Context: an optimization exercise on an open-source flow, tuned for small area and a short achievable clock period. The choices shown serve that exercise and are no tape-out recipe.
At most, simulation tests tie the RTL to the original design; equivalence was not proved.
The series may have gaps, and a smaller design here may also do less where the tests do not look.
Only the layout flow was run in runs 1 to 4; the RTL was not checked for function there.
Power and IR-drop figures of this design are not reliable: the tool's default activity estimate is inflated in some of its runs.

### Signal routing as the flow saved it, run 1

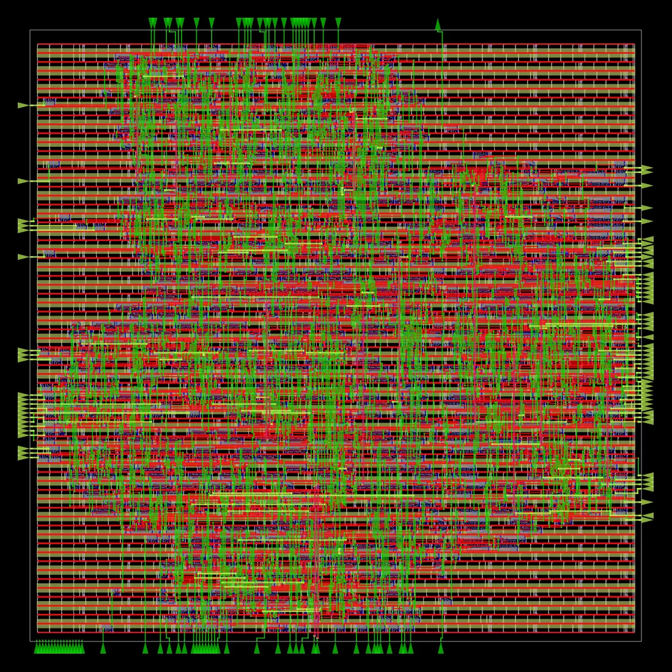
### Sequential cells coloured by netlist name, run 1

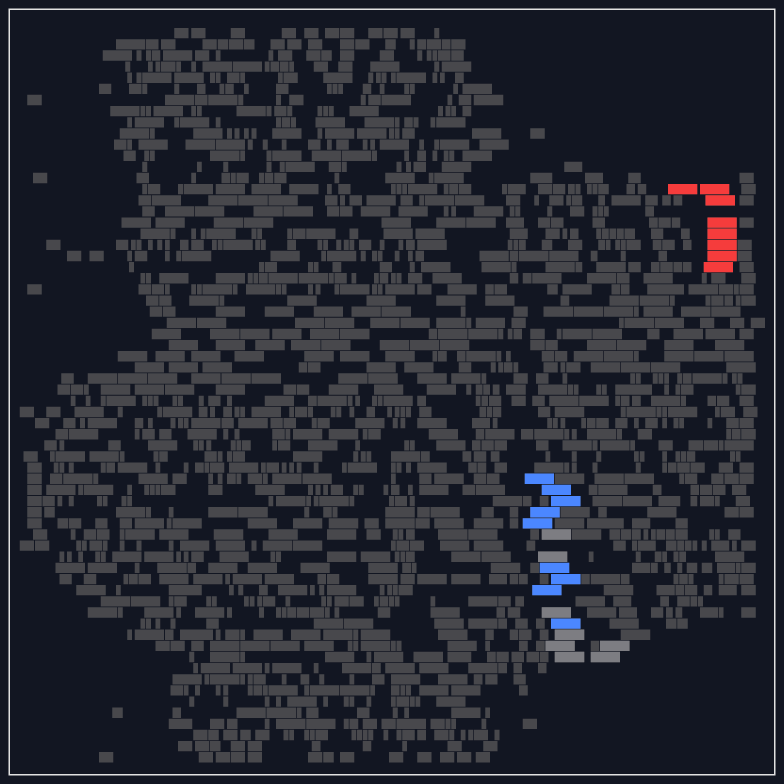
### IR drop map, run 1

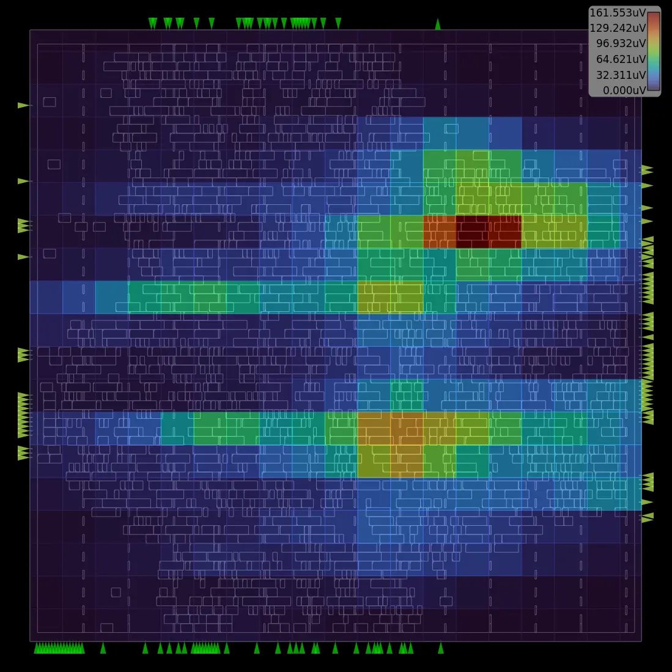
==> flow/design.v, too long to show whole: its modules and the start of the top module <==
// module FA: 6 lines
// module HA: 6 lines
// module XN2: 5 lines
// module OR2: 5 lines
// module LSTM: 1712 lines
module LSTM(clk, Of, En, Ci, Cip, In, Ui, Uf, Uk, Uo, Wi, Wk, Wf, Wo, Vo, Bi, Bo, Bf, Bk, PrevH, Cout, Hout);
  // ...
==> flow/run.sh <==
#!/bin/bash
# synth_recipe.tcl (not shown) runs the flow's synth.tcl, then flattens the netlist and writes it again
# the make line also repeats each setting of config.mk as NAME=value (left out here)
make -C /OpenROAD-flow-scripts/flow DESIGN_CONFIG=/design/flow/config.mk WORK_HOME=/design/flow/orfs CLKGATE_MAP_FILE= SYNTH_SCRIPT=/design/flow/synth_recipe.tcl finish
==> flow/config.mk <==
export PLATFORM = sky130hd
export DESIGN_NAME = LSTM
export DESIGN_NICKNAME = LSTM
export VERILOG_FILES = /design/flow/design.v
export SDC_FILE = /design/flow/constraint.sdc
export NUM_CORES = 4
export LEC_CHECK = 0
export CAP_MARGIN = 20
export CORE_MARGIN = 2
export CORE_UTILIZATION = 40
export SLEW_MARGIN = 20
export SYNTH_HIERARCHICAL = 1
==> flow/constraint.sdc <==
create_clock -name core_clock -period 45.0 [get_ports {clk}]
set_input_delay 9.0000 -clock core_clock [delete_from_list [all_inputs] [get_ports {clk}]]
set_output_delay 9.0000 -clock core_clock [all_outputs]
set_load 0.01 [all_outputs]
==> results.toml, run 1 <==
[worst_setup_path]
critPathKind = "primary input to output port"
required_ns = 36.00
start_kind = "primary input"
crit_buf_inv = 3
crit_family = "adder cells"
crit_slowest_cell = "clkdlybuf4s50_1"
r2r_slack_ns = 37.08
crit_top_cell = "fa_1"
arrival_ns = 18.75
slowest_delay_ns = 1.11
path_depth = 30
path_max_fanout = 24
r2r_cells = 26
end_kind = "output port"

[sta]
skew_ns = 0.00365
min_period_over_period_pct = 61.7
hold_violations = 0
slew_headroom_pct = 34.9
fin_hold_ws_ns = 1.41
rsz0062_at_grt = "false"
finalSetupTns_ns = 0
setup_violations = 0
min_period_ns = 27.75
tightest_slew_ns = 0.974
max_freq_mhz = 36.0
finalMaxSlewViolations = 0

[routing]
vias = 9540
totalWireLength_um = 31100
drcViolationCount = 0
viasPerCell = 5.02
drtIter0Drc = 493
drtAntennaViolNets = 0
drtPass1Iterations = 4
wl_per_cell_um = 16.3

[yosys]
synth_top_cell_by_area = "fa_1"
synth_ff_type = "dfxtp_1"
synthTopCellsByArea = "fa_1 (56%), nand2_1 (13%), xnor2_1 (8.8%)"
yosys_warnings = 7
netlist_area_um2 = 13300
syn-mean-instance-area_um2 = 9.57
synth_edf_count = 0
synth_async_sr_flop_share_pct = 0
synth_fp_nets = 1912
synth_seq_cells = 25
synth_cells = 1393
synth_top_area_share_pct = 55.7
ys_types = 49
ys_seq_area_share_pct = 3.75

[clocking]
clockBufferDepth = 2
clk_pin_slew_ns = 0.07
numCtsBuffers = 3
root_buffer = "clkbuf_16"
cts_tree = "done"
cts_resized = 0
cts_hold_buffers = 0
htree_levels = 1
postCtsSetupBuffers = 0
clock-sinks = 25
clock_latency_ns = 0.27

[layout]
multi_input_comb_area_um2 = 12300
postLayoutCoreUtil_pct = 45.9
fillers = 3138
area_delta_synth_final_pct = 12.7
layout-drive-gt1-share_pct = 1.65
regArea_um2 = 500
nets = 1977
stdcell_area_um2 = 15000
largest_reg_flops = 9

[placement]
port_buffers = 131
gp_congestion = 0.861
placed_cell_area_um2 = 14900
post-dp-hpwl_um = 26300

[min_path]
hold_path_depth = 6
hp-class = "flip-flop to flip-flop"

[floorplanning]
die-area_um2 = 34800
fp.coreArea_um2 = 32700
die-height_um = 187
rows = 66
io_pins = 148
die_w_um = 187
start_util_pct = 40.8

[global_route]
grt_pass1_wl_um = 53600
first_global_vias = 10900
grt-ovfl-total = 0
grt_max_degree = 33
grt_antenna_before_repair = 3

[run]
maxCapViolations = 0

[status]
status = "complete, no violations"
Back to the opening pictures, 'Signal routing as the flow saved it':
met3 WL: 1260 um
GRT Util Overall: 19.0%
Top Metal Used: met4

Back to the opening pictures, 'Sequential cells coloured by netlist name':
[h_r] red | sequential cells: 8
[u_r] blue | sequential cells: 9
not coloured: 8

Back to the opening pictures, 'IR drop map':

[run 1: synth_stat cells (all sizes together), types with 7 or more instances]
library cell	instances
nand2	472
fa	371
xnor2	135
or2	90
clkbuf	64
inv	46
and2	25
dfxtp	25
buf	19
xor2	19
ha	17
maj3	16
nor2	12
nor4	9
nand4	8
nand3	7
o21ai	7
[run 1: stage by stage]
step,setup WS [ns],std cells
floorplan,18.99,1393
global placement,17.29,1895
detailed placement,17.16,1895
CTS,17.16,1899
global route,16.62,1901
finish,17.25,1901
[run 1: cell type report]
| class | instances | share of cell area [%] |
|---|---|---|
| Sequential cell | 25 | 3.33 |
| Tap cell | 442 | 3.68 |
| Inverter | 46 | 1.15 |
| Clock inverter | 1 | 0.0583 |
| Antenna cell | 2 | 0.0333 |
| Timing Repair Buffer | 143 | 9.33 |
| Multi-Input combinational cell | 1239 | 81.9 |
| Clock buffer | 3 | 0.500 |
[run 1: per-layer routing]
metal	wire [um]	up-vias	global-route usage (%)
li1	-	4353	-
met1	13400	4943	25.0
met2	15800	211	33.9
met3	1260	33	1.43
met4	591	0	5.13
met5	0	-	0
[run 1: cells by family after synthesis]
logic type,synth area share [%]
buffers and inverters,3.91
multiplexers,0.704
XOR/XNOR,10.5
flip-flops,3.75
adder cells (fa/ha/maj),58.5
AND/OR/NAND/NOR,20.7
AO/OA/AOI/OAI,1.92
[run 1: worst reg2reg max path: stages (launching register included)]
cell	delay, ns
dfxtp_1	0.31
ha_1	0.20
fa_1	0.49
fa_1	0.43
fa_1	0.39
fa_1	0.41
fa_1	0.40
fa_1	0.39
fa_1	0.40
fa_1	0.41
fa_1	0.58
nand3_1	0.10
nor3_1	0.20
xnor2_1	0.21
a31oi_1	0.12
a31oi_1	0.21
mux2_4	0.26
mux2i_1	0.14
or2_1	0.26
fa_1	0.40
or2_1	0.26
or2_1	0.25
or2_1	0.25
or2_1	0.25
or2_1	0.24
xnor2_1	0.13
and2_1	0.15
[run 1: cell usage in the layout, fill, tap and decap left out, drive strengths merged, types with 2 or more instances in the layout]
cell,instances
dfxtp,25
xor2,19
xnor3,2
xnor2,135
a21oi,5
maj3,16
buf,12
a31oi,5
ha,17
clkbuf,3
inv,47
or2,90
o31a,3
o21ai,7
o21a,2
nand4,8
and2,25
nor4,9
nand3,7
nor2,12
clkdlybuf4s50,131
diode,2
mux2,2
nor3,6
fa,371
a211o,2
mux2i,6
a21boi,3
nand2,472
## Run 2: what changed since run 1
==> flow/flow/run.sh (new file) <==
#!/bin/bash
set -euo pipefail
export BUFFER_PORTS_ARGS="-buffer_cell sky130_fd_sc_hd__buf_2"
bash standard.sh > standard_flow.log 2>&1
==> flow/standard.sh (new file) <==
#!/bin/bash
# synth_recipe.tcl (not shown) runs the flow's synth.tcl, then flattens the netlist and writes it again
# the make line also repeats each setting of config.mk as NAME=value (left out here)
make -C /OpenROAD-flow-scripts/flow DESIGN_CONFIG=/design/flow/config.mk WORK_HOME=/design/flow/orfs CLKGATE_MAP_FILE= SYNTH_SCRIPT=/design/flow/synth_recipe.tcl "${@:-finish}"
removed: flow/run.sh
### Sequential cells coloured by netlist name, run 2

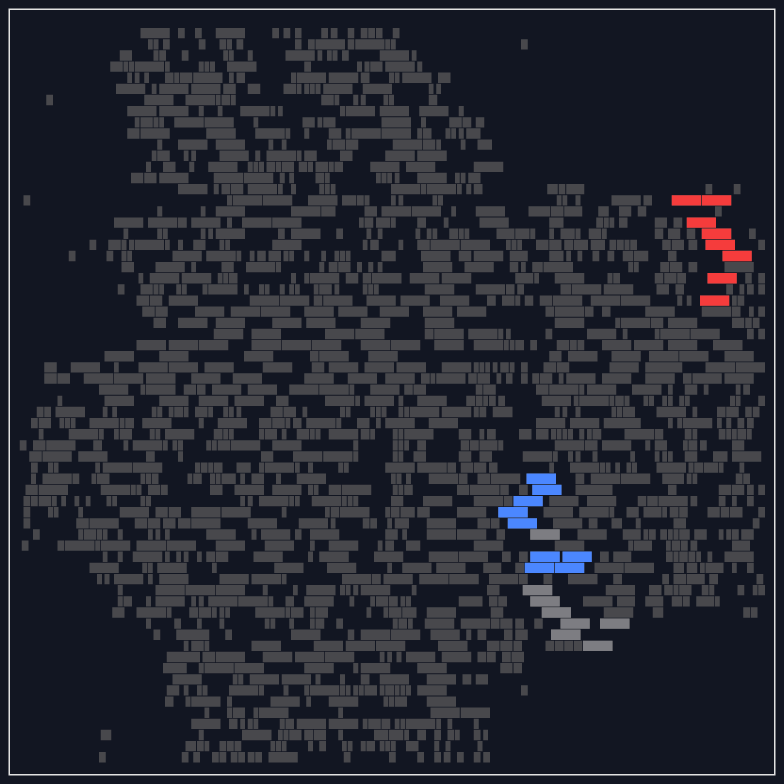
[h_r] red | sequential cells: 8
[u_r] blue | sequential cells: 9
not coloured: 8

### Nets reached from selected ports, run 2

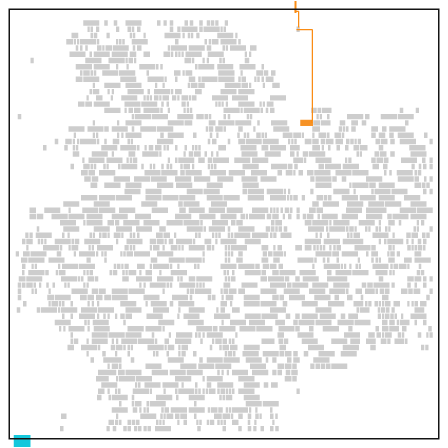
[Bf] cyan | bits: 8 | direction: input | edge: south | end cells: 0 | buffers: 0
[Of] orange | bits: 1 | direction: output | edge: north | end cells: 1 | buffers: 1 | wire: 57.0 um

==> run 2 against run 1 <==
Effect of this change:
- still clean
- clock-buffer cell count unchanged
- global-route usage decreased by 0.055 points
- area after synthesis stayed put
- register-to-register slack improved by 0.02 ns
- critical path type unchanged
==> results.toml, run 2 <==
[status]
status = "complete, no violations"

[layout]
largest_reg_flops = 9
nets = 1967
layout-drive-gt1-share_pct = 10.0
final_cell_mix = "nand2_1 (471), fa_1 (371), xnor2_1 (134)"
postLayoutCoreUtil_pct = 43.7

[sta]
hold_violations = 0
rsz0062_at_grt = "false"
tightest_slew_ns = 0.738
min_period_ns = 26.78
setup_violations = 0
finalSetupTns_ns = 0
max_freq_mhz = 37.3
slew_headroom_pct = 50.8

[worst_setup_path]
critPathKind = "primary input to output port"
end_kind = "output port"
crit_family = "adder cells"
crit_slowest_cell = "fa_1"
r2r_cells = 26
r2r_slack_ns = 37.10
required_ns = 36.00
slowest_delay_ns = 0.60
crit_top_cell = "fa_1"
start_kind = "primary input"
path_max_fanout = 32

[yosys]
syn-mean-instance-area_um2 = 9.57
synth_fp_nets = 1912
synth_seq_cells = 25
synth_top_area_share_pct = 55.7
yosysMostFrequentCell = "nand2_1"
synthTopCellsByArea = "fa_1 (56%), nand2_1 (13%), xnor2_1 (8.8%)"
synth_cells = 1393
netlist_area_um2 = 13300

[routing]
totalWireLength_um = 31200
wl_met1_um = 13800
drtIter0Drc = 471
wl_per_cell_um = 16.5
wl_met3_um = 1290
drtAntennaViolNets = 0
drtPass1Iterations = 6
viasPerCell = 5.10
wl_met2_um = 15800

[clocking]
clockBufferDepth = 2
cts_tree = "done"
clock_latency_ns = 0.27
cts_hold_buffers = 0
root_buffer = "clkbuf_16"
postCtsSetupBuffers = 0
cts_resized = 0
clk_pin_slew_ns = 0.07
htree_levels = 1
numCtsBuffers = 3

[floorplanning]
start_util_pct = 40.8
rows = 66
io_pins = 148
die-area_um2 = 34800
fp.coreArea_um2 = 32700
die_w_um = 187
die-height_um = 187

[placement]
post-dp-hpwl_um = 26200
gp_congestion = 0.838
placed_cell_area_um2 = 14200

[global_route]
grt-ovfl-total = 0
grt_antenna_before_repair = 6
grt_max_degree = 33
grt_pass1_wl_um = 53900

[run]
maxCapViolations = 0

[min_path]
hold_path_depth = 6
### Signal routing as the flow saved it, run 2

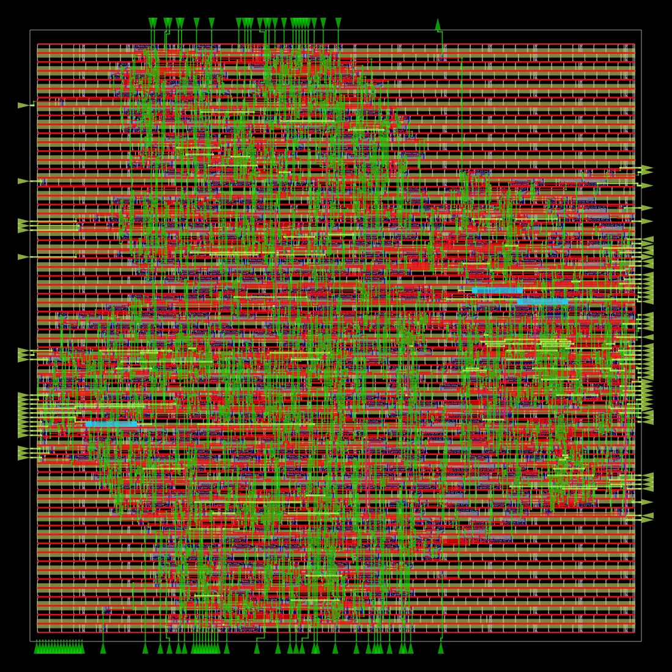
Top Metal Used: met5
vias: 9650

### Placed cells, one colour a class, run 2

Fill, decap, tap and diode cells in grey.
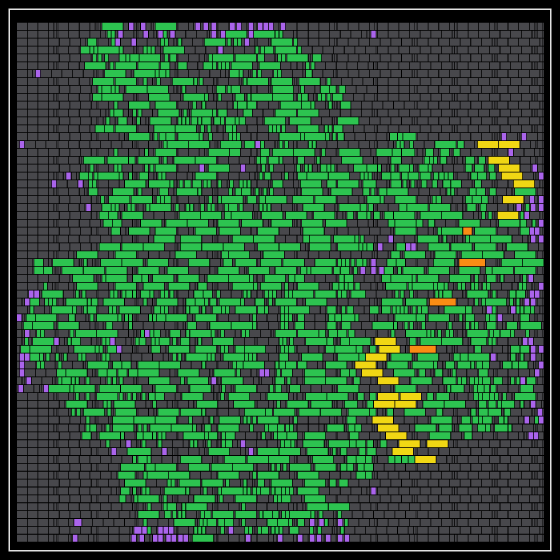
[remaining buffers and delay cells] purple | cells: 133 | share of their area: 4.9%
[registers] yellow | cells: 25 | share of their area: 3.6%
[clock drivers and dummy loads] orange | cells: 4 | share of their area: 0.61%
[remaining logic cells] green | cells: 1285 | share of their area: 91%

-- run 2: layout make-up --
class	instances	area, um^2
fill	3210	18400
multi-input combinational	1239	12300
timing repair buffer	133	671
tap	442	553
sequential	25	500
inverter	46	173
clock buffer	3	75.1
clock inverter	1	8.76
antenna	3	7.51
-- run 2: worst register-to-register path, delay by kind of cell (launching register included) --
kind                       cells  cell delay (ns)
AOI/OAI and AO/OA              2             0.32
DFF                            1             0.30
muxes                          2             0.37
xor gates and xnor gates       2             0.33
and+or+nand+nor                9             1.95
adders and majority gates     11             4.52
-- run 2: per-layer routing --
metal | vias to the layer above | track usage (%)
met2 | 217 | 33.6
li1 | 4332 | -
met3 | 28 | 1.56
met1 | 5067 | 25.7
met4 | 6 | 3.33
met5 | - | 0
-- run 2: cells by family after synthesis --
kind of cell             share of synthesized area (%)
AND/OR/NAND/NOR                                   20.7
adder cells (fa/ha/maj)                           58.5
XOR/XNOR                                          10.5
buffers and inverters                             3.91
AO/OA/AOI/OAI                                     1.92
flip-flops                                        3.75
multiplexers                                     0.704
-- run 2: through the flow --
step / setup slack (ns) / cells
3_5_place_dp: 18.18 / 1885
6_report: 18.22 / 1892
3_3_place_gp: 18.25 / 1885
2_1_floorplan: 18.99 / 1393
5_1_grt: 17.80 / 1891
4_1_cts: 18.17 / 1889
## Run 3: what changed since run 2
--- a/flow/design.v
+++ b/flow/design.v
@@ -1603,126 +1603,149 @@
   wire w991 = ((w989 & w990) ? ({1'b0, P981} + 11'd1 >= 11'd766) : ((w989 | w990) ? ({1'b0, P981} + 11'd1 >= 11'd511) : ({1'b0, P981} + 11'd1 >= 11'd256)));
   wire w992 = 1 ^ w989 ^ w990;
   wire w993 = (1 & w989) | (1 & w990) | (w989 & w990);
-  wire w994 = w946 ? w992 : w987;
-  wire w995 = w946 ? w993 : w988;
-  wire w996 = w946 ? w991 : w986;
-  wire w997 = s973 & w994;
-  wire w998 = (s974 & w995) | ((s974 ^ w995) & w997);
-  wire w999 = s973 ^ w994;
-  wire w1000 = s974 ^ w995 ^ w997;
-  wire w1001 = s975 ^ (w998 & 1'b1);
-  wire w1002 = &{s975};
-  wire w1003 = s976 ^ (w998 & w1002);
-  wire w1004 = &{s975, s976};
-  wire w1005 = s977 ^ (w998 & w1004);
-  wire w1006 = &{s975, s976, s977};
-  wire w1007 = s978 ^ (w998 & w1006);
-  wire w1008 = &{s975, s976, s977, s978};
-  wire w1009 = s979 ^ (w998 & w1008);
-  wire w1010 = &{s975, s976, s977, s978, s979};
-  wire w1011 = s980 ^ (w998 & w1010);
-  wire [7:0] cout_w = {w1011, w1009, w1007, w1005, w1003, w1001, w1000, w999};
-  wire s1012;
-  XN2 xn1012(.a(s665), .b(s773), .y(s1012));
-  wire c1012;
-  OR2 or1012(.a(s665), .b(s773), .y(c1012));
-  wire s1013, c1013;
-  FA fa1013(.a(s666), .b(s774), .ci(c1012), .s(s1013), .co(c1013));
-  wire s1014, c1014;
-  FA fa1014(.a(s667), .b(s775), .ci(c1013), .s(s1014), .co(c1014));
-  wire s1015, c1015;
-  FA fa1015(.a(s668), .b(s776), .ci(c1014), .s(s1015), .co(c1015));
-  wire s1016, c1016;
-  FA fa1016(.a(s669), .b(s777), .ci(c1015), .s(s1016), .co(c1016));
-  wire s1017, c1017;
-  FA fa1017(.a(s670), .b(s778), .ci(c1016), .s(s1017), .co(c1017));
-  wire s1018, c1018;
-  FA fa1018(.a(s671), .b(s779), .ci(c1017), .s(s1018), .co(c1018));
-  wire s1019, c1019;
-  FA fa1019(.a(s672), .b(s780), .ci(c1018), .s(s1019), .co(c1019));
-  wire s1020;
-  XN2 xn1020(.a(s881), .b(w17), .y(s1020));
-  wire c1020;
-  OR2 or1020(.a(s881), .b(w17), .y(c1020));
+  wire w994 = w946 ? w991 : w986;
+  wire s995, c995;
+  HA ha995(.a(s973), .b(w987), .s(s995), .co(c995));
+  wire s996, c996;
+  FA fa996(.a(s974), .b(w988), .ci(c995), .s(s996), .co(c996));
+  wire s997, c997;
+  HA ha997(.a(s975), .b(c996), .s(s997), .co(c997));
+  wire s998, c998;
+  HA ha998(.a(s976), .b(c997), .s(s998), .co(c998));
+  wire s999, c999;
+  HA ha999(.a(s977), .b(c998), .s(s999), .co(c999));
+  wire s1000, c1000;
+  HA ha1000(.a(s978), .b(c999), .s(s1000), .co(c1000));
+  wire s1001, c1001;
+  HA ha1001(.a(s979), .b(c1000), .s(s1001), .co(c1001));
+  wire s1002 = s980 ^ c1001;
+  wire s1003, c1003;
+  HA ha1003(.a(s973), .b(w992), .s(s1003), .co(c1003));
+  wire s1004, c1004;
+  FA fa1004(.a(s974), .b(w993), .ci(c1003), .s(s1004), .co(c1004));
+  wire s1005, c1005;
+  HA ha1005(.a(s975), .b(c1004), .s(s1005), .co(c1005));
+  wire s1006, c1006;
+  HA ha1006(.a(s976), .b(c1005), .s(s1006), .co(c1006));
+  wire s1007, c1007;
+  HA ha1007(.a(s977), .b(c1006), .s(s1007), .co(c1007));
+  wire s1008, c1008;
+  HA ha1008(.a(s978), .b(c1007), .s(s1008), .co(c1008));
+  wire s1009, c1009;
+  HA ha1009(.a(s979), .b(c1008), .s(s1009), .co(c1009));
+  wire s1010 = s980 ^ c1009;
+  wire w1011 = w946 ? s1003 : s995;
+  wire w1012 = w946 ? s1004 : s996;
+  wire w1013 = w946 ? s1005 : s997;
+  wire w1014 = w946 ? s1006 : s998;
+  wire w1015 = w946 ? s1007 : s999;
+  wire w1016 = w946 ? s1008 : s1000;
+  wire w1017 = w946 ? s1009 : s1001;
+  wire w1018 = w946 ? s1010 : s1002;
+  wire [7:0] cout_w = {w1018, w1017, w1016, w1015, w1014, w1013, w1012, w1011};
+  wire s1019;
+  XN2 xn1019(.a(s665), .b(s773), .y(s1019));
+  wire c1019;
+  OR2 or1019(.a(s665), .b(s773), .y(c1019));
+  wire s1020, c1020;
+  FA fa1020(.a(s666), .b(s774), .ci(c1019), .s(s1020), .co(c1020));
   wire s1021, c1021;
-  FA fa1021(.a(s882), .b(w18), .ci(c1020), .s(s1021), .co(c1021));
+  FA fa1021(.a(s667), .b(s775), .ci(c1020), .s(s1021), .co(c1021));
   wire s1022, c1022;
-  FA fa1022(.a(s883), .b(w19), .ci(c1021), .s(s1022), .co(c1022));
+  FA fa1022(.a(s668), .b(s776), .ci(c1021), .s(s1022), .co(c1022));
   wire s1023, c1023;
-  FA fa1023(.a(s884), .b(w20), .ci(c1022), .s(s1023), .co(c1023));
+  FA fa1023(.a(s669), .b(s777), .ci(c1022), .s(s1023), .co(c1023));
   wire s1024, c1024;
-  FA fa1024(.a(s885), .b(w21), .ci(c1023), .s(s1024), .co(c1024));
+  FA fa1024(.a(s670), .b(s778), .ci(c1023), .s(s1024), .co(c1024));
   wire s1025, c1025;
-  FA fa1025(.a(s886), .b(w22), .ci(c1024), .s(s1025), .co(c1025));
+  FA fa1025(.a(s671), .b(s779), .ci(c1024), .s(s1025), .co(c1025));
   wire s1026, c1026;
-  FA fa1026(.a(s887), .b(w23), .ci(c1025), .s(s1026), .co(c1026));
-  wire s1027, c1027;
-  FA fa1027(.a(s888), .b(w24), .ci(c1026), .s(s1027), .co(c1027));
-  wire s1028;
-  XN2 xn1028(.a(s1012), .b(s1020), .y(s1028));
-  wire c1028;
-  OR2 or1028(.a(s1012), .b(s1020), .y(c1028));
+  FA fa1026(.a(s672), .b(s780), .ci(c1025), .s(s1026), .co(c1026));
+  wire s1027;
+  XN2 xn1027(.a(s881), .b(w17), .y(s1027));
+  wire c1027;
+  OR2 or1027(.a(s881), .b(w17), .y(c1027));
+  wire s1028, c1028;
+  FA fa1028(.a(s882), .b(w18), .ci(c1027), .s(s1028), .co(c1028));
   wire s1029, c1029;
-  FA fa1029(.a(s1013), .b(s1021), .ci(c1028), .s(s1029), .co(c1029));
+  FA fa1029(.a(s883), .b(w19), .ci(c1028), .s(s1029), .co(c1029));
   wire s1030, c1030;
-  FA fa1030(.a(s1014), .b(s1022), .ci(c1029), .s(s1030), .co(c1030));
+  FA fa1030(.a(s884), .b(w20), .ci(c1029), .s(s1030), .co(c1030));
   wire s1031, c1031;
-  FA fa1031(.a(s1015), .b(s1023), .ci(c1030), .s(s1031), .co(c1031));
+  FA fa1031(.a(s885), .b(w21), .ci(c1030), .s(s1031), .co(c1031));
   wire s1032, c1032;
-  FA fa1032(.a(s1016), .b(s1024), .ci(c1031), .s(s1032), .co(c1032));
+  FA fa1032(.a(s886), .b(w22), .ci(c1031), .s(s1032), .co(c1032));
   wire s1033, c1033;
-  FA fa1033(.a(s1017), .b(s1025), .ci(c1032), .s(s1033), .co(c1033));
+  FA fa1033(.a(s887), .b(w23), .ci(c1032), .s(s1033), .co(c1033));
   wire s1034, c1034;
-  FA fa1034(.a(s1018), .b(s1026), .ci(c1033), .s(s1034), .co(c1034));
-  wire s1035, c1035;
-  FA fa1035(.a(s1019), .b(s1027), .ci(c1034), .s(s1035), .co(c1035));
+  FA fa1034(.a(s888), .b(w24), .ci(c1033), .s(s1034), .co(c1034));
+  wire s1035;
+  XN2 xn1035(.a(s1019), .b(s1027), .y(s1035));
+  wire c1035;
+  OR2 or1035(.a(s1019), .b(s1027), .y(c1035));
   wire s1036, c1036;
-  FA fa1036(.a(c1019), .b(c1027), .ci(c1035), .s(s1036), .co(c1036));
-  wire [9:0] P1036 = {~c1036, ~s1036, ~s1035, ~s1034, ~s1033, ~s1032, ~s1031, ~s1030, ~s1029, ~s1028};
-  wire w1037 = &{~s1012, ~s1013, ~s1014, ~s1015, ~s1016, ~s1017, ~s1018, ~s1019};
-  wire w1038 = &{~s1020, ~s1021, ~s1022, ~s1023, ~s1024, ~s1025, ~s1026, ~s1027};
-  wire w1039 = ~c1019 | (0 & w1037);
-  wire w1040 = ~c1027 | (w1039 & w1038);
-  wire w1041 = ((w1039 & w1040) ? ({1'b0, P1036} + 11'd0 >= 11'd766) : ((w1039 | w1040) ? ({1'b0, P1036} + 11'd0 >= 11'd511) : ({1'b0, P1036} + 11'd0 >= 11'd256)));
-  wire w1042 = 0 ^ w1039 ^ w1040;
-  wire w1043 = (0 & w1039) | (0 & w1040) | (w1039 & w1040);
-  wire w1044 = ~c1019 | (1 & w1037);
-  wire w1045 = ~c1027 | (w1044 & w1038);
-  wire w1046 = ((w1044 & w1045) ? ({1'b0, P1036} + 11'd1 >= 11'd766) : ((w1044 | w1045) ? ({1'b0, P1036} + 11'd1 >= 11'd511) : ({1'b0, P1036} + 11'd1 >= 11'd256)));
-  wire w1047 = 1 ^ w1044 ^ w1045;
-  wire w1048 = (1 & w1044) | (1 & w1045) | (w1044 & w1045);
-  wire w1049 = w996 ? w1046 : w1041;
-  wire w1050 = w996 ? w1047 : w1042;
-  wire w1051 = w996 ? w1048 : w1043;
-  wire s1052;
-  XN2 xn1052(.a(s1028), .b(~w1050), .y(s1052));
-  wire c1052;
-  OR2 or1052(.a(s1028), .b(~w1050), .y(c1052));
-  wire s1053, c1053;
-  FA fa1053(.a(s1029), .b(~w1051), .ci(c1052), .s(s1053), .co(c1053));
-  wire s1054;
-  XN2 xn1054(.a(s1030), .b(c1053), .y(s1054));
-  wire c1054;
-  OR2 or1054(.a(s1030), .b(c1053), .y(c1054));
-  wire s1055;
-  XN2 xn1055(.a(s1031), .b(c1054), .y(s1055));
-  wire c1055;
-  OR2 or1055(.a(s1031), .b(c1054), .y(c1055));
-  wire s1056;
-  XN2 xn1056(.a(s1032), .b(c1055), .y(s1056));
-  wire c1056;
-  OR2 or1056(.a(s1032), .b(c1055), .y(c1056));
-  wire s1057;
-  XN2 xn1057(.a(s1033), .b(c1056), .y(s1057));
-  wire c1057;
-  OR2 or1057(.a(s1033), .b(c1056), .y(c1057));
-  wire s1058;
-  XN2 xn1058(.a(s1034), .b(c1057), .y(s1058));
-  wire c1058;
-  OR2 or1058(.a(s1034), .b(c1057), .y(c1058));
-  wire s1059;
-  XN2 xn1059(.a(s1035), .b(c1058), .y(s1059));
-  wire [7:0] h_d = {s1059, s1058, s1057, s1056, s1055, s1054, s1053, s1052};
+  FA fa1036(.a(s1020), .b(s1028), .ci(c1035), .s(s1036), .co(c1036));
+  wire s1037, c1037;
+  FA fa1037(.a(s1021), .b(s1029), .ci(c1036), .s(s1037), .co(c1037));
+  wire s1038, c1038;
+  FA fa1038(.a(s1022), .b(s1030), .ci(c1037), .s(s1038), .co(c1038));
+  wire s1039, c1039;
+  FA fa1039(.a(s1023), .b(s1031), .ci(c1038), .s(s1039), .co(c1039));
+  wire s1040, c1040;
+  FA fa1040(.a(s1024), .b(s1032), .ci(c1039), .s(s1040), .co(c1040));
+  wire s1041, c1041;
+  FA fa1041(.a(s1025), .b(s1033), .ci(c1040), .s(s1041), .co(c1041));
+  wire s1042, c1042;
+  FA fa1042(.a(s1026), .b(s1034), .ci(c1041), .s(s1042), .co(c1042));
+  wire s1043, c1043;
+  FA fa1043(.a(c1026), .b(c1034), .ci(c1042), .s(s1043), .co(c1043));
+  wire [9:0] P1043 = {~c1043, ~s1043, ~s1042, ~s1041, ~s1040, ~s1039, ~s1038, ~s1037, ~s1036, ~s1035};
+  wire w1044 = &{~s1019, ~s1020, ~s1021, ~s1022, ~s1023, ~s1024, ~s1025, ~s1026};
+  wire w1045 = &{~s1027, ~s1028, ~s1029, ~s1030, ~s1031, ~s1032, ~s1033, ~s1034};
+  wire w1046 = ~c1026 | (0 & w1044);
+  wire w1047 = ~c1034 | (w1046 & w1045);
+  wire w1048 = ((w1046 & w1047) ? ({1'b0, P1043} + 11'd0 >= 11'd766) : ((w1046 | w1047) ? ({1'b0, P1043} + 11'd0 >= 11'd511) : ({1'b0, P1043} + 11'd0 >= 11'd256)));
+  wire w1049 = 0 ^ w1046 ^ w1047;
+  wire w1050 = (0 & w1046) | (0 & w1047) | (w1046 & w1047);
+  wire w1051 = ~c1026 | (1 & w1044);
+  wire w1052 = ~c1034 | (w1051 & w1045);
+  wire w1053 = ((w1051 & w1052) ? ({1'b0, P1043} + 11'd1 >= 11'd766) : ((w1051 | w1052) ? ({1'b0, P1043} + 11'd1 >= 11'd511) : ({1'b0, P1043} + 11'd1 >= 11'd256)));
+  wire w1054 = 1 ^ w1051 ^ w1052;
+  wire w1055 = (1 & w1051) | (1 & w1052) | (w1051 & w1052);
+  wire w1056 = w986 ? w1053 : w1048;
+  wire w1057 = w991 ? w1053 : w1048;
+  wire w1058 = w946 ? w1057 : w1056;
+  wire w1059 = w994 ? w1054 : w1049;
+  wire w1060 = w994 ? w1055 : w1050;
+  wire s1061;
+  XN2 xn1061(.a(s1035), .b(~w1059), .y(s1061));
+  wire c1061;
+  OR2 or1061(.a(s1035), .b(~w1059), .y(c1061));
+  wire s1062, c1062;
+  FA fa1062(.a(s1036), .b(~w1060), .ci(c1061), .s(s1062), .co(c1062));
+  wire s1063;
+  XN2 xn1063(.a(s1037), .b(c1062), .y(s1063));
+  wire c1063;
+  OR2 or1063(.a(s1037), .b(c1062), .y(c1063));
+  wire s1064;
+  XN2 xn1064(.a(s1038), .b(c1063), .y(s1064));
+  wire c1064;
+  OR2 or1064(.a(s1038), .b(c1063), .y(c1064));
+  wire s1065;
+  XN2 xn1065(.a(s1039), .b(c1064), .y(s1065));
+  wire c1065;
+  OR2 or1065(.a(s1039), .b(c1064), .y(c1065));
+  wire s1066;
+  XN2 xn1066(.a(s1040), .b(c1065), .y(s1066));
+  wire c1066;
+  OR2 or1066(.a(s1040), .b(c1065), .y(c1066));
+  wire s1067;
+  XN2 xn1067(.a(s1041), .b(c1066), .y(s1067));
+  wire c1067;
+  OR2 or1067(.a(s1041), .b(c1066), .y(c1067));
+  wire s1068;
+  XN2 xn1068(.a(s1042), .b(c1067), .y(s1068));
+  wire [7:0] h_d = {s1068, s1067, s1066, s1065, s1064, s1063, s1062, s1061};
   always @(posedge clk) begin
     u_r  <= En ? u_d  : 9'd0;
     ft_r <= En ? ft_d : 8'd0;
@@ -1730,5 +1753,5 @@
   end
   assign Hout = h_r;
   assign Cout = cout_w;
-  assign Of = w1049;
+  assign Of = w1058;
 endmodule
### Placed cells, one colour a class, run 3

Fill, decap, tap and diode cells in grey.
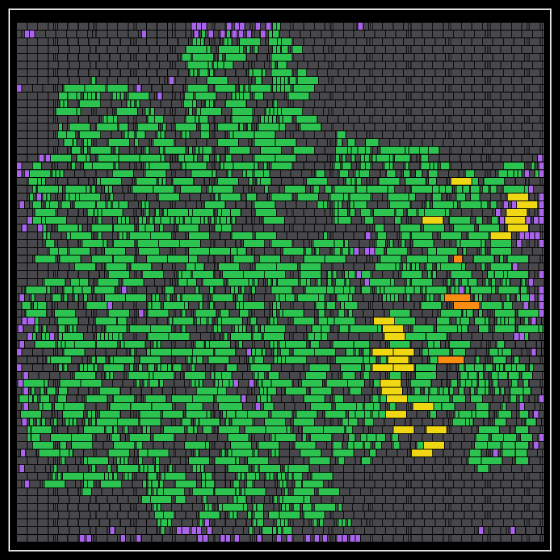
[clock drivers and dummy loads] orange | cells: 4 | share of their area: 0.59%
[registers] yellow | cells: 25 | share of their area: 3.5%
[remaining logic cells] green | cells: 1312 | share of their area: 91%
[remaining buffers and delay cells] purple | cells: 133 | share of their area: 4.7%

### Nets reached from selected ports, run 3

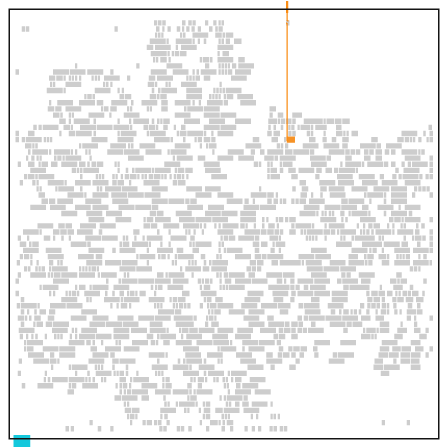
[Of] orange | bits: 1 | direction: output | edge: north | end cells: 1 | buffers: 1 | wire: 58.0 um
[Bf] cyan | bits: 8 | direction: input | edge: south | end cells: 0 | buffers: 0

==> run 3 against run 2 <==
Effect of this change:
- still clean on timing, DRC and antenna
- setup slack improved by 0.62 ns
- sequential share of layout area decreased by 0.094 points
- final cell count increased by 1.8%
- worst hold slack improved by 0.16 ns
- die area increased by 2.9%
- fmax increased by 2.4%
- global-route usage about the same
- critical path depth decreased by 7
- area after synthesis increased by 3.0%
- first-iteration DRC count increased by 11%
- largest cell class unchanged
- highest routed layer unchanged
==> results.toml, run 3 <==
[yosys]
synth_edf_count = 0
synth_seq_cells = 25
synth_cells = 1422
yosys_warnings = 7
synthTopCellsByArea = "fa_1 (54%), nand2_1 (13%), xnor2_1 (8.4%)"
synth_fp_nets = 1953
synth_ff_type = "dfxtp_1"
synth_async_sr_flop_share_pct = 0
netlist_area_um2 = 13700
synth_top_cell_by_area = "fa_1"
syn-mean-instance-area_um2 = 9.66
yosysMostFrequentCell = "nand2_1"
synth_top_area_share_pct = 54.2
synth_common_cells = "nand2_1 (468), fa_1 (372), xnor2_1 (132), or2_1 (89), clkbuf_1 (63)"
ys_types = 70
ys_seq_area_share_pct = 3.64

[sta]
finalSetupTns_ns = 0
hold_violations = 0
min_period_over_period_pct = 58.1
finalMaxSlewViolations = 0
rsz0062_at_grt = "false"
skew_ns = 0.00371
max_freq_mhz = 38.2
setup_violations = 0
tightest_slew_ns = 0.720
min_period_ns = 26.17
slew_headroom_pct = 52.0

[layout]
final_common_cell = "nand2_1"
final_cell_mix = "nand2_1 (468), fa_1 (372), xnor2_1 (132)"
layout-drive-gt1-share_pct = 10.4
postLayoutCoreUtil_pct = 43.6
regArea_um2 = 500
multi_input_comb_area_um2 = 12700
largest_reg_flops = 9
nets = 2006
area_delta_synth_final_pct = 6.99
fillers = 3290

[global_route]
grt_max_degree = 33
grt_pass1_wl_um = 54600
globalRouteMet3Util_pct = 1.85
first_global_vias = 10900
grtUsageMet2_pct = 34.2
grt_antenna_before_repair = 8
grt_busiest_layer = "met2"
grt.met1_usage_pct = 25.3
grt-ovfl-total = 0

[worst_setup_path]
cp_cell_sequence = "buf_2, nand2_1, xnor2_1, fa_1, maj3_1, fa_1, fa_1, fa_1, fa_1, fa_1, fa_1, fa_1, fa_1, fa_1, fa_1, or3_1, a211o_1, a31oi_1, nor2_1, a221oi_4, mux2i_1, buf_2"
end_kind = "output port"
crit_family = "adder cells"
required_ns = 36.00
critPathKind = "primary input to output port"
crit_slowest_cell = "fa_1"
arrival_ns = 17.17
r2r_slack_ns = 36.79
crit_buf_inv = 2
slowest_delay_ns = 0.55
crit_top_cell = "fa_1"
path_max_fanout = 32
start_kind = "primary input"
r2r_cells = 25
path_depth = 22

[clocking]
cts_tree = "done"
clock-sinks = 25
clock_latency_ns = 0.26
clk_pin_slew_ns = 0.07
htree_levels = 1
cts_hold_buffers = 0
root_buffer = "clkbuf_16"
clockBufferDepth = 2
cts_resized = 0
postCtsSetupBuffers = 0
numCtsBuffers = 3

[floorplanning]
rows = 67
start_util_pct = 40.7
die_w_um = 189
die-area_um2 = 35800
fp.coreArea_um2 = 33700
die-height_um = 189
io_pins = 148

[routing]
wl_per_cell_um = 16.6
drtIter0Drc = 521
viasPerCell = 5.13
totalWireLength_um = 32000
drtAntennaViolNets = 0
drcViolationCount = 0
drtPass1Iterations = 4

[min_path]
hold_path_depth = 8
hp-class = "flip-flop to flip-flop"

[status]
status = "complete, no violations"

[placement]
gp_congestion = 0.875
post-dp-hpwl_um = 27300
port_buffers = 131

[run]
maxCapViolations = 0
### Signal routing as the flow saved it, run 3

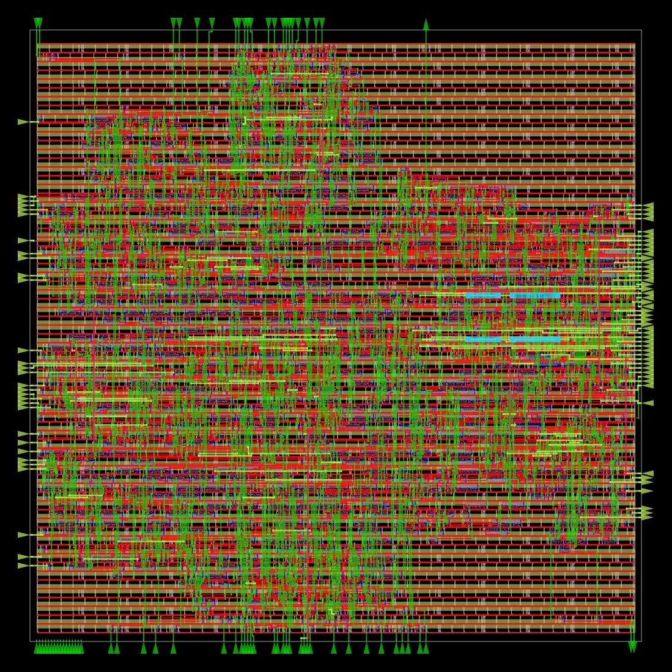
GRT Util Overall: 18.9%
vias: 9879

### IR drop map, run 3

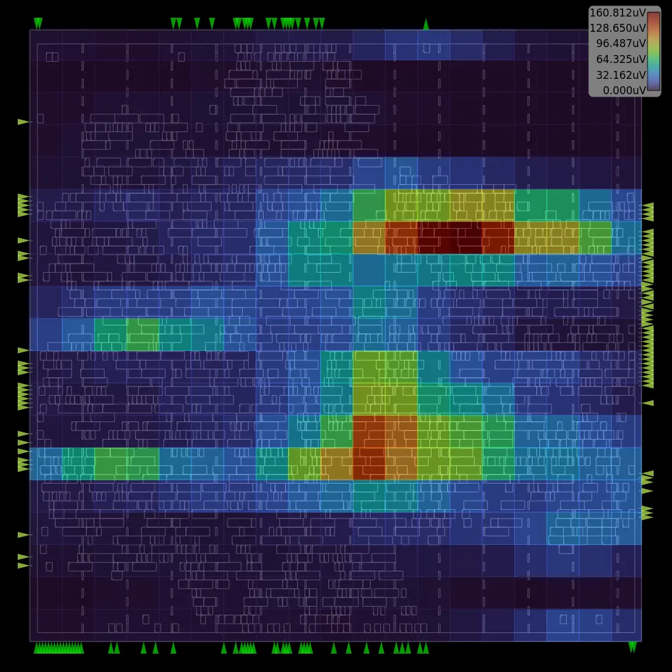

[run 3: logic make-up after synthesis]
group,share of synthesized area (%)
flip-flops,3.64
AND/OR/NAND/NOR,20.5
adder cells (fa/ha/maj),58.0
AO/OA/AOI/OAI,2.98
buffers and inverters,3.89
XOR/XNOR,9.96
multiplexers,1.06
[run 3: worst register-to-register path, stage by stage, from the launching register on]
cell	delay, ns
dfxtp_1	0.33
ha_1	0.21
fa_1	0.48
fa_1	0.43
fa_1	0.40
fa_1	0.39
fa_1	0.39
fa_1	0.39
fa_1	0.39
fa_1	0.41
fa_1	0.52
or3_1	0.41
a21oi_1	0.16
o2111ai_1	0.18
o2111a_1	0.21
a221oi_4	0.39
mux2i_1	0.19
or2_1	0.27
fa_1	0.40
or2_1	0.27
or2_1	0.26
or2_1	0.25
or2_1	0.25
or2_1	0.24
xnor2_1	0.13
and2_1	0.17
[run 3: cell type report]
cell class	instances	area share, %
Tap cell	448	3.82
Timing Repair Buffer	133	4.57
Multi-Input combinational cell	1267	86.4
Antenna cell	4	0.0681
Sequential cell	25	3.41
Clock buffer	3	0.511
Clock inverter	1	0.0596
Inverter	45	1.15
[run 3: layer usage]
layer / up-vias / routed length [um]
li1: 4466 / -
met1: 5148 / 13600
met2: 231 / 16300
met3: 26 / 1710
met4: 8 / 298
met5: - / 46
[run 3: per-stage QoR]
stage / instances / instance area, um^2 / hold slack (ns) / setup WS [ns]
6_report: 1926 / 14700 / 1.57 / 18.83
3_3_place_gp: 1918 / 14600 / 1.53 / 18.80
2_1_floorplan: 1422 / 13700 / 1.36 / 19.52
5_1_grt: 1925 / 14700 / 1.76 / 18.45
3_5_place_dp: 1918 / 14600 / 1.54 / 18.76
4_1_cts: 1922 / 14700 / 1.56 / 18.74
==> run 4: too many edits to list; what changed since run 3 <==
flow/design.v: 1757 -> 1758 lines; modules unchanged: 4
  MX: new, 5 lines
  LSTM: edited, 1735 -> 1731 lines
==> module MX as of run 4 <==
module MX(s, a, b, y);
  input s, a, b;
  output y;
  assign y = s ? a : b;
endmodule
### Signal wires on met1, run 4

Scale bar: 50 um. Supply wires on this layer in grey.
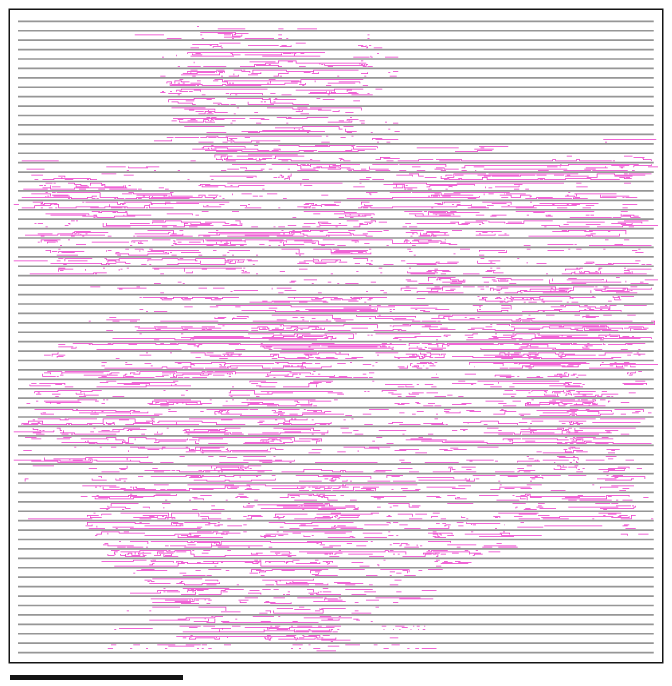
wire length on this layer: 13400 um
nets with wire on the layer: 1589

### Sequential cells coloured by netlist name, run 4

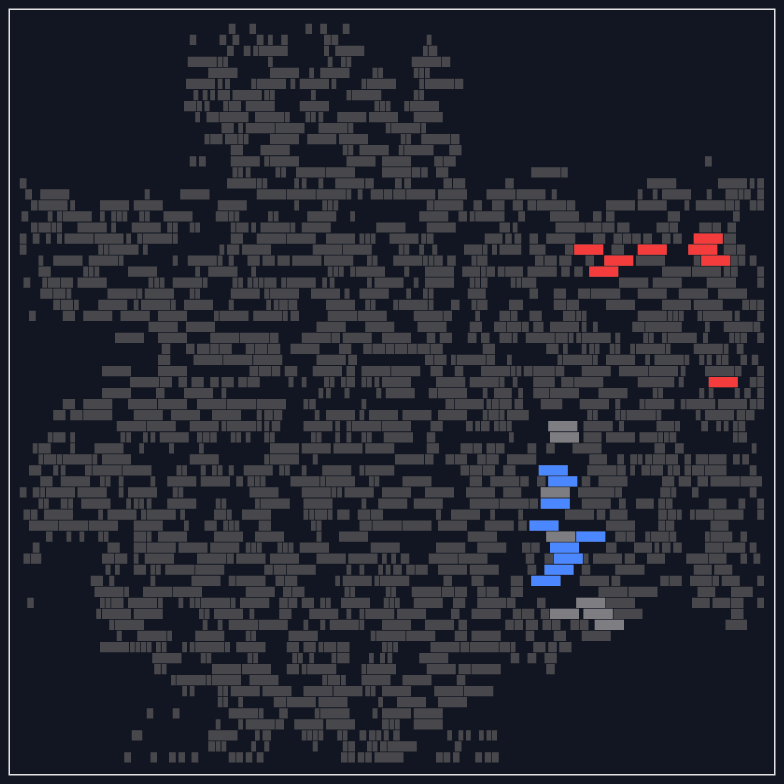
[u_r] blue | sequential cells: 9
[h_r] red | sequential cells: 8
not coloured: 8

==> run 4 against run 3 <==
Effect of this change:
- worst hold slack worse by 0.067 ns
- design area down 0.93%
- critical path depth is 3 higher
==> results.toml, run 4 <==
[yosys]
synth_fa_ha_area_share_pct = 59.8
yosysMostFrequentCell = "nand2_1"
yosys_warnings = 7
synth_top_cell_by_area = "fa_1"
synth_cells = 1389
synth_edf_count = 0
netlist_area_um2 = 13600
yosys.area_share.simple_pct = 20.3
synth_top_family_by_area = "adder cells"
ys_seq_area_share_pct = 3.69
synth_seq_cells = 25
synth_ff_type = "dfxtp_1"
synth_common_cells = "nand2_1 (466), fa_1 (388), xnor2_1 (118), or2_1 (89), clkbuf_1 (66)"
synth-xor-area-share_pct = 8.90
synth_compound_area_share_pct = 1.93
synth_fp_nets = 1936
synth_mux_area_share_pct = 1.56

[worst_setup_path]
r2r_slack_ns = 37.12
required_ns = 36.00
critPathKind = "primary input to output port"
arrival_ns = 17.86
start_kind = "primary input"
end_kind = "output port"

[clocking]
clk_pin_slew_ns = 0.07
numCtsBuffers = 3
cts_tree = "done"
clock-sinks = 25
clockBufferDepth = 2
cts_hold_buffers = 0
postCtsSetupBuffers = 0
clock_latency_ns = 0.27
cts_resized = 0
root_buffer = "clkbuf_16"
htree_levels = 1

[sta]
hold_violations = 0
max_freq_mhz = 37.2
setup_violations = 0
finalSetupTns_ns = 0
min_period_ns = 26.86
skew_ns = 0.00910
tightest_slew_ns = 0.730
slew_headroom_pct = 51.3
min_period_over_period_pct = 59.7

[layout]
nets = 1988
final_cell_mix = "nand2_1 (466), fa_1 (388), buf_2 (131)"
stdcell_count = 1895
regArea_um2 = 500
fillers = 3252
layout-drive-gt1-share_pct = 10.8
multi_input_comb_area_um2 = 12600
final_common_cell = "nand2_1"

[routing]
totalWireLength_um = 32000
drtIter0Drc = 534
drcViolationCount = 0
viasPerCell = 5.11
wl_per_cell_um = 16.9
drtAntennaViolNets = 0

[global_route]
first_global_vias = 10600
grt_antenna_before_repair = 10
grt_max_degree = 33
grt_pass1_wl_um = 54200

[min_path]
hold_path_depth = 7
hp-class = "flip-flop to flip-flop"

[placement]
post-dp-hpwl_um = 27100
place_inst = 1884
port_buffers = 131
placed_cell_area_um2 = 14500

[floorplanning]
die-height_um = 188
die-area_um2 = 35400
die_w_um = 188
start_util_pct = 40.6

[status]
status = "complete, no violations"
### Nets reached from selected ports, run 4

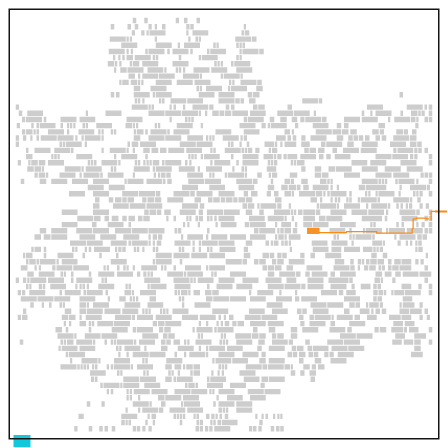
[Of] orange | bits: 1 | direction: output | edge: east | end cells: 1 | buffers: 1 | wire: 63.4 um
[Bf] cyan | bits: 8 | direction: input | edge: south | end cells: 0 | buffers: 0

### Placed cells, one colour a class, run 4

Fill, decap, tap and diode cells in grey.
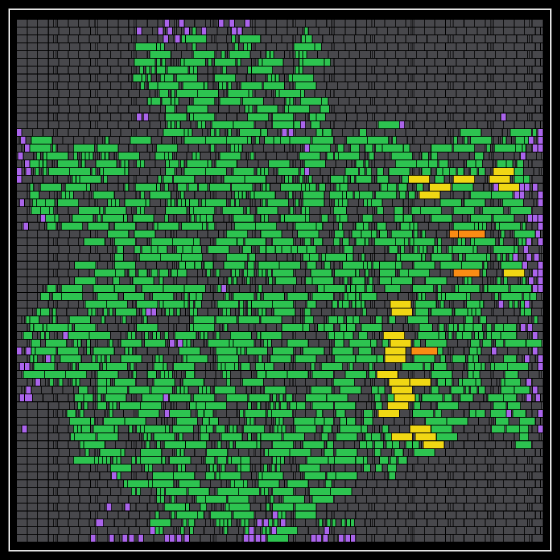
final core utilization: 43.5%
final instance area: 14600 um^2
Seq area share: 3.44%
Core ar.: 33400 um^2
number of cell rows: 67

## run 4: cell types whose count changed in the layout (fill, tap and decap cells not counted), moves of 7 or more
cell,previous run,this run
maj3_1,16,0
mux2_1,7,0
fa_1,372,388
nor2_1,12,5
xnor2_1,132,118
mux2_4,1,12
## run 4: stage by stage
stage          util (%)  hold WS (ns)  worst slack (ns)
2_1_floorplan         -          1.23             18.86
3_3_place_gp       43.2          1.50             18.20
3_5_place_dp       43.2          1.51             18.11
4_1_cts            43.5          1.52             18.09
5_1_grt            43.5          1.66             17.83
6_report           43.5          1.50             18.14
## run 4: metal layers
layer  part of all wire (%)  track usage [%]
met1                     42             25.9
met2                     51             33.8
met3                    5.6             1.77
met4                    1.2             3.06
met5                   0.13                0
## run 4: cells by family (layout without fill, tap and decap cells)
logic type / Yosys count / count (layout)
xor+xnor: 138 / 138
flops: 25 / 25
buf+inv: 130 / 181
other cells: 0 / 7
fa+ha+maj: 416 / 416
mux: 15 / 15
compound gates: 40 / 40
simple gates: 625 / 625
## run 4: cell type report
type	instances	share of cell area (%)
Sequential cell	25	3.44
Timing Repair Buffer	133	4.61
Inverter	44	1.13
Antenna cell	7	0.120
Clock inverter	1	0.0602
Clock buffer	3	0.516
Multi-Input combinational cell	1234	86.3
Tap cell	448	3.85
## run 4: worst max-delay path, stage by stage
cell and delay, ns:
buf_2 0.52, nand2_1 0.18, fa_1 0.51, fa_1 0.42, fa_1 0.42, fa_1 0.40, fa_1 0.40, fa_1 0.39
fa_1 0.47, or2_1 0.24, fa_1 0.38, fa_1 0.39, xor2_1 0.18, xnor2_1 0.13, xnor2_1 0.35, fa_1 0.53
fa_1 0.54, or4_4 0.58, nor4b_2 0.52, or2_2 0.20, a211oi_1 0.07, a211o_1 0.30, mux2_4 0.26, mux2_4 0.29
buf_2 0.14
## Run 5: what changed since run 4
--- a/flow/design.v
+++ b/flow/design.v
@@ -20,11 +20,6 @@
   output y;
   assign y = a | b;
 endmodule
-module MX(s, a, b, y);
-  input s, a, b;
-  output y;
-  assign y = s ? a : b;
-endmodule
 module LSTM(clk, Of, En, Ci, Cip, In, Ui, Uf, Uk, Uo, Wi, Wk, Wf, Wo, Vo, Bi, Bo, Bf, Bk, PrevH, Cout, Hout);
   input clk, En, Cip;
   input [7:0] In, Ci, Ui, Uf, Uk;
@@ -1496,8 +1491,7 @@
   wire w943 = ~c930 | (w914 & w939);
   wire w944 = ~c938 | (~c930 & w940);
   wire w945 = w939 ? w942 : (~c938 | w940 | (~c930 & w941));
-  wire m946;
-  MX mx946(.s(w914), .a(w945), .b(w944), .y(m946));
+  wire w946 = w914 ? w945 : w944;
   wire w947 = w914 ^ w943;
   wire w948 = w914 & w943;
   wire s949;
@@ -1593,7 +1587,7 @@
   wire w991 = ((w989 & w990) ? ({1'b0, P981} + 11'd1 >= 11'd766) : ((w989 | w990) ? ({1'b0, P981} + 11'd1 >= 11'd511) : ({1'b0, P981} + 11'd1 >= 11'd256)));
   wire w992 = 1 ^ w989 ^ w990;
   wire w993 = (1 & w989) | (1 & w990) | (w989 & w990);
-  wire w994 = m946 ? w991 : w986;
+  wire w994 = w946 ? w991 : w986;
   wire s995, c995;
   HA ha995(.a(s973), .b(w987), .s(s995), .co(c995));
   wire s996, c996;
@@ -1624,23 +1618,15 @@
   wire s1009, c1009;
   HA ha1009(.a(s979), .b(c1008), .s(s1009), .co(c1009));
   wire s1010 = s980 ^ c1009;
-  wire m1011;
-  MX mx1011(.s(m946), .a(s1003), .b(s995), .y(m1011));
-  wire m1012;
-  MX mx1012(.s(m946), .a(s1004), .b(s996), .y(m1012));
-  wire m1013;
-  MX mx1013(.s(m946), .a(s1005), .b(s997), .y(m1013));
-  wire m1014;
-  MX mx1014(.s(m946), .a(s1006), .b(s998), .y(m1014));
-  wire m1015;
-  MX mx1015(.s(m946), .a(s1007), .b(s999), .y(m1015));
-  wire m1016;
-  MX mx1016(.s(m946), .a(s1008), .b(s1000), .y(m1016));
-  wire m1017;
-  MX mx1017(.s(m946), .a(s1009), .b(s1001), .y(m1017));
-  wire m1018;
-  MX mx1018(.s(m946), .a(s1010), .b(s1002), .y(m1018));
-  wire [7:0] cout_w = {m1018, m1017, m1016, m1015, m1014, m1013, m1012, m1011};
+  wire w1011 = w946 ? s1003 : s995;
+  wire w1012 = w946 ? s1004 : s996;
+  wire w1013 = w946 ? s1005 : s997;
+  wire w1014 = w946 ? s1006 : s998;
+  wire w1015 = w946 ? s1007 : s999;
+  wire w1016 = w946 ? s1008 : s1000;
+  wire w1017 = w946 ? s1009 : s1001;
+  wire w1018 = w946 ? s1010 : s1002;
+  wire [7:0] cout_w = {w1018, w1017, w1016, w1015, w1014, w1013, w1012, w1011};
   wire s1019;
   XN2 xn1019(.a(s665), .b(s773), .y(s1019));
   wire c1019;
@@ -1710,12 +1696,9 @@
   wire w1053 = ((w1051 & w1052) ? ({1'b0, P1043} + 11'd1 >= 11'd766) : ((w1051 | w1052) ? ({1'b0, P1043} + 11'd1 >= 11'd511) : ({1'b0, P1043} + 11'd1 >= 11'd256)));
   wire w1054 = 1 ^ w1051 ^ w1052;
   wire w1055 = (1 & w1051) | (1 & w1052) | (w1051 & w1052);
-  wire m1056;
-  MX mx1056(.s(w986), .a(w1053), .b(w1048), .y(m1056));
-  wire m1057;
-  MX mx1057(.s(w991), .a(w1053), .b(w1048), .y(m1057));
-  wire m1058;
-  MX mx1058(.s(m946), .a(m1057), .b(m1056), .y(m1058));
+  wire w1056 = w986 ? w1053 : w1048;
+  wire w1057 = w991 ? w1053 : w1048;
+  wire w1058 = w946 ? w1057 : w1056;
   wire w1059 = w994 ? w1054 : w1049;
   wire w1060 = w994 ? w1055 : w1050;
   wire s1061;
@@ -1754,5 +1737,5 @@
   end
   assign Hout = h_r;
   assign Cout = cout_w;
-  assign Of = m1058;
+  assign Of = w1058;
 endmodule
### Nets reached from selected ports, run 5

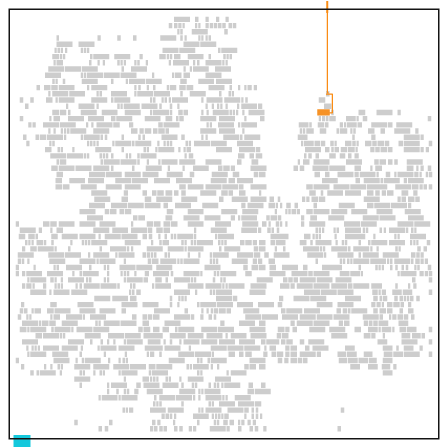
[Of] orange | bits: 1 | direction: output | edge: north | end cells: 1 | buffers: 1 | wire: 48.6 um
[Bf] cyan | bits: 8 | direction: input | edge: south | end cells: 0 | buffers: 0

### Signal wires on met1, run 5

Scale bar: 50 um. Supply wires on this layer in grey.
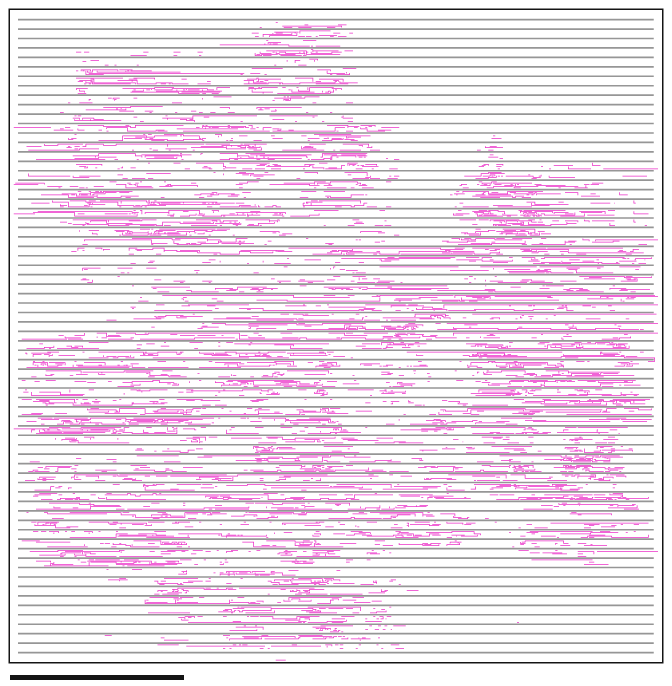
Routed WL: 30500 um
vias: 9511
GRT met1 Usage: 24.8%

==> run 5 against run 4 <==
Effect of this change:
- first-iteration DRC count decreased by 13%
- non-clock buffer count decreased by 1
- critical path depth decreased by 3
- setup slack improved by 0.48 ns
- die area decreased by 0.53%
- clock skew decreased by 0.0045 ns
- clock-buffer cell count unchanged
- still clean on timing, DRC and antenna
- global-route usage decreased by 0.72 points
- sequential cell count unchanged
- fmax increased by 1.8%
==> results.toml, run 5 <==
[layout]
postLayoutCoreUtil_pct = 43.4
final_cell_mix = "nand2_1 (465), fa_1 (388), buf_2 (131)"
largest_reg_flops = 9
multi_input_comb_area_um2 = 12500
fillers = 3312
layout-drive-gt1-share_pct = 10.7
regArea_um2 = 500
nets = 1981
stdcell_area_um2 = 14500
final_common_cell = "nand2_1"
area_delta_synth_final_pct = 7.19

[placement]
port_buffers = 131
place_ws_ns = 18.58
post-dp-hpwl_um = 25900
placed_cell_area_um2 = 14400

[yosys]
synth_top_cell_by_area = "fa_1"
synth_ff_type = "dfxtp_1"
synth_cells = 1380
ys_seq_area_share_pct = 3.71
netlist_area_um2 = 13500
synth_edf_count = 0
synth_fp_nets = 1927
synth_async_sr_flop_share_pct = 0
syn-mean-instance-area_um2 = 9.78
synth_common_cells = "nand2_1 (465), fa_1 (388), xnor2_1 (117), or2_1 (89), clkbuf_1 (60)"
ys_types = 50
synth_seq_cells = 25
yosys_warnings = 7
yosysMostFrequentCell = "nand2_1"
synthTopCellsByArea = "fa_1 (58%), nand2_1 (13%), xnor2_1 (7.6%)"

[floorplanning]
die-height_um = 188
die-area_um2 = 35200
start_util_pct = 40.5
fp.coreArea_um2 = 33400
io_pins = 148
die_w_um = 188
rows = 67

[worst_setup_path]
end_kind = "output port"
path_depth = 22
r2r_slack_ns = 37.05
slowest_delay_ns = 0.60
arrival_ns = 17.38
crit_top_cell = "fa_1"
start_kind = "primary input"
crit_buf_inv = 2
crit_family = "adder cells"
required_ns = 36.00
crit_slowest_cell = "fa_1"
cp_cell_sequence = "buf_2, nand2_1, fa_1, fa_1, fa_1, fa_1, fa_1, fa_1, fa_1, or2_1, fa_1, fa_1, fa_1, fa_1, fa_1, nor3_1, nand2_1, o31a_1, mux2i_4, mux2i_2, mux2_4, buf_2"
critPathKind = "primary input to output port"
path_max_fanout = 32

[clocking]
cts_resized = 0
numCtsBuffers = 3
clock_latency_ns = 0.27
cts_tree = "done"
root_buffer = "clkbuf_16"
postCtsSetupBuffers = 0
cts_hold_buffers = 0
clockBufferDepth = 2
htree_levels = 1
clock-sinks = 25
clk_pin_slew_ns = 0.07

[min_path]
hp-class = "flip-flop to flip-flop"
hold_path_depth = 7

[sta]
finalMaxSlewViolations = 0
hold_violations = 0
min_period_ns = 26.38
max_freq_mhz = 37.9
setup_violations = 0
finalSetupTns_ns = 0
slew_headroom_pct = 49.1
rsz0062_at_grt = "false"
fin_ws_ns = 18.62
skew_ns = 0.00458
tightest_slew_ns = 0.756
min_period_over_period_pct = 58.6

[global_route]
grt_antenna_before_repair = 6
first_global_vias = 10500
grt_max_degree = 33
grt_pass1_wl_um = 52300
grt_usage_pct = 18.4
grt-ovfl-total = 0

[status]
status = "complete, no violations"

[routing]
drcViolationCount = 0
wl_per_cell_um = 16.2
drtAntennaViolNets = 0
viasPerCell = 5.05
drtPass1Iterations = 5
drtIter0Drc = 465
### Signal routing as the flow saved it, run 5

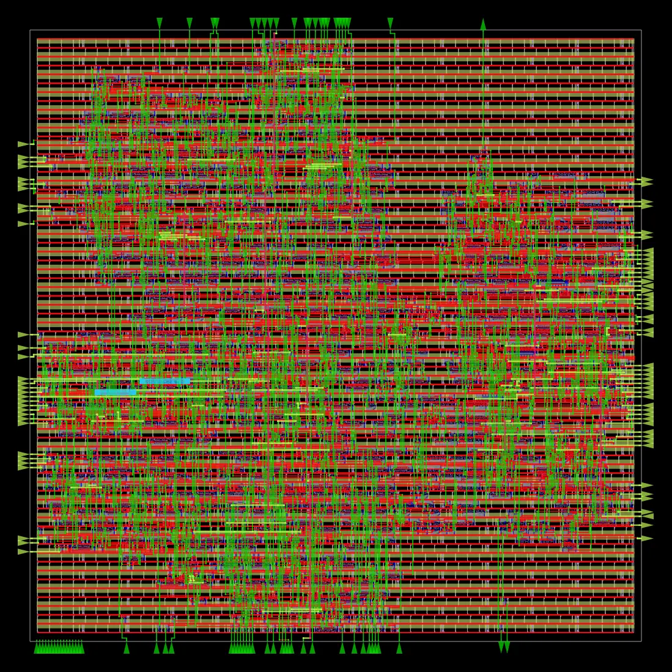
met1 WL: 13200 um
met3 WL: 1220 um

### Sequential cells coloured by netlist name, run 5

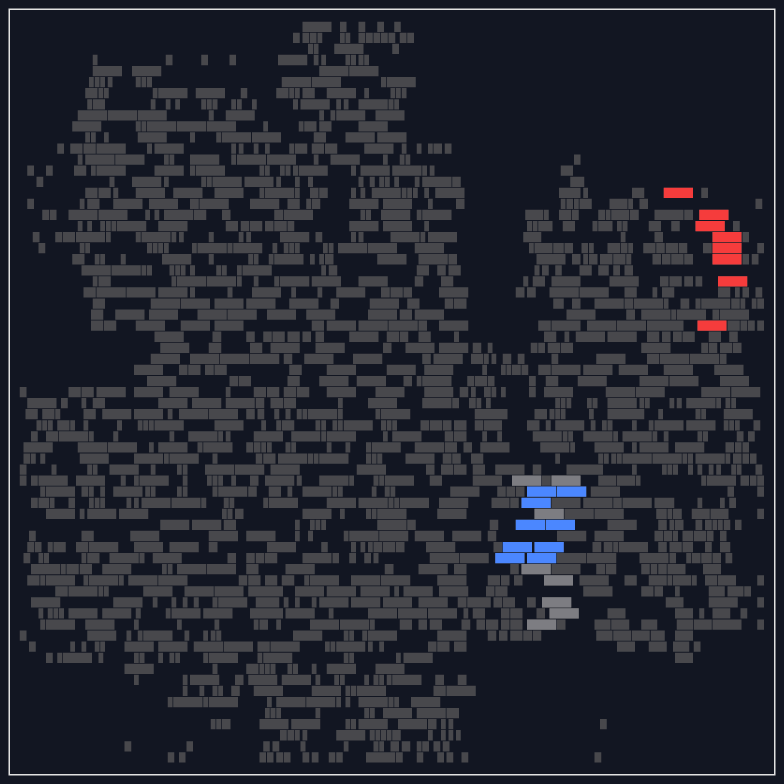
[h_r] red | sequential cells: 8
[u_r] blue | sequential cells: 9

==> run 5: routing by layer <==
| layer | wire (um) | up-vias | track usage [%] |
|---|---|---|---|
| li1 | - | 4275 | - |
| met1 | 13200 | 4984 | 24.8 |
| met2 | 15600 | 221 | 32.8 |
| met3 | 1220 | 27 | 1.42 |
| met4 | 387 | 4 | 3.06 |
| met5 | 24 | - | 0 |
==> run 5: final cells by class <==
type	instances	area share (%)
Timing Repair Buffer	132	4.58
Multi-Input combinational cell	1226	86.2
Sequential cell	25	3.46
Antenna cell	4	0.0692
Tap cell	448	3.87
Clock buffer	3	0.519
Inverter	46	1.19
Clock inverter	1	0.0605
==> run 5: tightest hold or removal path, cell delays in order, from the launching register on <==
cell,delay (ns)
dfxtp_1,0.42
or2_2,0.17
a21oi_1,0.06
o22ai_1,0.17
mux2i_2,0.19
mux2i_1,0.20
xnor2_1,0.16
and2_1,0.11
==> run 5: cells by family after synthesis <==
group                    Yosys count  synth area share, %
AO/OA/AOI/OAI                     36                 1.80
AND/OR/NAND/NOR                  624                 20.2
flip-flops                        25                 3.71
XOR/XNOR                         136                 9.09
buffers and inverters            129                 3.85
multiplexers                      14                 1.26
adder cells (fa/ha/maj)          416                 60.1
==> run 5: stage by stage <==
| stage | std cells | hold WS [ns] |
|---|---|---|
| 4_1_cts | 1881 | 1.51 |
| 3_3_place_gp | 1877 | 1.48 |
| 6_report | 1885 | 1.50 |
| 2_1_floorplan | 1380 | 1.23 |
| 3_5_place_dp | 1877 | 1.49 |
| 5_1_grt | 1883 | 1.58 |
==> run 6: too many edits to list; what changed since run 5 <==
flow/design.v: 1741 -> 1811 lines; modules unchanged: 4
  MX: new, 5 lines
  X2: new, 5 lines
  LSTM: edited, 1719 -> 1779 lines
==> module X2 as of run 6 <==
module X2(a, b, y);
  input a, b;
  output y;
  assign y = a ^ b;
endmodule
==> module MX as of run 6 <==
module MX(s, a, b, y);
  input s, a, b;
  output y;
  assign y = s ? a : b;
endmodule
### Signal routing as the flow saved it, run 6

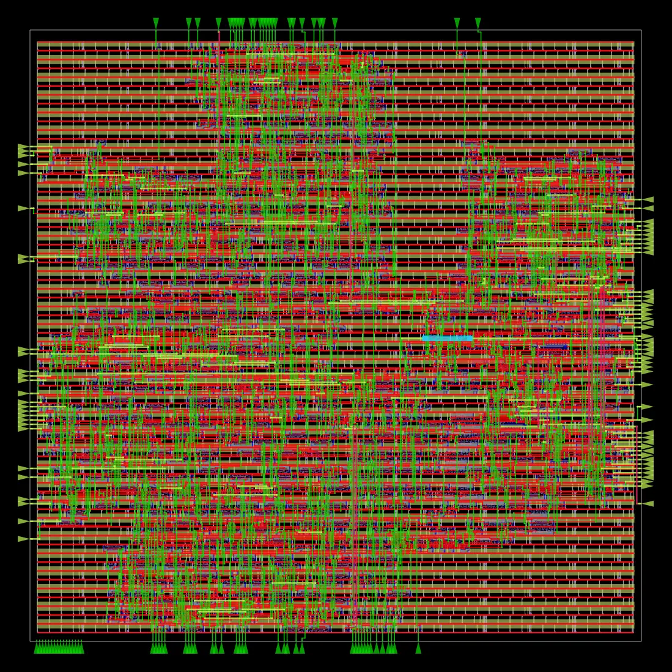
Routed WL: 30900 um
met3 WL: 1640 um

### IR drop map, run 6

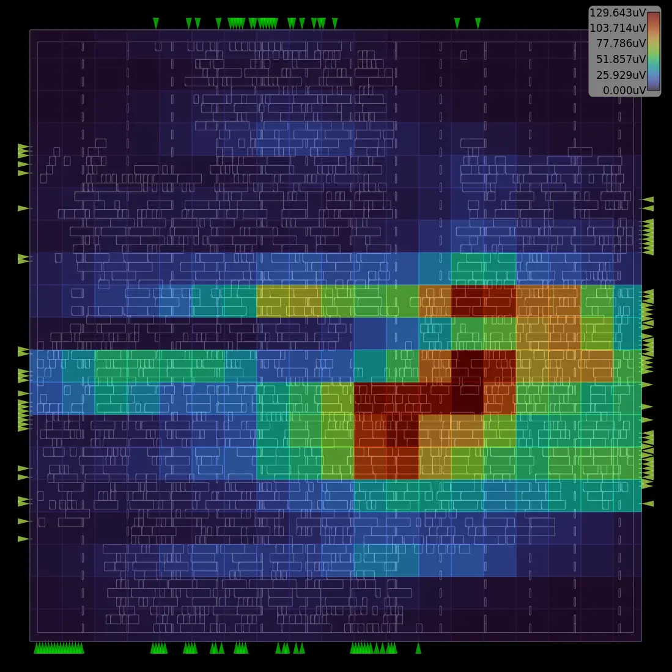

==> run 6 against run 5 <==
Effect of this change:
- die area is 0.99% higher
- still clean
- largest cell class unchanged
- clock-buffer cell count stayed put
- critical path type unchanged
==> results.toml, run 6 <==
[sta]
min_period_over_period_pct = 58.1
skew_ns = 0.00427
max_freq_mhz = 38.3
tightest_slew_ns = 0.984
rsz0062_at_grt = "false"
finalSetupTns_ns = 0
finalMaxSlewViolations = 0
slew_headroom_pct = 33.5
setup_violations = 0
hold_violations = 0
min_period_ns = 26.13

[placement]
place_inst = 1901
gp_congestion = 0.830
placed_cell_area_um2 = 14500
post-dp-hpwl_um = 26600

[routing]
drtIter0Drc = 513
wl_met1_um = 13600
drtAntennaViolNets = 0
wl_met2_um = 15200
drtPass1Iterations = 4
viasPerCell = 5.01
drcViolationCount = 0
wl_per_cell_um = 16.2
top_layer_used = "met5"

[worst_setup_path]
start_kind = "primary input"
crit_slowest_cell = "fa_1"
crit_family = "adder cells"
required_ns = 36.00
critPathKind = "primary input to output port"
crit_top_cell = "fa_1"
slowest_delay_ns = 0.56
path_depth = 25
arrival_ns = 17.13
r2r_slack_ns = 36.95
crit_buf_inv = 2
path_max_fanout = 32
r2r_cells = 25
end_kind = "output port"

[yosys]
synth_ff_type = "dfxtp_1"
synth_top_area_share_pct = 56.9
synth_seq_cells = 25
synth_edf_count = 0
ys_types = 46
yosys_warnings = 7
synth_cells = 1405
syn-mean-instance-area_um2 = 9.71
ys_seq_area_share_pct = 3.67
netlist_area_um2 = 13600
yosysMostFrequentCell = "nand2_1"
synthTopCellsByArea = "fa_1 (57%), nand2_1 (13%), xnor2_1 (7.8%)"
synth_top_cell_by_area = "fa_1"
synth_fp_nets = 1949
synth_common_cells = "nand2_1 (469), fa_1 (388), xnor2_1 (122), or2_1 (91), clkbuf_1 (66)"
synth_async_sr_flop_share_pct = 0

[clocking]
cts_resized = 0
clock_latency_ns = 0.26
clock-sinks = 25
htree_levels = 1
numCtsBuffers = 3
cts_tree = "done"
cts_hold_buffers = 0
root_buffer = "clkbuf_16"
clockBufferDepth = 2
postCtsSetupBuffers = 0
clk_pin_slew_ns = 0.06

[layout]
layout-drive-gt1-share_pct = 10.9
largest_reg_flops = 9
stdcell_area_um2 = 14600
final_common_cell = "nand2_1"
final_cell_mix = "nand2_1 (469), fa_1 (388), buf_2 (131)"
area_delta_synth_final_pct = 7.05
fillers = 3293
stdcell_count = 1905
diodes = 0
nets = 2002

[floorplanning]
die_w_um = 189
die-area_um2 = 35600
fp.coreArea_um2 = 33500
start_util_pct = 40.7
rows = 67
die-height_um = 189

[global_route]
grt_pass1_wl_um = 52700
grt_antenna_before_repair = 1
first_global_vias = 10400
grt-ovfl-total = 0
grt_usage_pct = 18.4
grt_max_degree = 33

[min_path]
hp-class = "flip-flop to flip-flop"
hold_path_depth = 8

[run]
maxCapViolations = 0

[status]
status = "complete, no violations"
### Signal wires on met1, run 6

Scale bar: 50 um. Supply wires on this layer in grey.
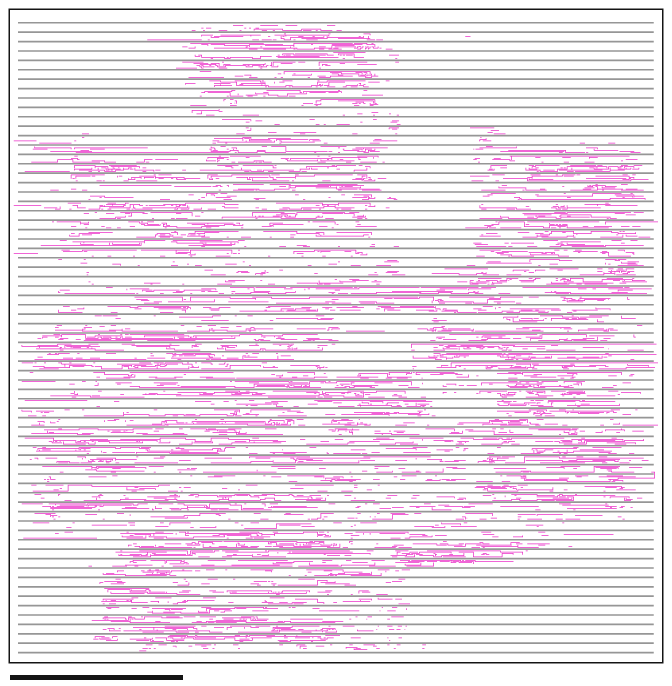
vias: 9552
GRT met1 Usage: 25.6%

### Nets reached from selected ports, run 6

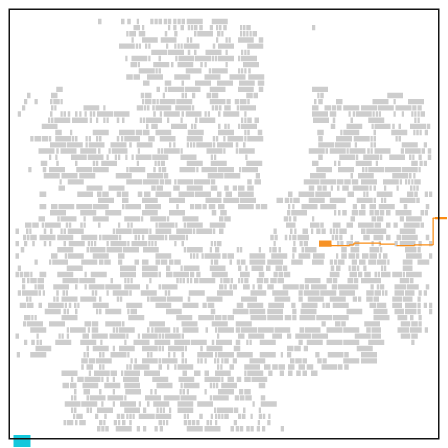
io pins: 148
Port Buffer Count: 131

-- run 6: final cells by class --
| type | instances | area [um^2] | area share (%) |
|---|---|---|---|
| flip-flops and latches | 25 | 500 | 3.43 |
| clock inverters | 1 | 8.76 | 0.0600 |
| well taps | 448 | 561 | 3.84 |
| repair buffers | 132 | 663 | 4.54 |
| clock buffers | 3 | 75.1 | 0.514 |
| inverters | 57 | 214 | 1.47 |
| multi-input cells | 1239 | 12600 | 86.2 |
-- run 6: routing by layer --
layer / GRT usage [%] / vias up
met4: 3.00 / 2
met3: 1.68 / 31
met1: 25.6 / 4925
met5: 0 / -
met2: 31.7 / 271
li1: - / 4323
-- run 6: kinds of logic (layout without fill, tap and decap cells) --
logic type      after synthesis  in the layout  synth area share [%]
fa+ha+maj                   413            413                  59.2
buf+inv                     141            193                  4.10
simple gates                639            639                  20.6
compound gates               28             28                  1.47
xor+xnor                    140            140                  8.99
other cells                   1              1                0.0275
flops                        25             25                  3.67
mux                          18             18                  1.91
-- run 6: per-stage QoR --
stage,hold WS (ns),utilization [%],setup WS [ns]
global route,1.57,43.5,18.57
global placement,1.36,43.3,18.92
finish,1.39,43.5,18.87
floorplan,1.24,-,19.42
detailed placement,1.37,43.3,18.87
CTS,1.40,43.5,18.85
-- run 6: worst register-to-register path: stages, from the launching register on --
cell	delay [ns]
dfxtp_1	0.31
ha_1	0.20
fa_1	0.38
fa_1	0.40
fa_1	0.39
fa_1	0.50
fa_1	0.43
fa_1	0.39
fa_1	0.39
fa_1	0.38
fa_1	0.64
inv_1	0.10
nor4_1	0.34
xnor2_1	0.11
o311a_1	0.15
or3_4	0.39
a211o_1	0.29
or2_1	0.25
fa_1	0.39
or2_1	0.26
or2_1	0.25
or2_1	0.25
or2_1	0.25
or2_1	0.24
xnor2_1	0.13
and2_1	0.15
## Run 7: what changed since run 6
==> flow/flow/run.sh (replaced) <==
#!/bin/bash
set -euo pipefail
export BUFFER_PORTS_ARGS="-buffer_cell sky130_fd_sc_hd__buf_2"
export SETUP_SLACK_MARGIN=20
bash standard.sh > standard_flow.log 2>&1
### Signal wires on met1, run 7

Scale bar: 50 um. Supply wires on this layer in grey.
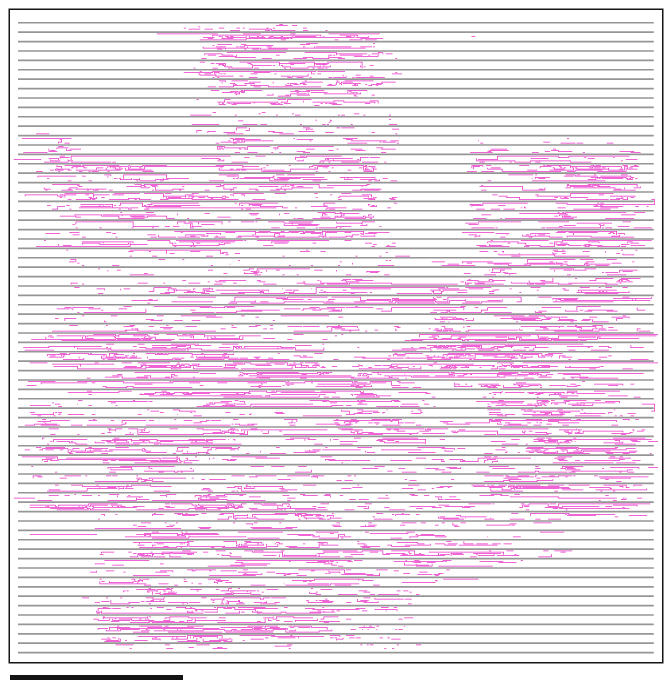
share of all routed wire: 43%
main direction: horizontal
wire length on this layer: 13700 um
longest straight run: 69.0 um

### Signal routing as the flow saved it, run 7

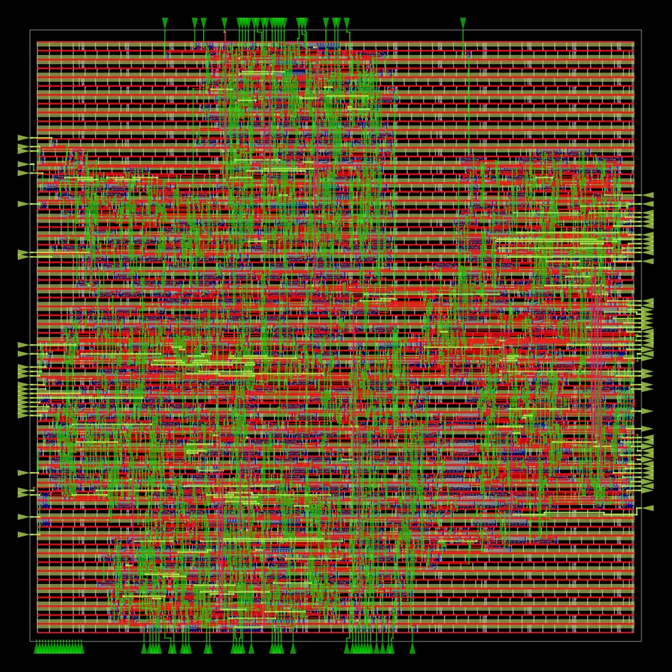
met1 WL: 13700 um
WL/cell: 16.7 um

==> run 7 against run 6 <==
Effect of this change:
- still clean
- non-clock buffer count increased by 27
- synthesized cell count unchanged
- clock skew fell by 0.0010 ns
- setup slack gained 0.84 ns
- critical path type unchanged
- critical endpoint unchanged
- largest cell class unchanged
- highest routed layer is now met4
==> results.toml, run 7 <==
[placement]
port_buffers = 131
post-dp-hpwl_um = 26200
gp_congestion = 0.843

[floorplanning]
die-area_um2 = 35600
die-height_um = 189
die_w_um = 189
rows = 67
fp.coreArea_um2 = 33500
start_util_pct = 40.7
io_pins = 148

[worst_setup_path]
critPathKind = "primary input to output port"
path_max_fanout = 8
end_kind = "output port"
r2r_cells = 25
arrival_ns = 16.29
r2r_slack_ns = 36.90
required_ns = 36.00

[clocking]
numCtsBuffers = 3
postCtsSetupBuffers = 10
clock-sinks = 25
clock_latency_ns = 0.26
cts_tree = "done"
clk_pin_slew_ns = 0.06
cts_hold_buffers = 0
root_buffer = "clkbuf_16"
htree_levels = 1

[run]
maxCapViolations = 0

[sta]
setup_violations = 0
hold_violations = 0
min_period_over_period_pct = 56.2
rsz0062_at_grt = "true"
finalMaxSlewViolations = 0
fin_ws_ns = 19.71
max_freq_mhz = 39.5
slew_headroom_pct = 64.6
min_period_ns = 25.29
skew_ns = 0.00326
tightest_slew_ns = 0.530

[global_route]
first_global_vias = 10500
grt-ovfl-total = 0
grt_max_degree = 33
grt_antenna_before_repair = 0
grt_pass1_wl_um = 54000
grt_usage_pct = 19.0

[yosys]
synth_fa_ha_area_share_pct = 59.2
synth_top_area_share_pct = 56.9
yosys_warnings = 7
syn-mean-instance-area_um2 = 9.71
synth-xor-area-share_pct = 8.99
yosysMostFrequentCell = "nand2_1"
synth_cells = 1405
synthTopCellsByArea = "fa_1 (57%), nand2_1 (13%), xnor2_1 (7.8%)"
synth_mux_area_share_pct = 1.91
synth_seq_cells = 25
synth_edf_count = 0
netlist_area_um2 = 13600
synth_top_family_by_area = "adder cells"
synth_top_cell_by_area = "fa_1"
synth_async_sr_flop_share_pct = 0
ys_types = 46
synth_common_cells = "nand2_1 (469), fa_1 (388), xnor2_1 (122), or2_1 (91), clkbuf_1 (66)"
ys_seq_area_share_pct = 3.67
yosys.area_share.simple_pct = 20.6
synth_ff_type = "dfxtp_1"
synth_compound_area_share_pct = 1.47

[layout]
area_delta_synth_final_pct = 14.4
nets = 2030
layout-drive-gt1-share_pct = 19.0
final_cell_mix = "nand2_1 (461), fa_1 (315), xnor2_1 (118)"
final_common_cell = "nand2_1"
largest_reg_flops = 9
fillers = 3165

[min_path]
hp-class = "flip-flop to flip-flop"
hold_path_depth = 8

[routing]
drcViolationCount = 0
drtAntennaViolNets = 0
drtIter0Drc = 392
totalWireLength_um = 32300
viasPerCell = 5.06
vias = 9804
drtPass1Iterations = 7

[status]
status = "complete, no violations"
### IR drop map, run 7

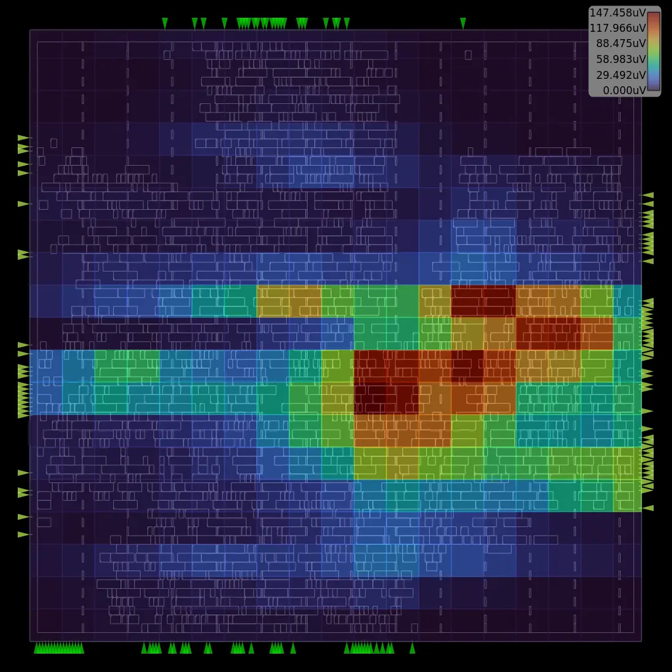

### Sequential cells coloured by netlist name, run 7

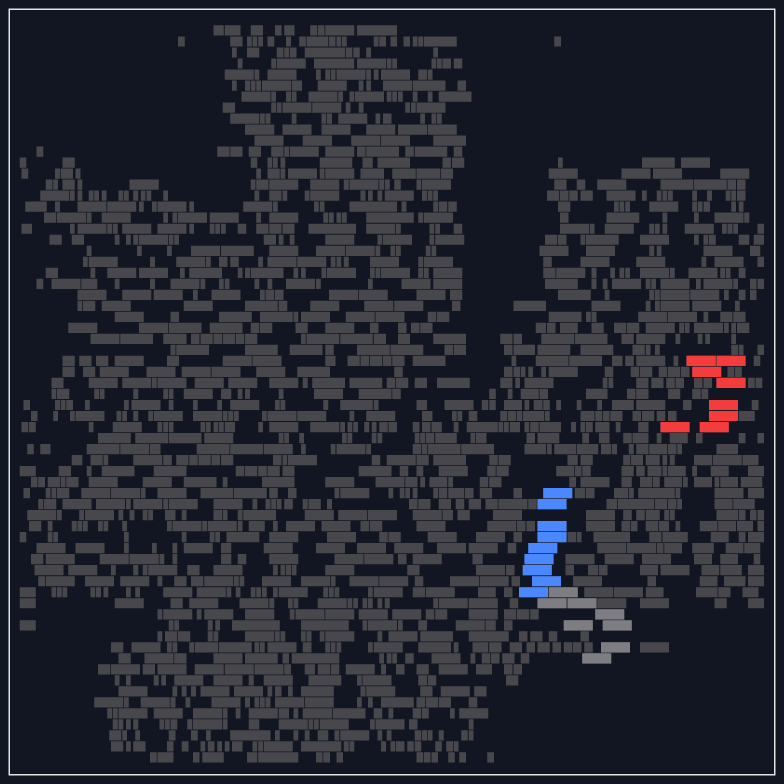
Seq area share: 3.21%
FF/Latch Area: 500 um^2

[run 7: worst max-delay path, cell delays in order]
cell	delay, ns
buf_4	0.13
nand2_1	0.09
fa_1	0.43
fa_1	0.46
fa_2	0.35
fa_2	0.56
xnor2_1	0.10
fa_1	0.46
fa_1	0.39
fa_1	0.51
fa_2	0.40
fa_2	0.40
fa_2	0.40
fa_2	0.39
fa_1	0.52
nor2_1	0.05
nand2_1	0.07
or2_2	0.13
nor2_1	0.05
and2_1	0.18
mux2_4	0.26
mux2_4	0.27
mux2_4	0.26
mux2_4	0.28
buf_2	0.15
[run 7: cells by family (layout without fill, tap and decap cells)]
kind of cell | count (synthesis) | after routing
buffers and inverters | 141 | 220
AOI/OAI and AO/OA | 28 | 28
muxes | 18 | 19
DFF | 25 | 25
adders and majority gates | 413 | 413
and+or+nand+nor | 639 | 639
xor gates and xnor gates | 140 | 140
other | 1 | 4
[run 7: routing by layer]
layer / part of all wire (%) / vias up / GRT usage [%]
li1: - / 4411 / -
met1: 43 / 5026 / 26.5
met2: 50 / 322 / 32.7
met3: 5.3 / 45 / 1.42
met4: 2.4 / 0 / 4.45
met5: 0 / - / 0
[run 7: per-stage QoR]
stage	util, %	cells	hold slack (ns)	area, um^2
finish	46.5	1936	1.43	15600
floorplan	-	1405	1.24	13800
detailed placement	43.5	1900	1.40	14600
CTS	45.8	1921	1.42	15300
global placement	43.5	1900	1.35	14600
global route	46.5	1933	1.52	15600
[run 7: final cells by class]
cell class | instances | area, um^2 | share of cell area, %
Multi-Input combinational cell | 1240 | 12900 | 82.6
Timing Repair Buffer | 159 | 1350 | 8.63
Tap cell | 448 | 561 | 3.59
Sequential cell | 25 | 500 | 3.21
Inverter | 57 | 214 | 1.37
Clock buffer | 3 | 75.1 | 0.481
Clock inverter | 1 | 8.76 | 0.0561
Antenna cell | 3 | 7.51 | 0.0481
## Run 8: what changed since run 7
==> flow/flow/run.sh (replaced) <==
#!/bin/bash
set -euo pipefail
export BUFFER_PORTS_ARGS="-buffer_cell sky130_fd_sc_hd__buf_2"
export SETUP_SLACK_MARGIN=22
bash standard.sh > standard_flow.log 2>&1
### Sequential cells coloured by netlist name, run 8

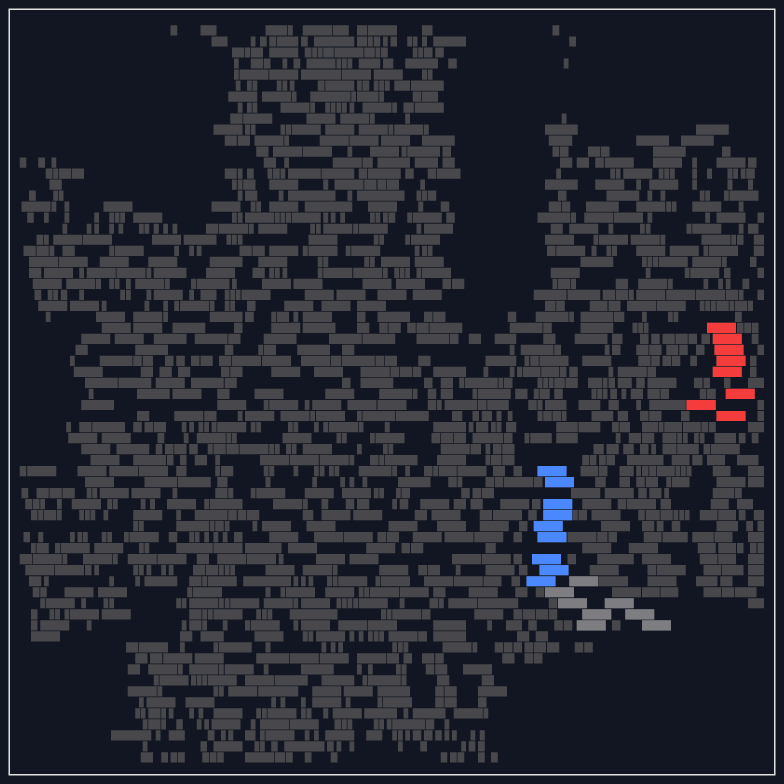
[u_r] blue | sequential cells: 9
[h_r] red | sequential cells: 8 | where: east

### Placed cells, one colour a class, run 8

Fill, decap, tap and diode cells in grey.
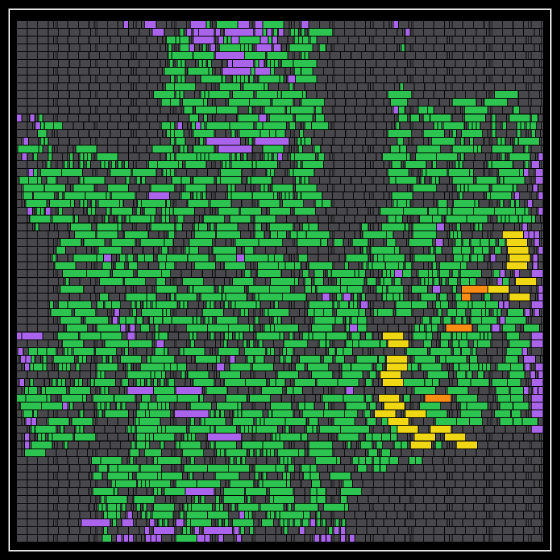
[registers] yellow | cells: 25 | share of their area: 3.3%
[remaining logic cells] green | cells: 1297 | share of their area: 87%
[clock drivers and dummy loads] orange | cells: 4 | share of their area: 0.55%
[remaining buffers and delay cells] purple | cells: 164 | share of their area: 9.3%

==> run 8 against run 7 <==
Effect of this change:
- critical path depth increased by 2
- design area increased by 0.80%
- register-to-register slack about the same
- wire length increased by 3.2%
- area after synthesis unchanged
- non-clock buffer count increased by 5
- final cell count increased by 0.26%
- synthesized cell count unchanged
- die area unchanged
==> results.toml, run 8 <==
[floorplanning]
die-height_um = 189
die-area_um2 = 35600
die_w_um = 189
io_pins = 148
start_util_pct = 40.7
rows = 67
fp.coreArea_um2 = 33500

[layout]
area_delta_synth_final_pct = 15.3
stdcell_count = 1941
postLayoutCoreUtil_pct = 46.9
nets = 2035
largest_reg_flops = 9
final_common_cell = "nand2_1"
stdcell_area_um2 = 15700
fillers = 3188
layout-drive-gt1-share_pct = 20.2
final_cell_mix = "nand2_1 (461), fa_1 (304), xnor2_1 (119)"

[clocking]
root_buffer = "clkbuf_16"
clockBufferDepth = 2
clock_latency_ns = 0.26
clock-sinks = 25
htree_levels = 1
numCtsBuffers = 3
clk_pin_slew_ns = 0.06
cts_hold_buffers = 0
cts_tree = "done"

[yosys]
synth_cells = 1405
netlist_area_um2 = 13600
yosys_warnings = 7
syn-mean-instance-area_um2 = 9.71
synth_common_cells = "nand2_1 (469), fa_1 (388), xnor2_1 (122), or2_1 (91), clkbuf_1 (66)"
synth_ff_type = "dfxtp_1"
synth_top_area_share_pct = 56.9
synth_top_cell_by_area = "fa_1"
ys_seq_area_share_pct = 3.67
yosysMostFrequentCell = "nand2_1"
synth_async_sr_flop_share_pct = 0
synth_edf_count = 0
synth_fp_nets = 1949
synthTopCellsByArea = "fa_1 (57%), nand2_1 (13%), xnor2_1 (7.8%)"
ys_types = 46
synth_seq_cells = 25

[sta]
min_period_ns = 25.21
hold_violations = 0
fin_hold_ws_ns = 1.41
finalMaxSlewViolations = 0
slew_headroom_pct = 62.5
min_period_over_period_pct = 56.0
tightest_slew_ns = 0.563
setup_violations = 0
finalSetupTns_ns = 0
rsz0062_at_grt = "true"
skew_ns = 0.00218
max_freq_mhz = 39.7

[global_route]
grt_antenna_before_repair = 5
first_global_vias = 10800
grt_max_degree = 33
grt-ovfl-total = 0
grt_usage_pct = 19.5
grt_pass1_wl_um = 55200

[status]
status = "complete, no violations"

[placement]
place_inst = 1902
placed_cell_area_um2 = 14700
port_buffers = 131
gp_congestion = 0.815
post-dp-hpwl_um = 26500

[min_path]
hp-class = "flip-flop to flip-flop"
hold_path_depth = 8

[worst_setup_path]
r2r_slack_ns = 36.90
arrival_ns = 16.21
critPathKind = "primary input to output port"
required_ns = 36.00
r2r_cells = 25
path_max_fanout = 16
end_kind = "output port"
start_kind = "primary input"

[routing]
wl_per_cell_um = 17.1
drcViolationCount = 0
drtIter0Drc = 511
drtPass1Iterations = 5
drtAntennaViolNets = 0
vias = 9939
viasPerCell = 5.12
totalWireLength_um = 33300

[run]
maxCapViolations = 0
### IR drop map, run 8

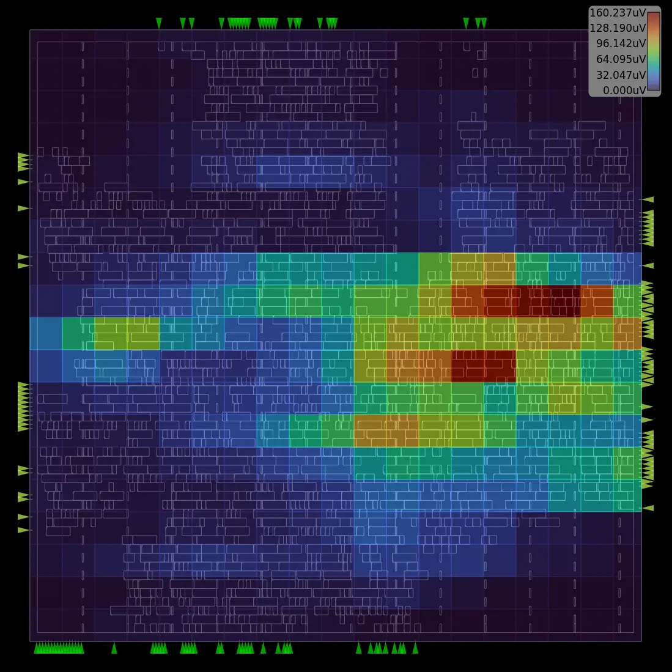

### Nets reached from selected ports, run 8

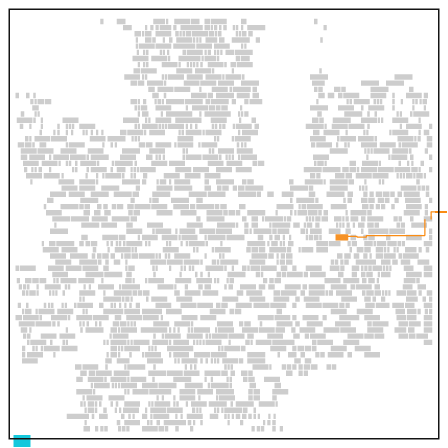

## run 8: worst max-delay path, cell delays in order
cell	delay (ns)
buf_2	0.16
buf_12	0.17
nand2_1	0.09
fa_1	0.56
fa_2	0.45
fa_2	0.37
fa_2	0.34
fa_2	0.34
fa_1	0.45
or2_1	0.27
fa_2	0.35
fa_1	0.56
fa_2	0.21
inv_2	0.04
fa_2	0.57
inv_2	0.06
fa_1	0.56
nor2_1	0.05
nand2_1	0.08
or2_4	0.13
nor2_2	0.03
and2_1	0.17
mux2_4	0.26
mux2_4	0.27
mux2_4	0.25
mux2_4	0.29
buf_6	0.12
## run 8: layer usage
layer	vias to the layer above	share of wire, %	GRT usage (%)
li1	4409	-	-
met1	5155	41	26.2
met2	336	51	34.2
met3	37	6.5	2.03
met4	2	1.4	4.09
met5	-	0.021	0
## run 8: repair_timing
item,4_1_cts,5_1_grt
setup buffers,22,2
resized for setup,111,37
pin swaps,27,20
setup endpoints to repair,9,9
cloned,6,2
## run 8: logic make-up (layout without fill, tap and decap cells)
group	after synthesis	in the layout	share of synthesized area [%]
other	1	4	0.0275
XOR/XNOR	140	140	8.99
AND/OR/NAND/NOR	639	639	20.6
flip-flops	25	25	3.67
buffers and inverters	141	225	4.10
multiplexers	18	19	1.91
AO/OA/AOI/OAI	28	28	1.47
adder cells (fa/ha/maj)	413	413	59.2
## run 8: cell type report
class	count	area [um^2]	share of cell area (%)
diodes	3	7.51	0.0477
clock buffers	3	75.1	0.477
clock inverters	1	8.76	0.0557
inverters	57	214	1.36
multi-input cells	1240	13000	82.4
flip-flops and latches	25	500	3.18
well taps	448	561	3.56
repair buffers	164	1410	8.96
## run 8: stage by stage
stage	setup slack, ns
2_1_floorplan	19.97
3_3_place_gp	19.16
3_5_place_dp	19.09
4_1_cts	19.67
5_1_grt	19.56
6_report	19.79
## Run 9: what changed since run 8
==> flow/flow/run.sh (replaced) <==
#!/bin/bash
set -euo pipefail
export BUFFER_PORTS_ARGS="-buffer_cell sky130_fd_sc_hd__buf_1"
bash standard.sh > standard_flow.log 2>&1
### Signal wires on met1, run 9

Scale bar: 50 um. Supply wires on this layer in grey.
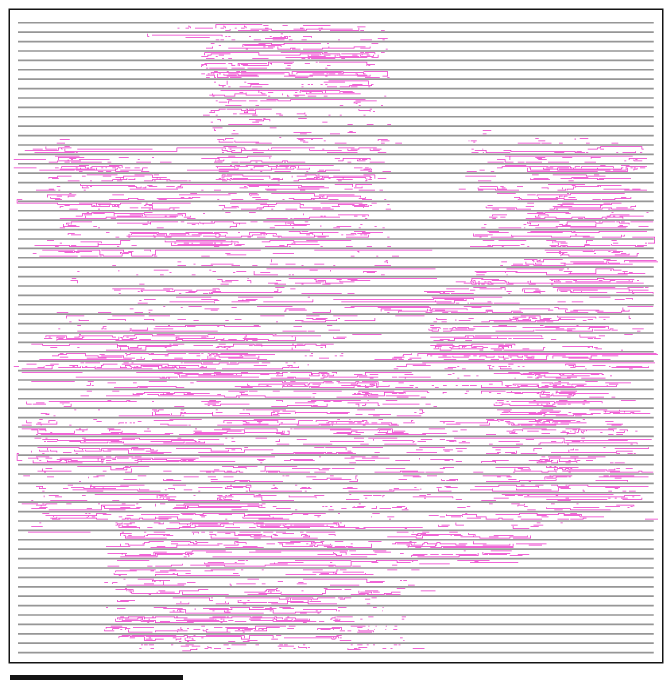
wire length on this layer: 13800 um
nets with wire on the layer: 1630
longest straight run: 69.0 um

### Sequential cells coloured by netlist name, run 9

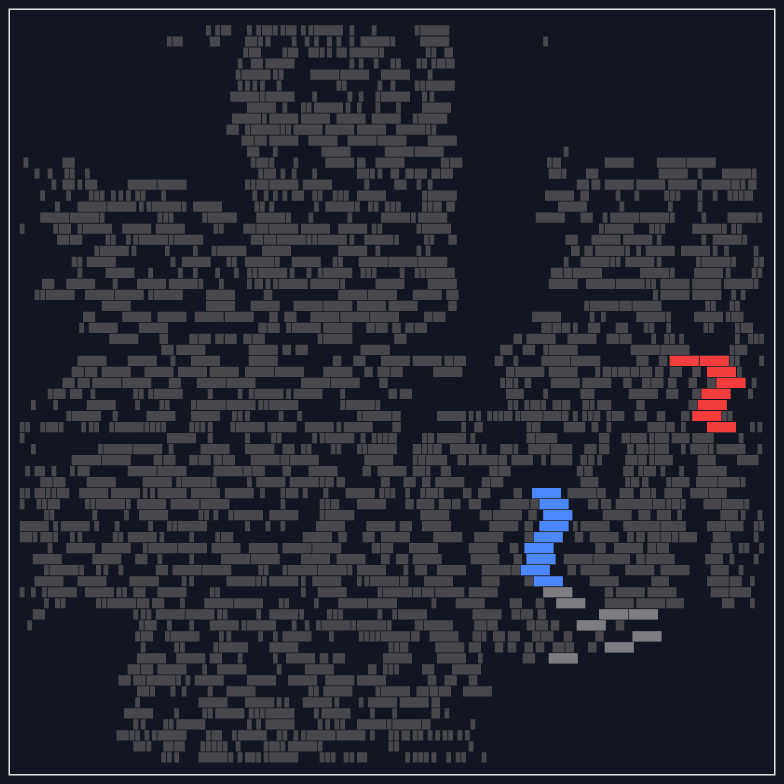
[u_r] blue | sequential cells: 9
[h_r] red | sequential cells: 8 | where: east

==> run 9 against run 8 <==
Effect of this change:
- still clean on timing, DRC and antenna
- critical path depth fell by 2
- sequential cell count did not move
- via count fell by 4.0%
- sequential share of layout area rose by 0.26 points
- clock-buffer cell count did not move
- critical path type unchanged
- highest routed layer unchanged
==> results.toml, run 9 <==
[yosys]
synth_ff_type = "dfxtp_1"
yosys_warnings = 7
synth_seq_cells = 25
syn-mean-instance-area_um2 = 9.71
synth_fp_nets = 1949
synth_edf_count = 0
netlist_area_um2 = 13600
ys_types = 46
synth_async_sr_flop_share_pct = 0
synthTopCellsByArea = "fa_1 (57%), nand2_1 (13%), xnor2_1 (7.8%)"
synth_top_area_share_pct = 56.9
yosysMostFrequentCell = "nand2_1"
synth_top_cell_by_area = "fa_1"
synth_cells = 1405
synth_common_cells = "nand2_1 (469), fa_1 (388), xnor2_1 (122), or2_1 (91), clkbuf_1 (66)"
ys_seq_area_share_pct = 3.67

[sta]
rsz0062_at_grt = "false"
fin_hold_ws_ns = 1.38
tightest_slew_ns = 0.880
skew_ns = 0.00291
setup_violations = 0
min_period_ns = 25.93
min_period_over_period_pct = 57.6
slew_headroom_pct = 40.6
finalMaxSlewViolations = 0
hold_violations = 0
finalSetupTns_ns = 0
max_freq_mhz = 38.6

[floorplanning]
die-area_um2 = 35600
fp.coreArea_um2 = 33500
io_pins = 148
start_util_pct = 40.7
die-height_um = 189
rows = 67
die_w_um = 189

[global_route]
grt_max_degree = 33
grt-ovfl-total = 0
first_global_vias = 10400
grt_pass1_wl_um = 52800
grt_antenna_before_repair = 2

[routing]
drtPass1Iterations = 5
drtIter0Drc = 426
vias = 9542
drtAntennaViolNets = 0
drcViolationCount = 0
viasPerCell = 4.97

[clocking]
clock_latency_ns = 0.26
postCtsSetupBuffers = 0
cts_resized = 0
htree_levels = 1
cts_hold_buffers = 0
clock-sinks = 25
numCtsBuffers = 3
root_buffer = "clkbuf_16"
clk_pin_slew_ns = 0.07
clockBufferDepth = 2
cts_tree = "done"

[layout]
final_cell_mix = "nand2_1 (469), fa_1 (388), buf_1 (131)"
layout-drive-gt1-share_pct = 2.92
final_common_cell = "nand2_1"
area_delta_synth_final_pct = 6.70
nets = 2017
largest_reg_flops = 9

[worst_setup_path]
end_kind = "output port"
start_kind = "primary input"
required_ns = 36.00
arrival_ns = 16.93
critPathKind = "primary input to output port"
r2r_slack_ns = 36.96
r2r_cells = 25
path_max_fanout = 9

[status]
status = "complete, no violations"

[placement]
port_buffers = 131
post-dp-hpwl_um = 26400
gp_congestion = 0.818

[min_path]
hp-class = "flip-flop to flip-flop"
hold_path_depth = 8

[run]
maxCapViolations = 0
### Nets reached from selected ports, run 9

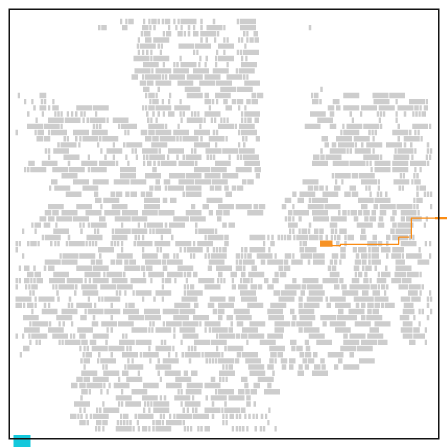

### Signal routing as the flow saved it, run 9

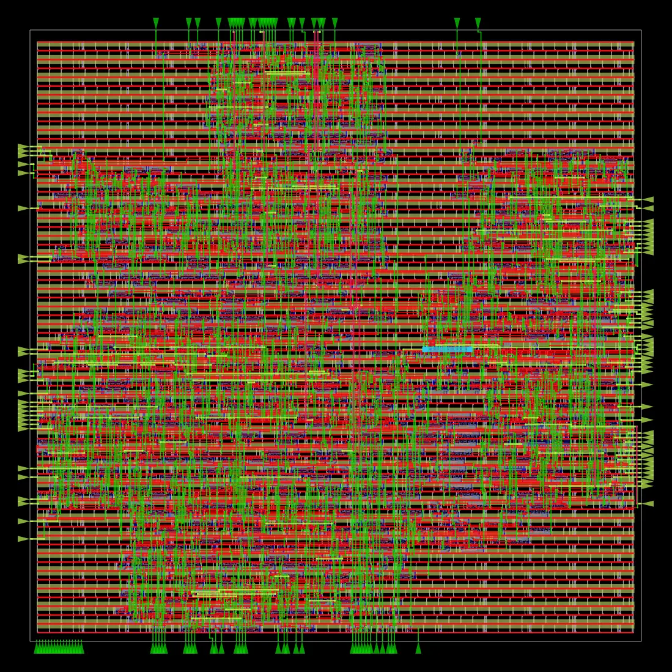
WL/cell: 16.1 um
Routed WL: 30800 um
met3 WL: 1360 um
GRT Util Overall: 18.3%

## run 9: cell counts after synthesis
Identical to the previous run, type by type.
## run 9: per-layer routing
metal	share of wire (%)	GRT usage (%)	up-vias	wire [um]
li1	-	-	4358	-
met1	45	26.1	4935	13800
met2	49	31.2	215	15100
met3	4.4	1.60	32	1360
met4	1.8	3.00	2	562
met5	0.042	0	-	13
## run 9: logic make-up after synthesis
family,share of synthesized area [%]
adder cells (fa/ha/maj),59.2
AO/OA/AOI/OAI,1.47
XOR/XNOR,8.99
AND/OR/NAND/NOR,20.6
other,0.0275
multiplexers,1.91
flip-flops,3.67
buffers and inverters,4.10
## run 9: per-stage QoR
| stage | instance area, um^2 | utilization [%] | cells | setup WS (ns) |
|---|---|---|---|---|
| final | 14600 | 43.4 | 1921 | 19.07 |
| after detailed placement | 14500 | 43.1 | 1916 | 19.00 |
| after global placement | 14500 | 43.1 | 1916 | 19.09 |
| after CTS | 14600 | 43.4 | 1920 | 19.02 |
| after global routing | 14600 | 43.4 | 1920 | 18.73 |
| after floorplan | 13600 | - | 1405 | 19.42 |
## run 9: layout make-up
type	instances	area, um^2
fillers	3294	19000
multi-input cells	1239	12600
repair buffers	147	612
well taps	448	561
flip-flops and latches	25	500
inverters	57	214
clock buffers	3	75.1
clock inverters	1	8.76
diodes	1	2.50
## run 9: critical path, stage by stage
cell     delay [ns]
buf_1          0.45
nand2_1        0.15
fa_1           0.49
fa_1           0.40
fa_1           0.41
fa_1           0.38
fa_1           0.40
fa_1           0.39
fa_1           0.49
or2_1          0.24
fa_1           0.39
fa_1           0.49
fa_1           0.45
fa_1           0.50
fa_1           0.59
nor2_1         0.06
nand2_1        0.07
or2_2          0.13
nor2_1         0.05
and2_1         0.17
mux2_4         0.26
mux2_4         0.27
mux2_4         0.26
mux2_4         0.28
buf_1          0.14
## Run 10: what changed since run 9
==> flow/flow/run.sh (replaced) <==
#!/bin/bash
set -euo pipefail
export BUFFER_PORTS_ARGS="-buffer_cell sky130_fd_sc_hd__buf_1"
export SETUP_SLACK_MARGIN=20
export TNS_END_PERCENT=0
bash standard.sh > standard_flow.log 2>&1
--- a/flow/config.mk
+++ b/flow/config.mk
@@ -8,5 +8,6 @@
 export CAP_MARGIN = 20
 export CORE_MARGIN = 2
 export CORE_UTILIZATION = 40
+export CTS_BUF_LIST = sky130_fd_sc_hd__clkbuf_8
 export SLEW_MARGIN = 20
 export SYNTH_HIERARCHICAL = 1
### Nets reached from selected ports, run 10

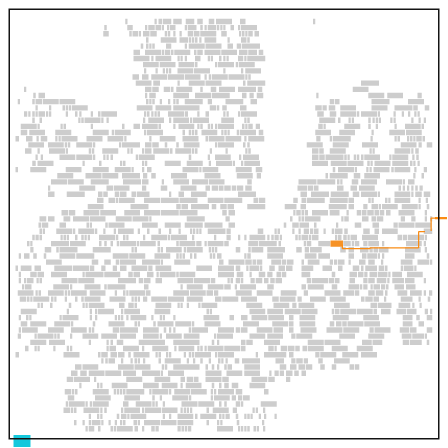

### Sequential cells coloured by netlist name, run 10

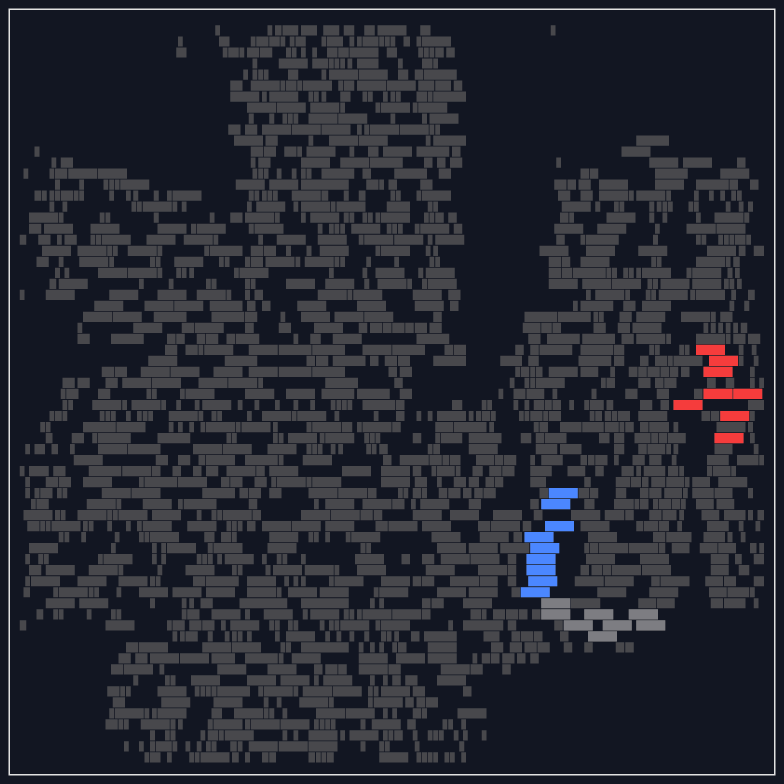
[h_r] red | sequential cells: 8 | where: east
[u_r] blue | sequential cells: 9

==> run 10 against run 9 <==
Effect of this change:
- still clean on timing, DRC and antenna
- final cell count up 2.0%
- register-to-register slack worse by 0.05 ns
- worst hold slack better by 0.016 ns
- fmax up 2.3%
- non-clock buffer count up 37
- sequential share of layout area down 0.18 points
- core utilization up 2.3 points
- global-route usage up 1.4 points
- critical path type unchanged
- highest routed layer unchanged
==> results.toml, run 10 <==
[floorplanning]
die_w_um = 189
die-area_um2 = 35600
die-height_um = 189
io_pins = 148
start_util_pct = 40.7
rows = 67
fp.coreArea_um2 = 33500

[yosys]
synth_ff_type = "dfxtp_1"
synth_cells = 1405
synth_top_cell_by_area = "fa_1"
netlist_area_um2 = 13600
synth_common_cells = "nand2_1 (469), fa_1 (388), xnor2_1 (122), or2_1 (91), clkbuf_1 (66)"
syn-mean-instance-area_um2 = 9.71
ys_types = 46
synth_fp_nets = 1949
synth_top_area_share_pct = 56.9
ys_seq_area_share_pct = 3.67
synth_seq_cells = 25
synth_edf_count = 0
synthTopCellsByArea = "fa_1 (57%), nand2_1 (13%), xnor2_1 (7.8%)"
yosysMostFrequentCell = "nand2_1"
yosys_warnings = 7
synth_async_sr_flop_share_pct = 0

[layout]
largest_reg_flops = 9
layout-drive-gt1-share_pct = 12.4
final_common_cell = "nand2_1"
nets = 2055
final_cell_mix = "nand2_1 (466), fa_1 (335), xnor2_1 (120)"
area_delta_synth_final_pct = 12.5

[routing]
drcViolationCount = 0
viasPerCell = 5.06
wl_per_cell_um = 16.9
drtPass1Iterations = 5
totalWireLength_um = 33100
drtAntennaViolNets = 0
vias = 9906
drtIter0Drc = 507

[clocking]
numCtsBuffers = 3
clockBufferDepth = 2
clock-sinks = 25
cts_hold_buffers = 0
root_buffer = "clkbuf_8"
htree_levels = 1
clock_latency_ns = 0.27
cts_tree = "done"
clk_pin_slew_ns = 0.09

[worst_setup_path]
crit_family = "adder cells"
start_kind = "primary input"
path_max_fanout = 9
slowest_delay_ns = 0.56
required_ns = 36.00
end_kind = "output port"
arrival_ns = 16.35
critPathKind = "primary input to output port"
crit_buf_inv = 5
crit_slowest_cell = "fa_2"
path_depth = 28
r2r_cells = 25
r2r_slack_ns = 36.91
crit_top_cell = "fa_2"

[sta]
skew_ns = 0.00390
finalMaxSlewViolations = 0
finalSetupTns_ns = 0
tightest_slew_ns = 0.808
hold_violations = 0
slew_headroom_pct = 46.2
setup_violations = 0
min_period_over_period_pct = 56.3
max_freq_mhz = 39.4
rsz0062_at_grt = "true"
min_period_ns = 25.35

[global_route]
grt_pass1_wl_um = 56000
first_global_vias = 11100
grt_usage_pct = 19.7
grt_antenna_before_repair = 2
grt_max_degree = 33
grt-ovfl-total = 0

[run]
maxCapViolations = 0

[min_path]
hp-class = "flip-flop to flip-flop"
hold_path_depth = 8

[placement]
post-dp-hpwl_um = 26400
gp_congestion = 0.865
port_buffers = 131

[status]
status = "complete, no violations"
### IR drop map, run 10

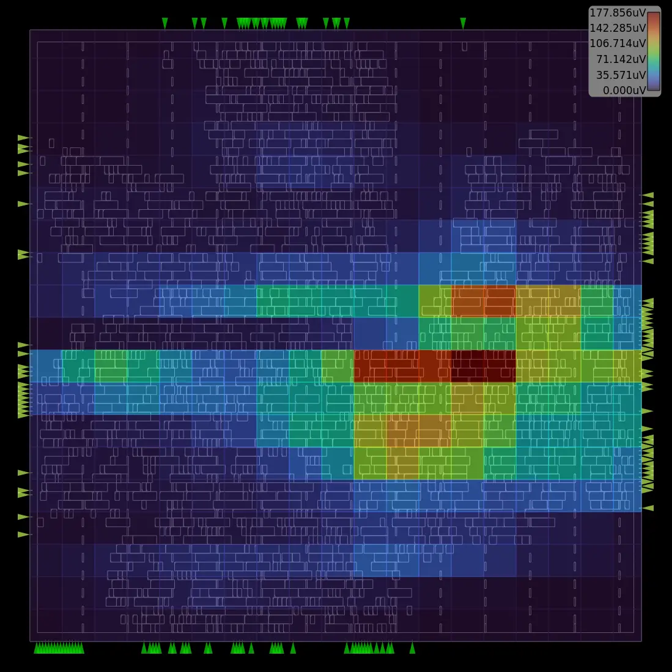

### Signal wires on met1, run 10

Scale bar: 50 um. Supply wires on this layer in grey.
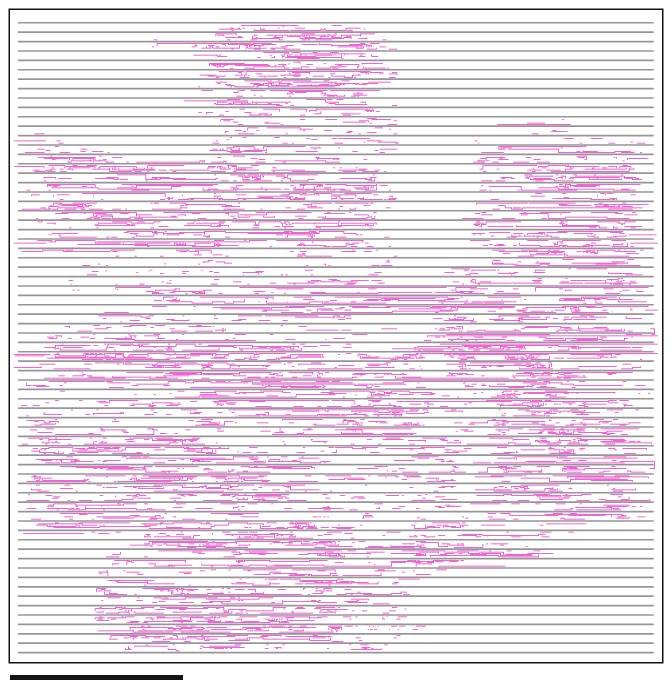
wire length on this layer: 13900 um
nets with wire on the layer: 1685
share of all routed wire: 42%

[run 10: cell count changes in the layout (fill, tap and decap cells not counted), moves of 3 or more]
cell | previous run | this run
fa_1 | 388 | 335
fa_2 | 0 | 53
buf_1 | 131 | 94
buf_4 | 16 | 42
buf_2 | 0 | 20
buf_6 | 0 | 8
clkbuf_2 | 0 | 7
buf_12 | 0 | 6
bufbuf_16 | 0 | 4
clkbuf_8 | 0 | 4
clkbuf_16 | 3 | 0
nand2_1 | 469 | 466
[run 10: worst min-delay path, delay by kind of cell (launching register included)]
family           cells  cell delay (ns)
AND/OR/NAND/NOR      4             0.55
flip-flops           1             0.37
AO/OA/AOI/OAI        3             0.34
XOR/XNOR             1             0.11
[run 10: per-stage QoR]
stage	cell area, um^2	setup WS [ns]	hold slack (ns)	cells	utilization (%)
CTS	15200	19.64	1.39	1954	45.4
finish	15300	19.65	1.39	1959	45.7
global placement	14500	19.19	1.36	1916	43.4
detailed placement	14500	19.08	1.35	1916	43.4
global route	15300	19.47	1.54	1958	45.7
floorplan	13800	19.95	1.24	1405	-
[run 10: cell families after synthesis]
family          after synthesis  share of synthesized area (%)
other cells                   1                         0.0275
compound gates               28                           1.47
simple gates                639                           20.6
fa+ha+maj                   413                           59.2
mux                          18                           1.91
xor+xnor                    140                           8.99
flops                        25                           3.67
buf+inv                     141                           4.10
[run 10: final cells by class]
cell class,instances,area (um^2)
Timing Repair Buffer,184,1180
Inverter,57,214
Multi-Input combinational cell,1240,12800
Tap cell,448,561
Antenna cell,1,2.50
Sequential cell,25,500
Fill cell,3231,18200
Clock buffer,3,41.3
Clock inverter,1,8.76
[run 10: routing by layer]
layer	track usage (%)	wire [um]
met5	0	12
met4	3.97	701
met3	1.66	1690
met2	34.7	16900
met1	26.7	13900
[run 10: timing repair]
item / in CTS / in global routing
buffers inserted: 27 / 4
cloned: 7 / 0
endpoints found under the setup margin: 9 / 9
pin swaps: 26 / 21
resized for setup: 91 / 37

==> static timing again, ports no longer ideal <==
The flow's constraints put no driver on any port. The routed layouts listed below were extracted and timed again, unchanged, in two steps. Step 1 (the two cells are an assumption about what drives the block):
set clk [get_ports {clk}]
set_driving_cell -lib_cell sky130_fd_sc_hd__clkbuf_16 $clk
set_driving_cell -lib_cell sky130_fd_sc_hd__buf_2 [delete_from_list [all_inputs] $clk]
Step 2 adds t to the input delays and takes it off the output delays; t is the mean of the earliest and latest rising clock arrival at the registers after step 1. Input paths then give back, and output paths get back, about the clock's delay inside the block. a / b / c = ideal ports / drivers / drivers and shift; a / b = the first two.
| run | t, ns | setup slack, ns | hold WS [ns] | worst data-port slew with drivers (ns) | pins driven straight from the clock port |
|---|---|---|---|---|---|
| run 1 | 0.309 | 17.248 / 17.223 / 17.223 | 1.407 / 1.407 / 1.407 | 0.08 | 1 |
| run 2 | 0.302 | 18.217 / 18.195 / 18.195 | 1.407 / 1.407 / 1.407 | 0.08 | 1 |
| run 3 | 0.296 | 18.834 / 18.813 / 18.813 | 1.567 / 1.567 / 1.567 | 0.09 | 1 |
| run 4 | 0.304 | 18.138 / 18.116 / 18.116 | 1.500 / 1.500 / 1.500 | 0.07 | 1 |
| run 5 | 0.302 | 18.619 / 18.596 / 18.596 | 1.504 / 1.504 / 1.504 | 0.08 | 1 |
| run 6 | 0.292 | 18.870 / 18.849 / 18.849 | 1.390 / 1.390 / 1.390 | 0.09 | 1 |
| run 7 | 0.287 | 19.706 / 19.648 / 19.648 | 1.435 / 1.435 / 1.435 | 0.13 | 1 |
| run 8 | 0.296 | 19.791 / 19.674 / 19.674 | 1.406 / 1.406 / 1.406 | 0.13 | 1 |
| run 9 | 0.288 | 19.075 / 19.047 / 19.047 | 1.378 / 1.378 / 1.378 | 0.10 | 1 |
| run 10 | 0.298 | 19.649 / 19.625 / 19.625 | 1.394 / 1.394 / 1.394 | 0.09 | 1 |
After both steps setup and hold are still met in every run listed. The setup slack of run 8, which loses most, moves by -0.117 ns with the drivers and by -0.117 ns with both steps.
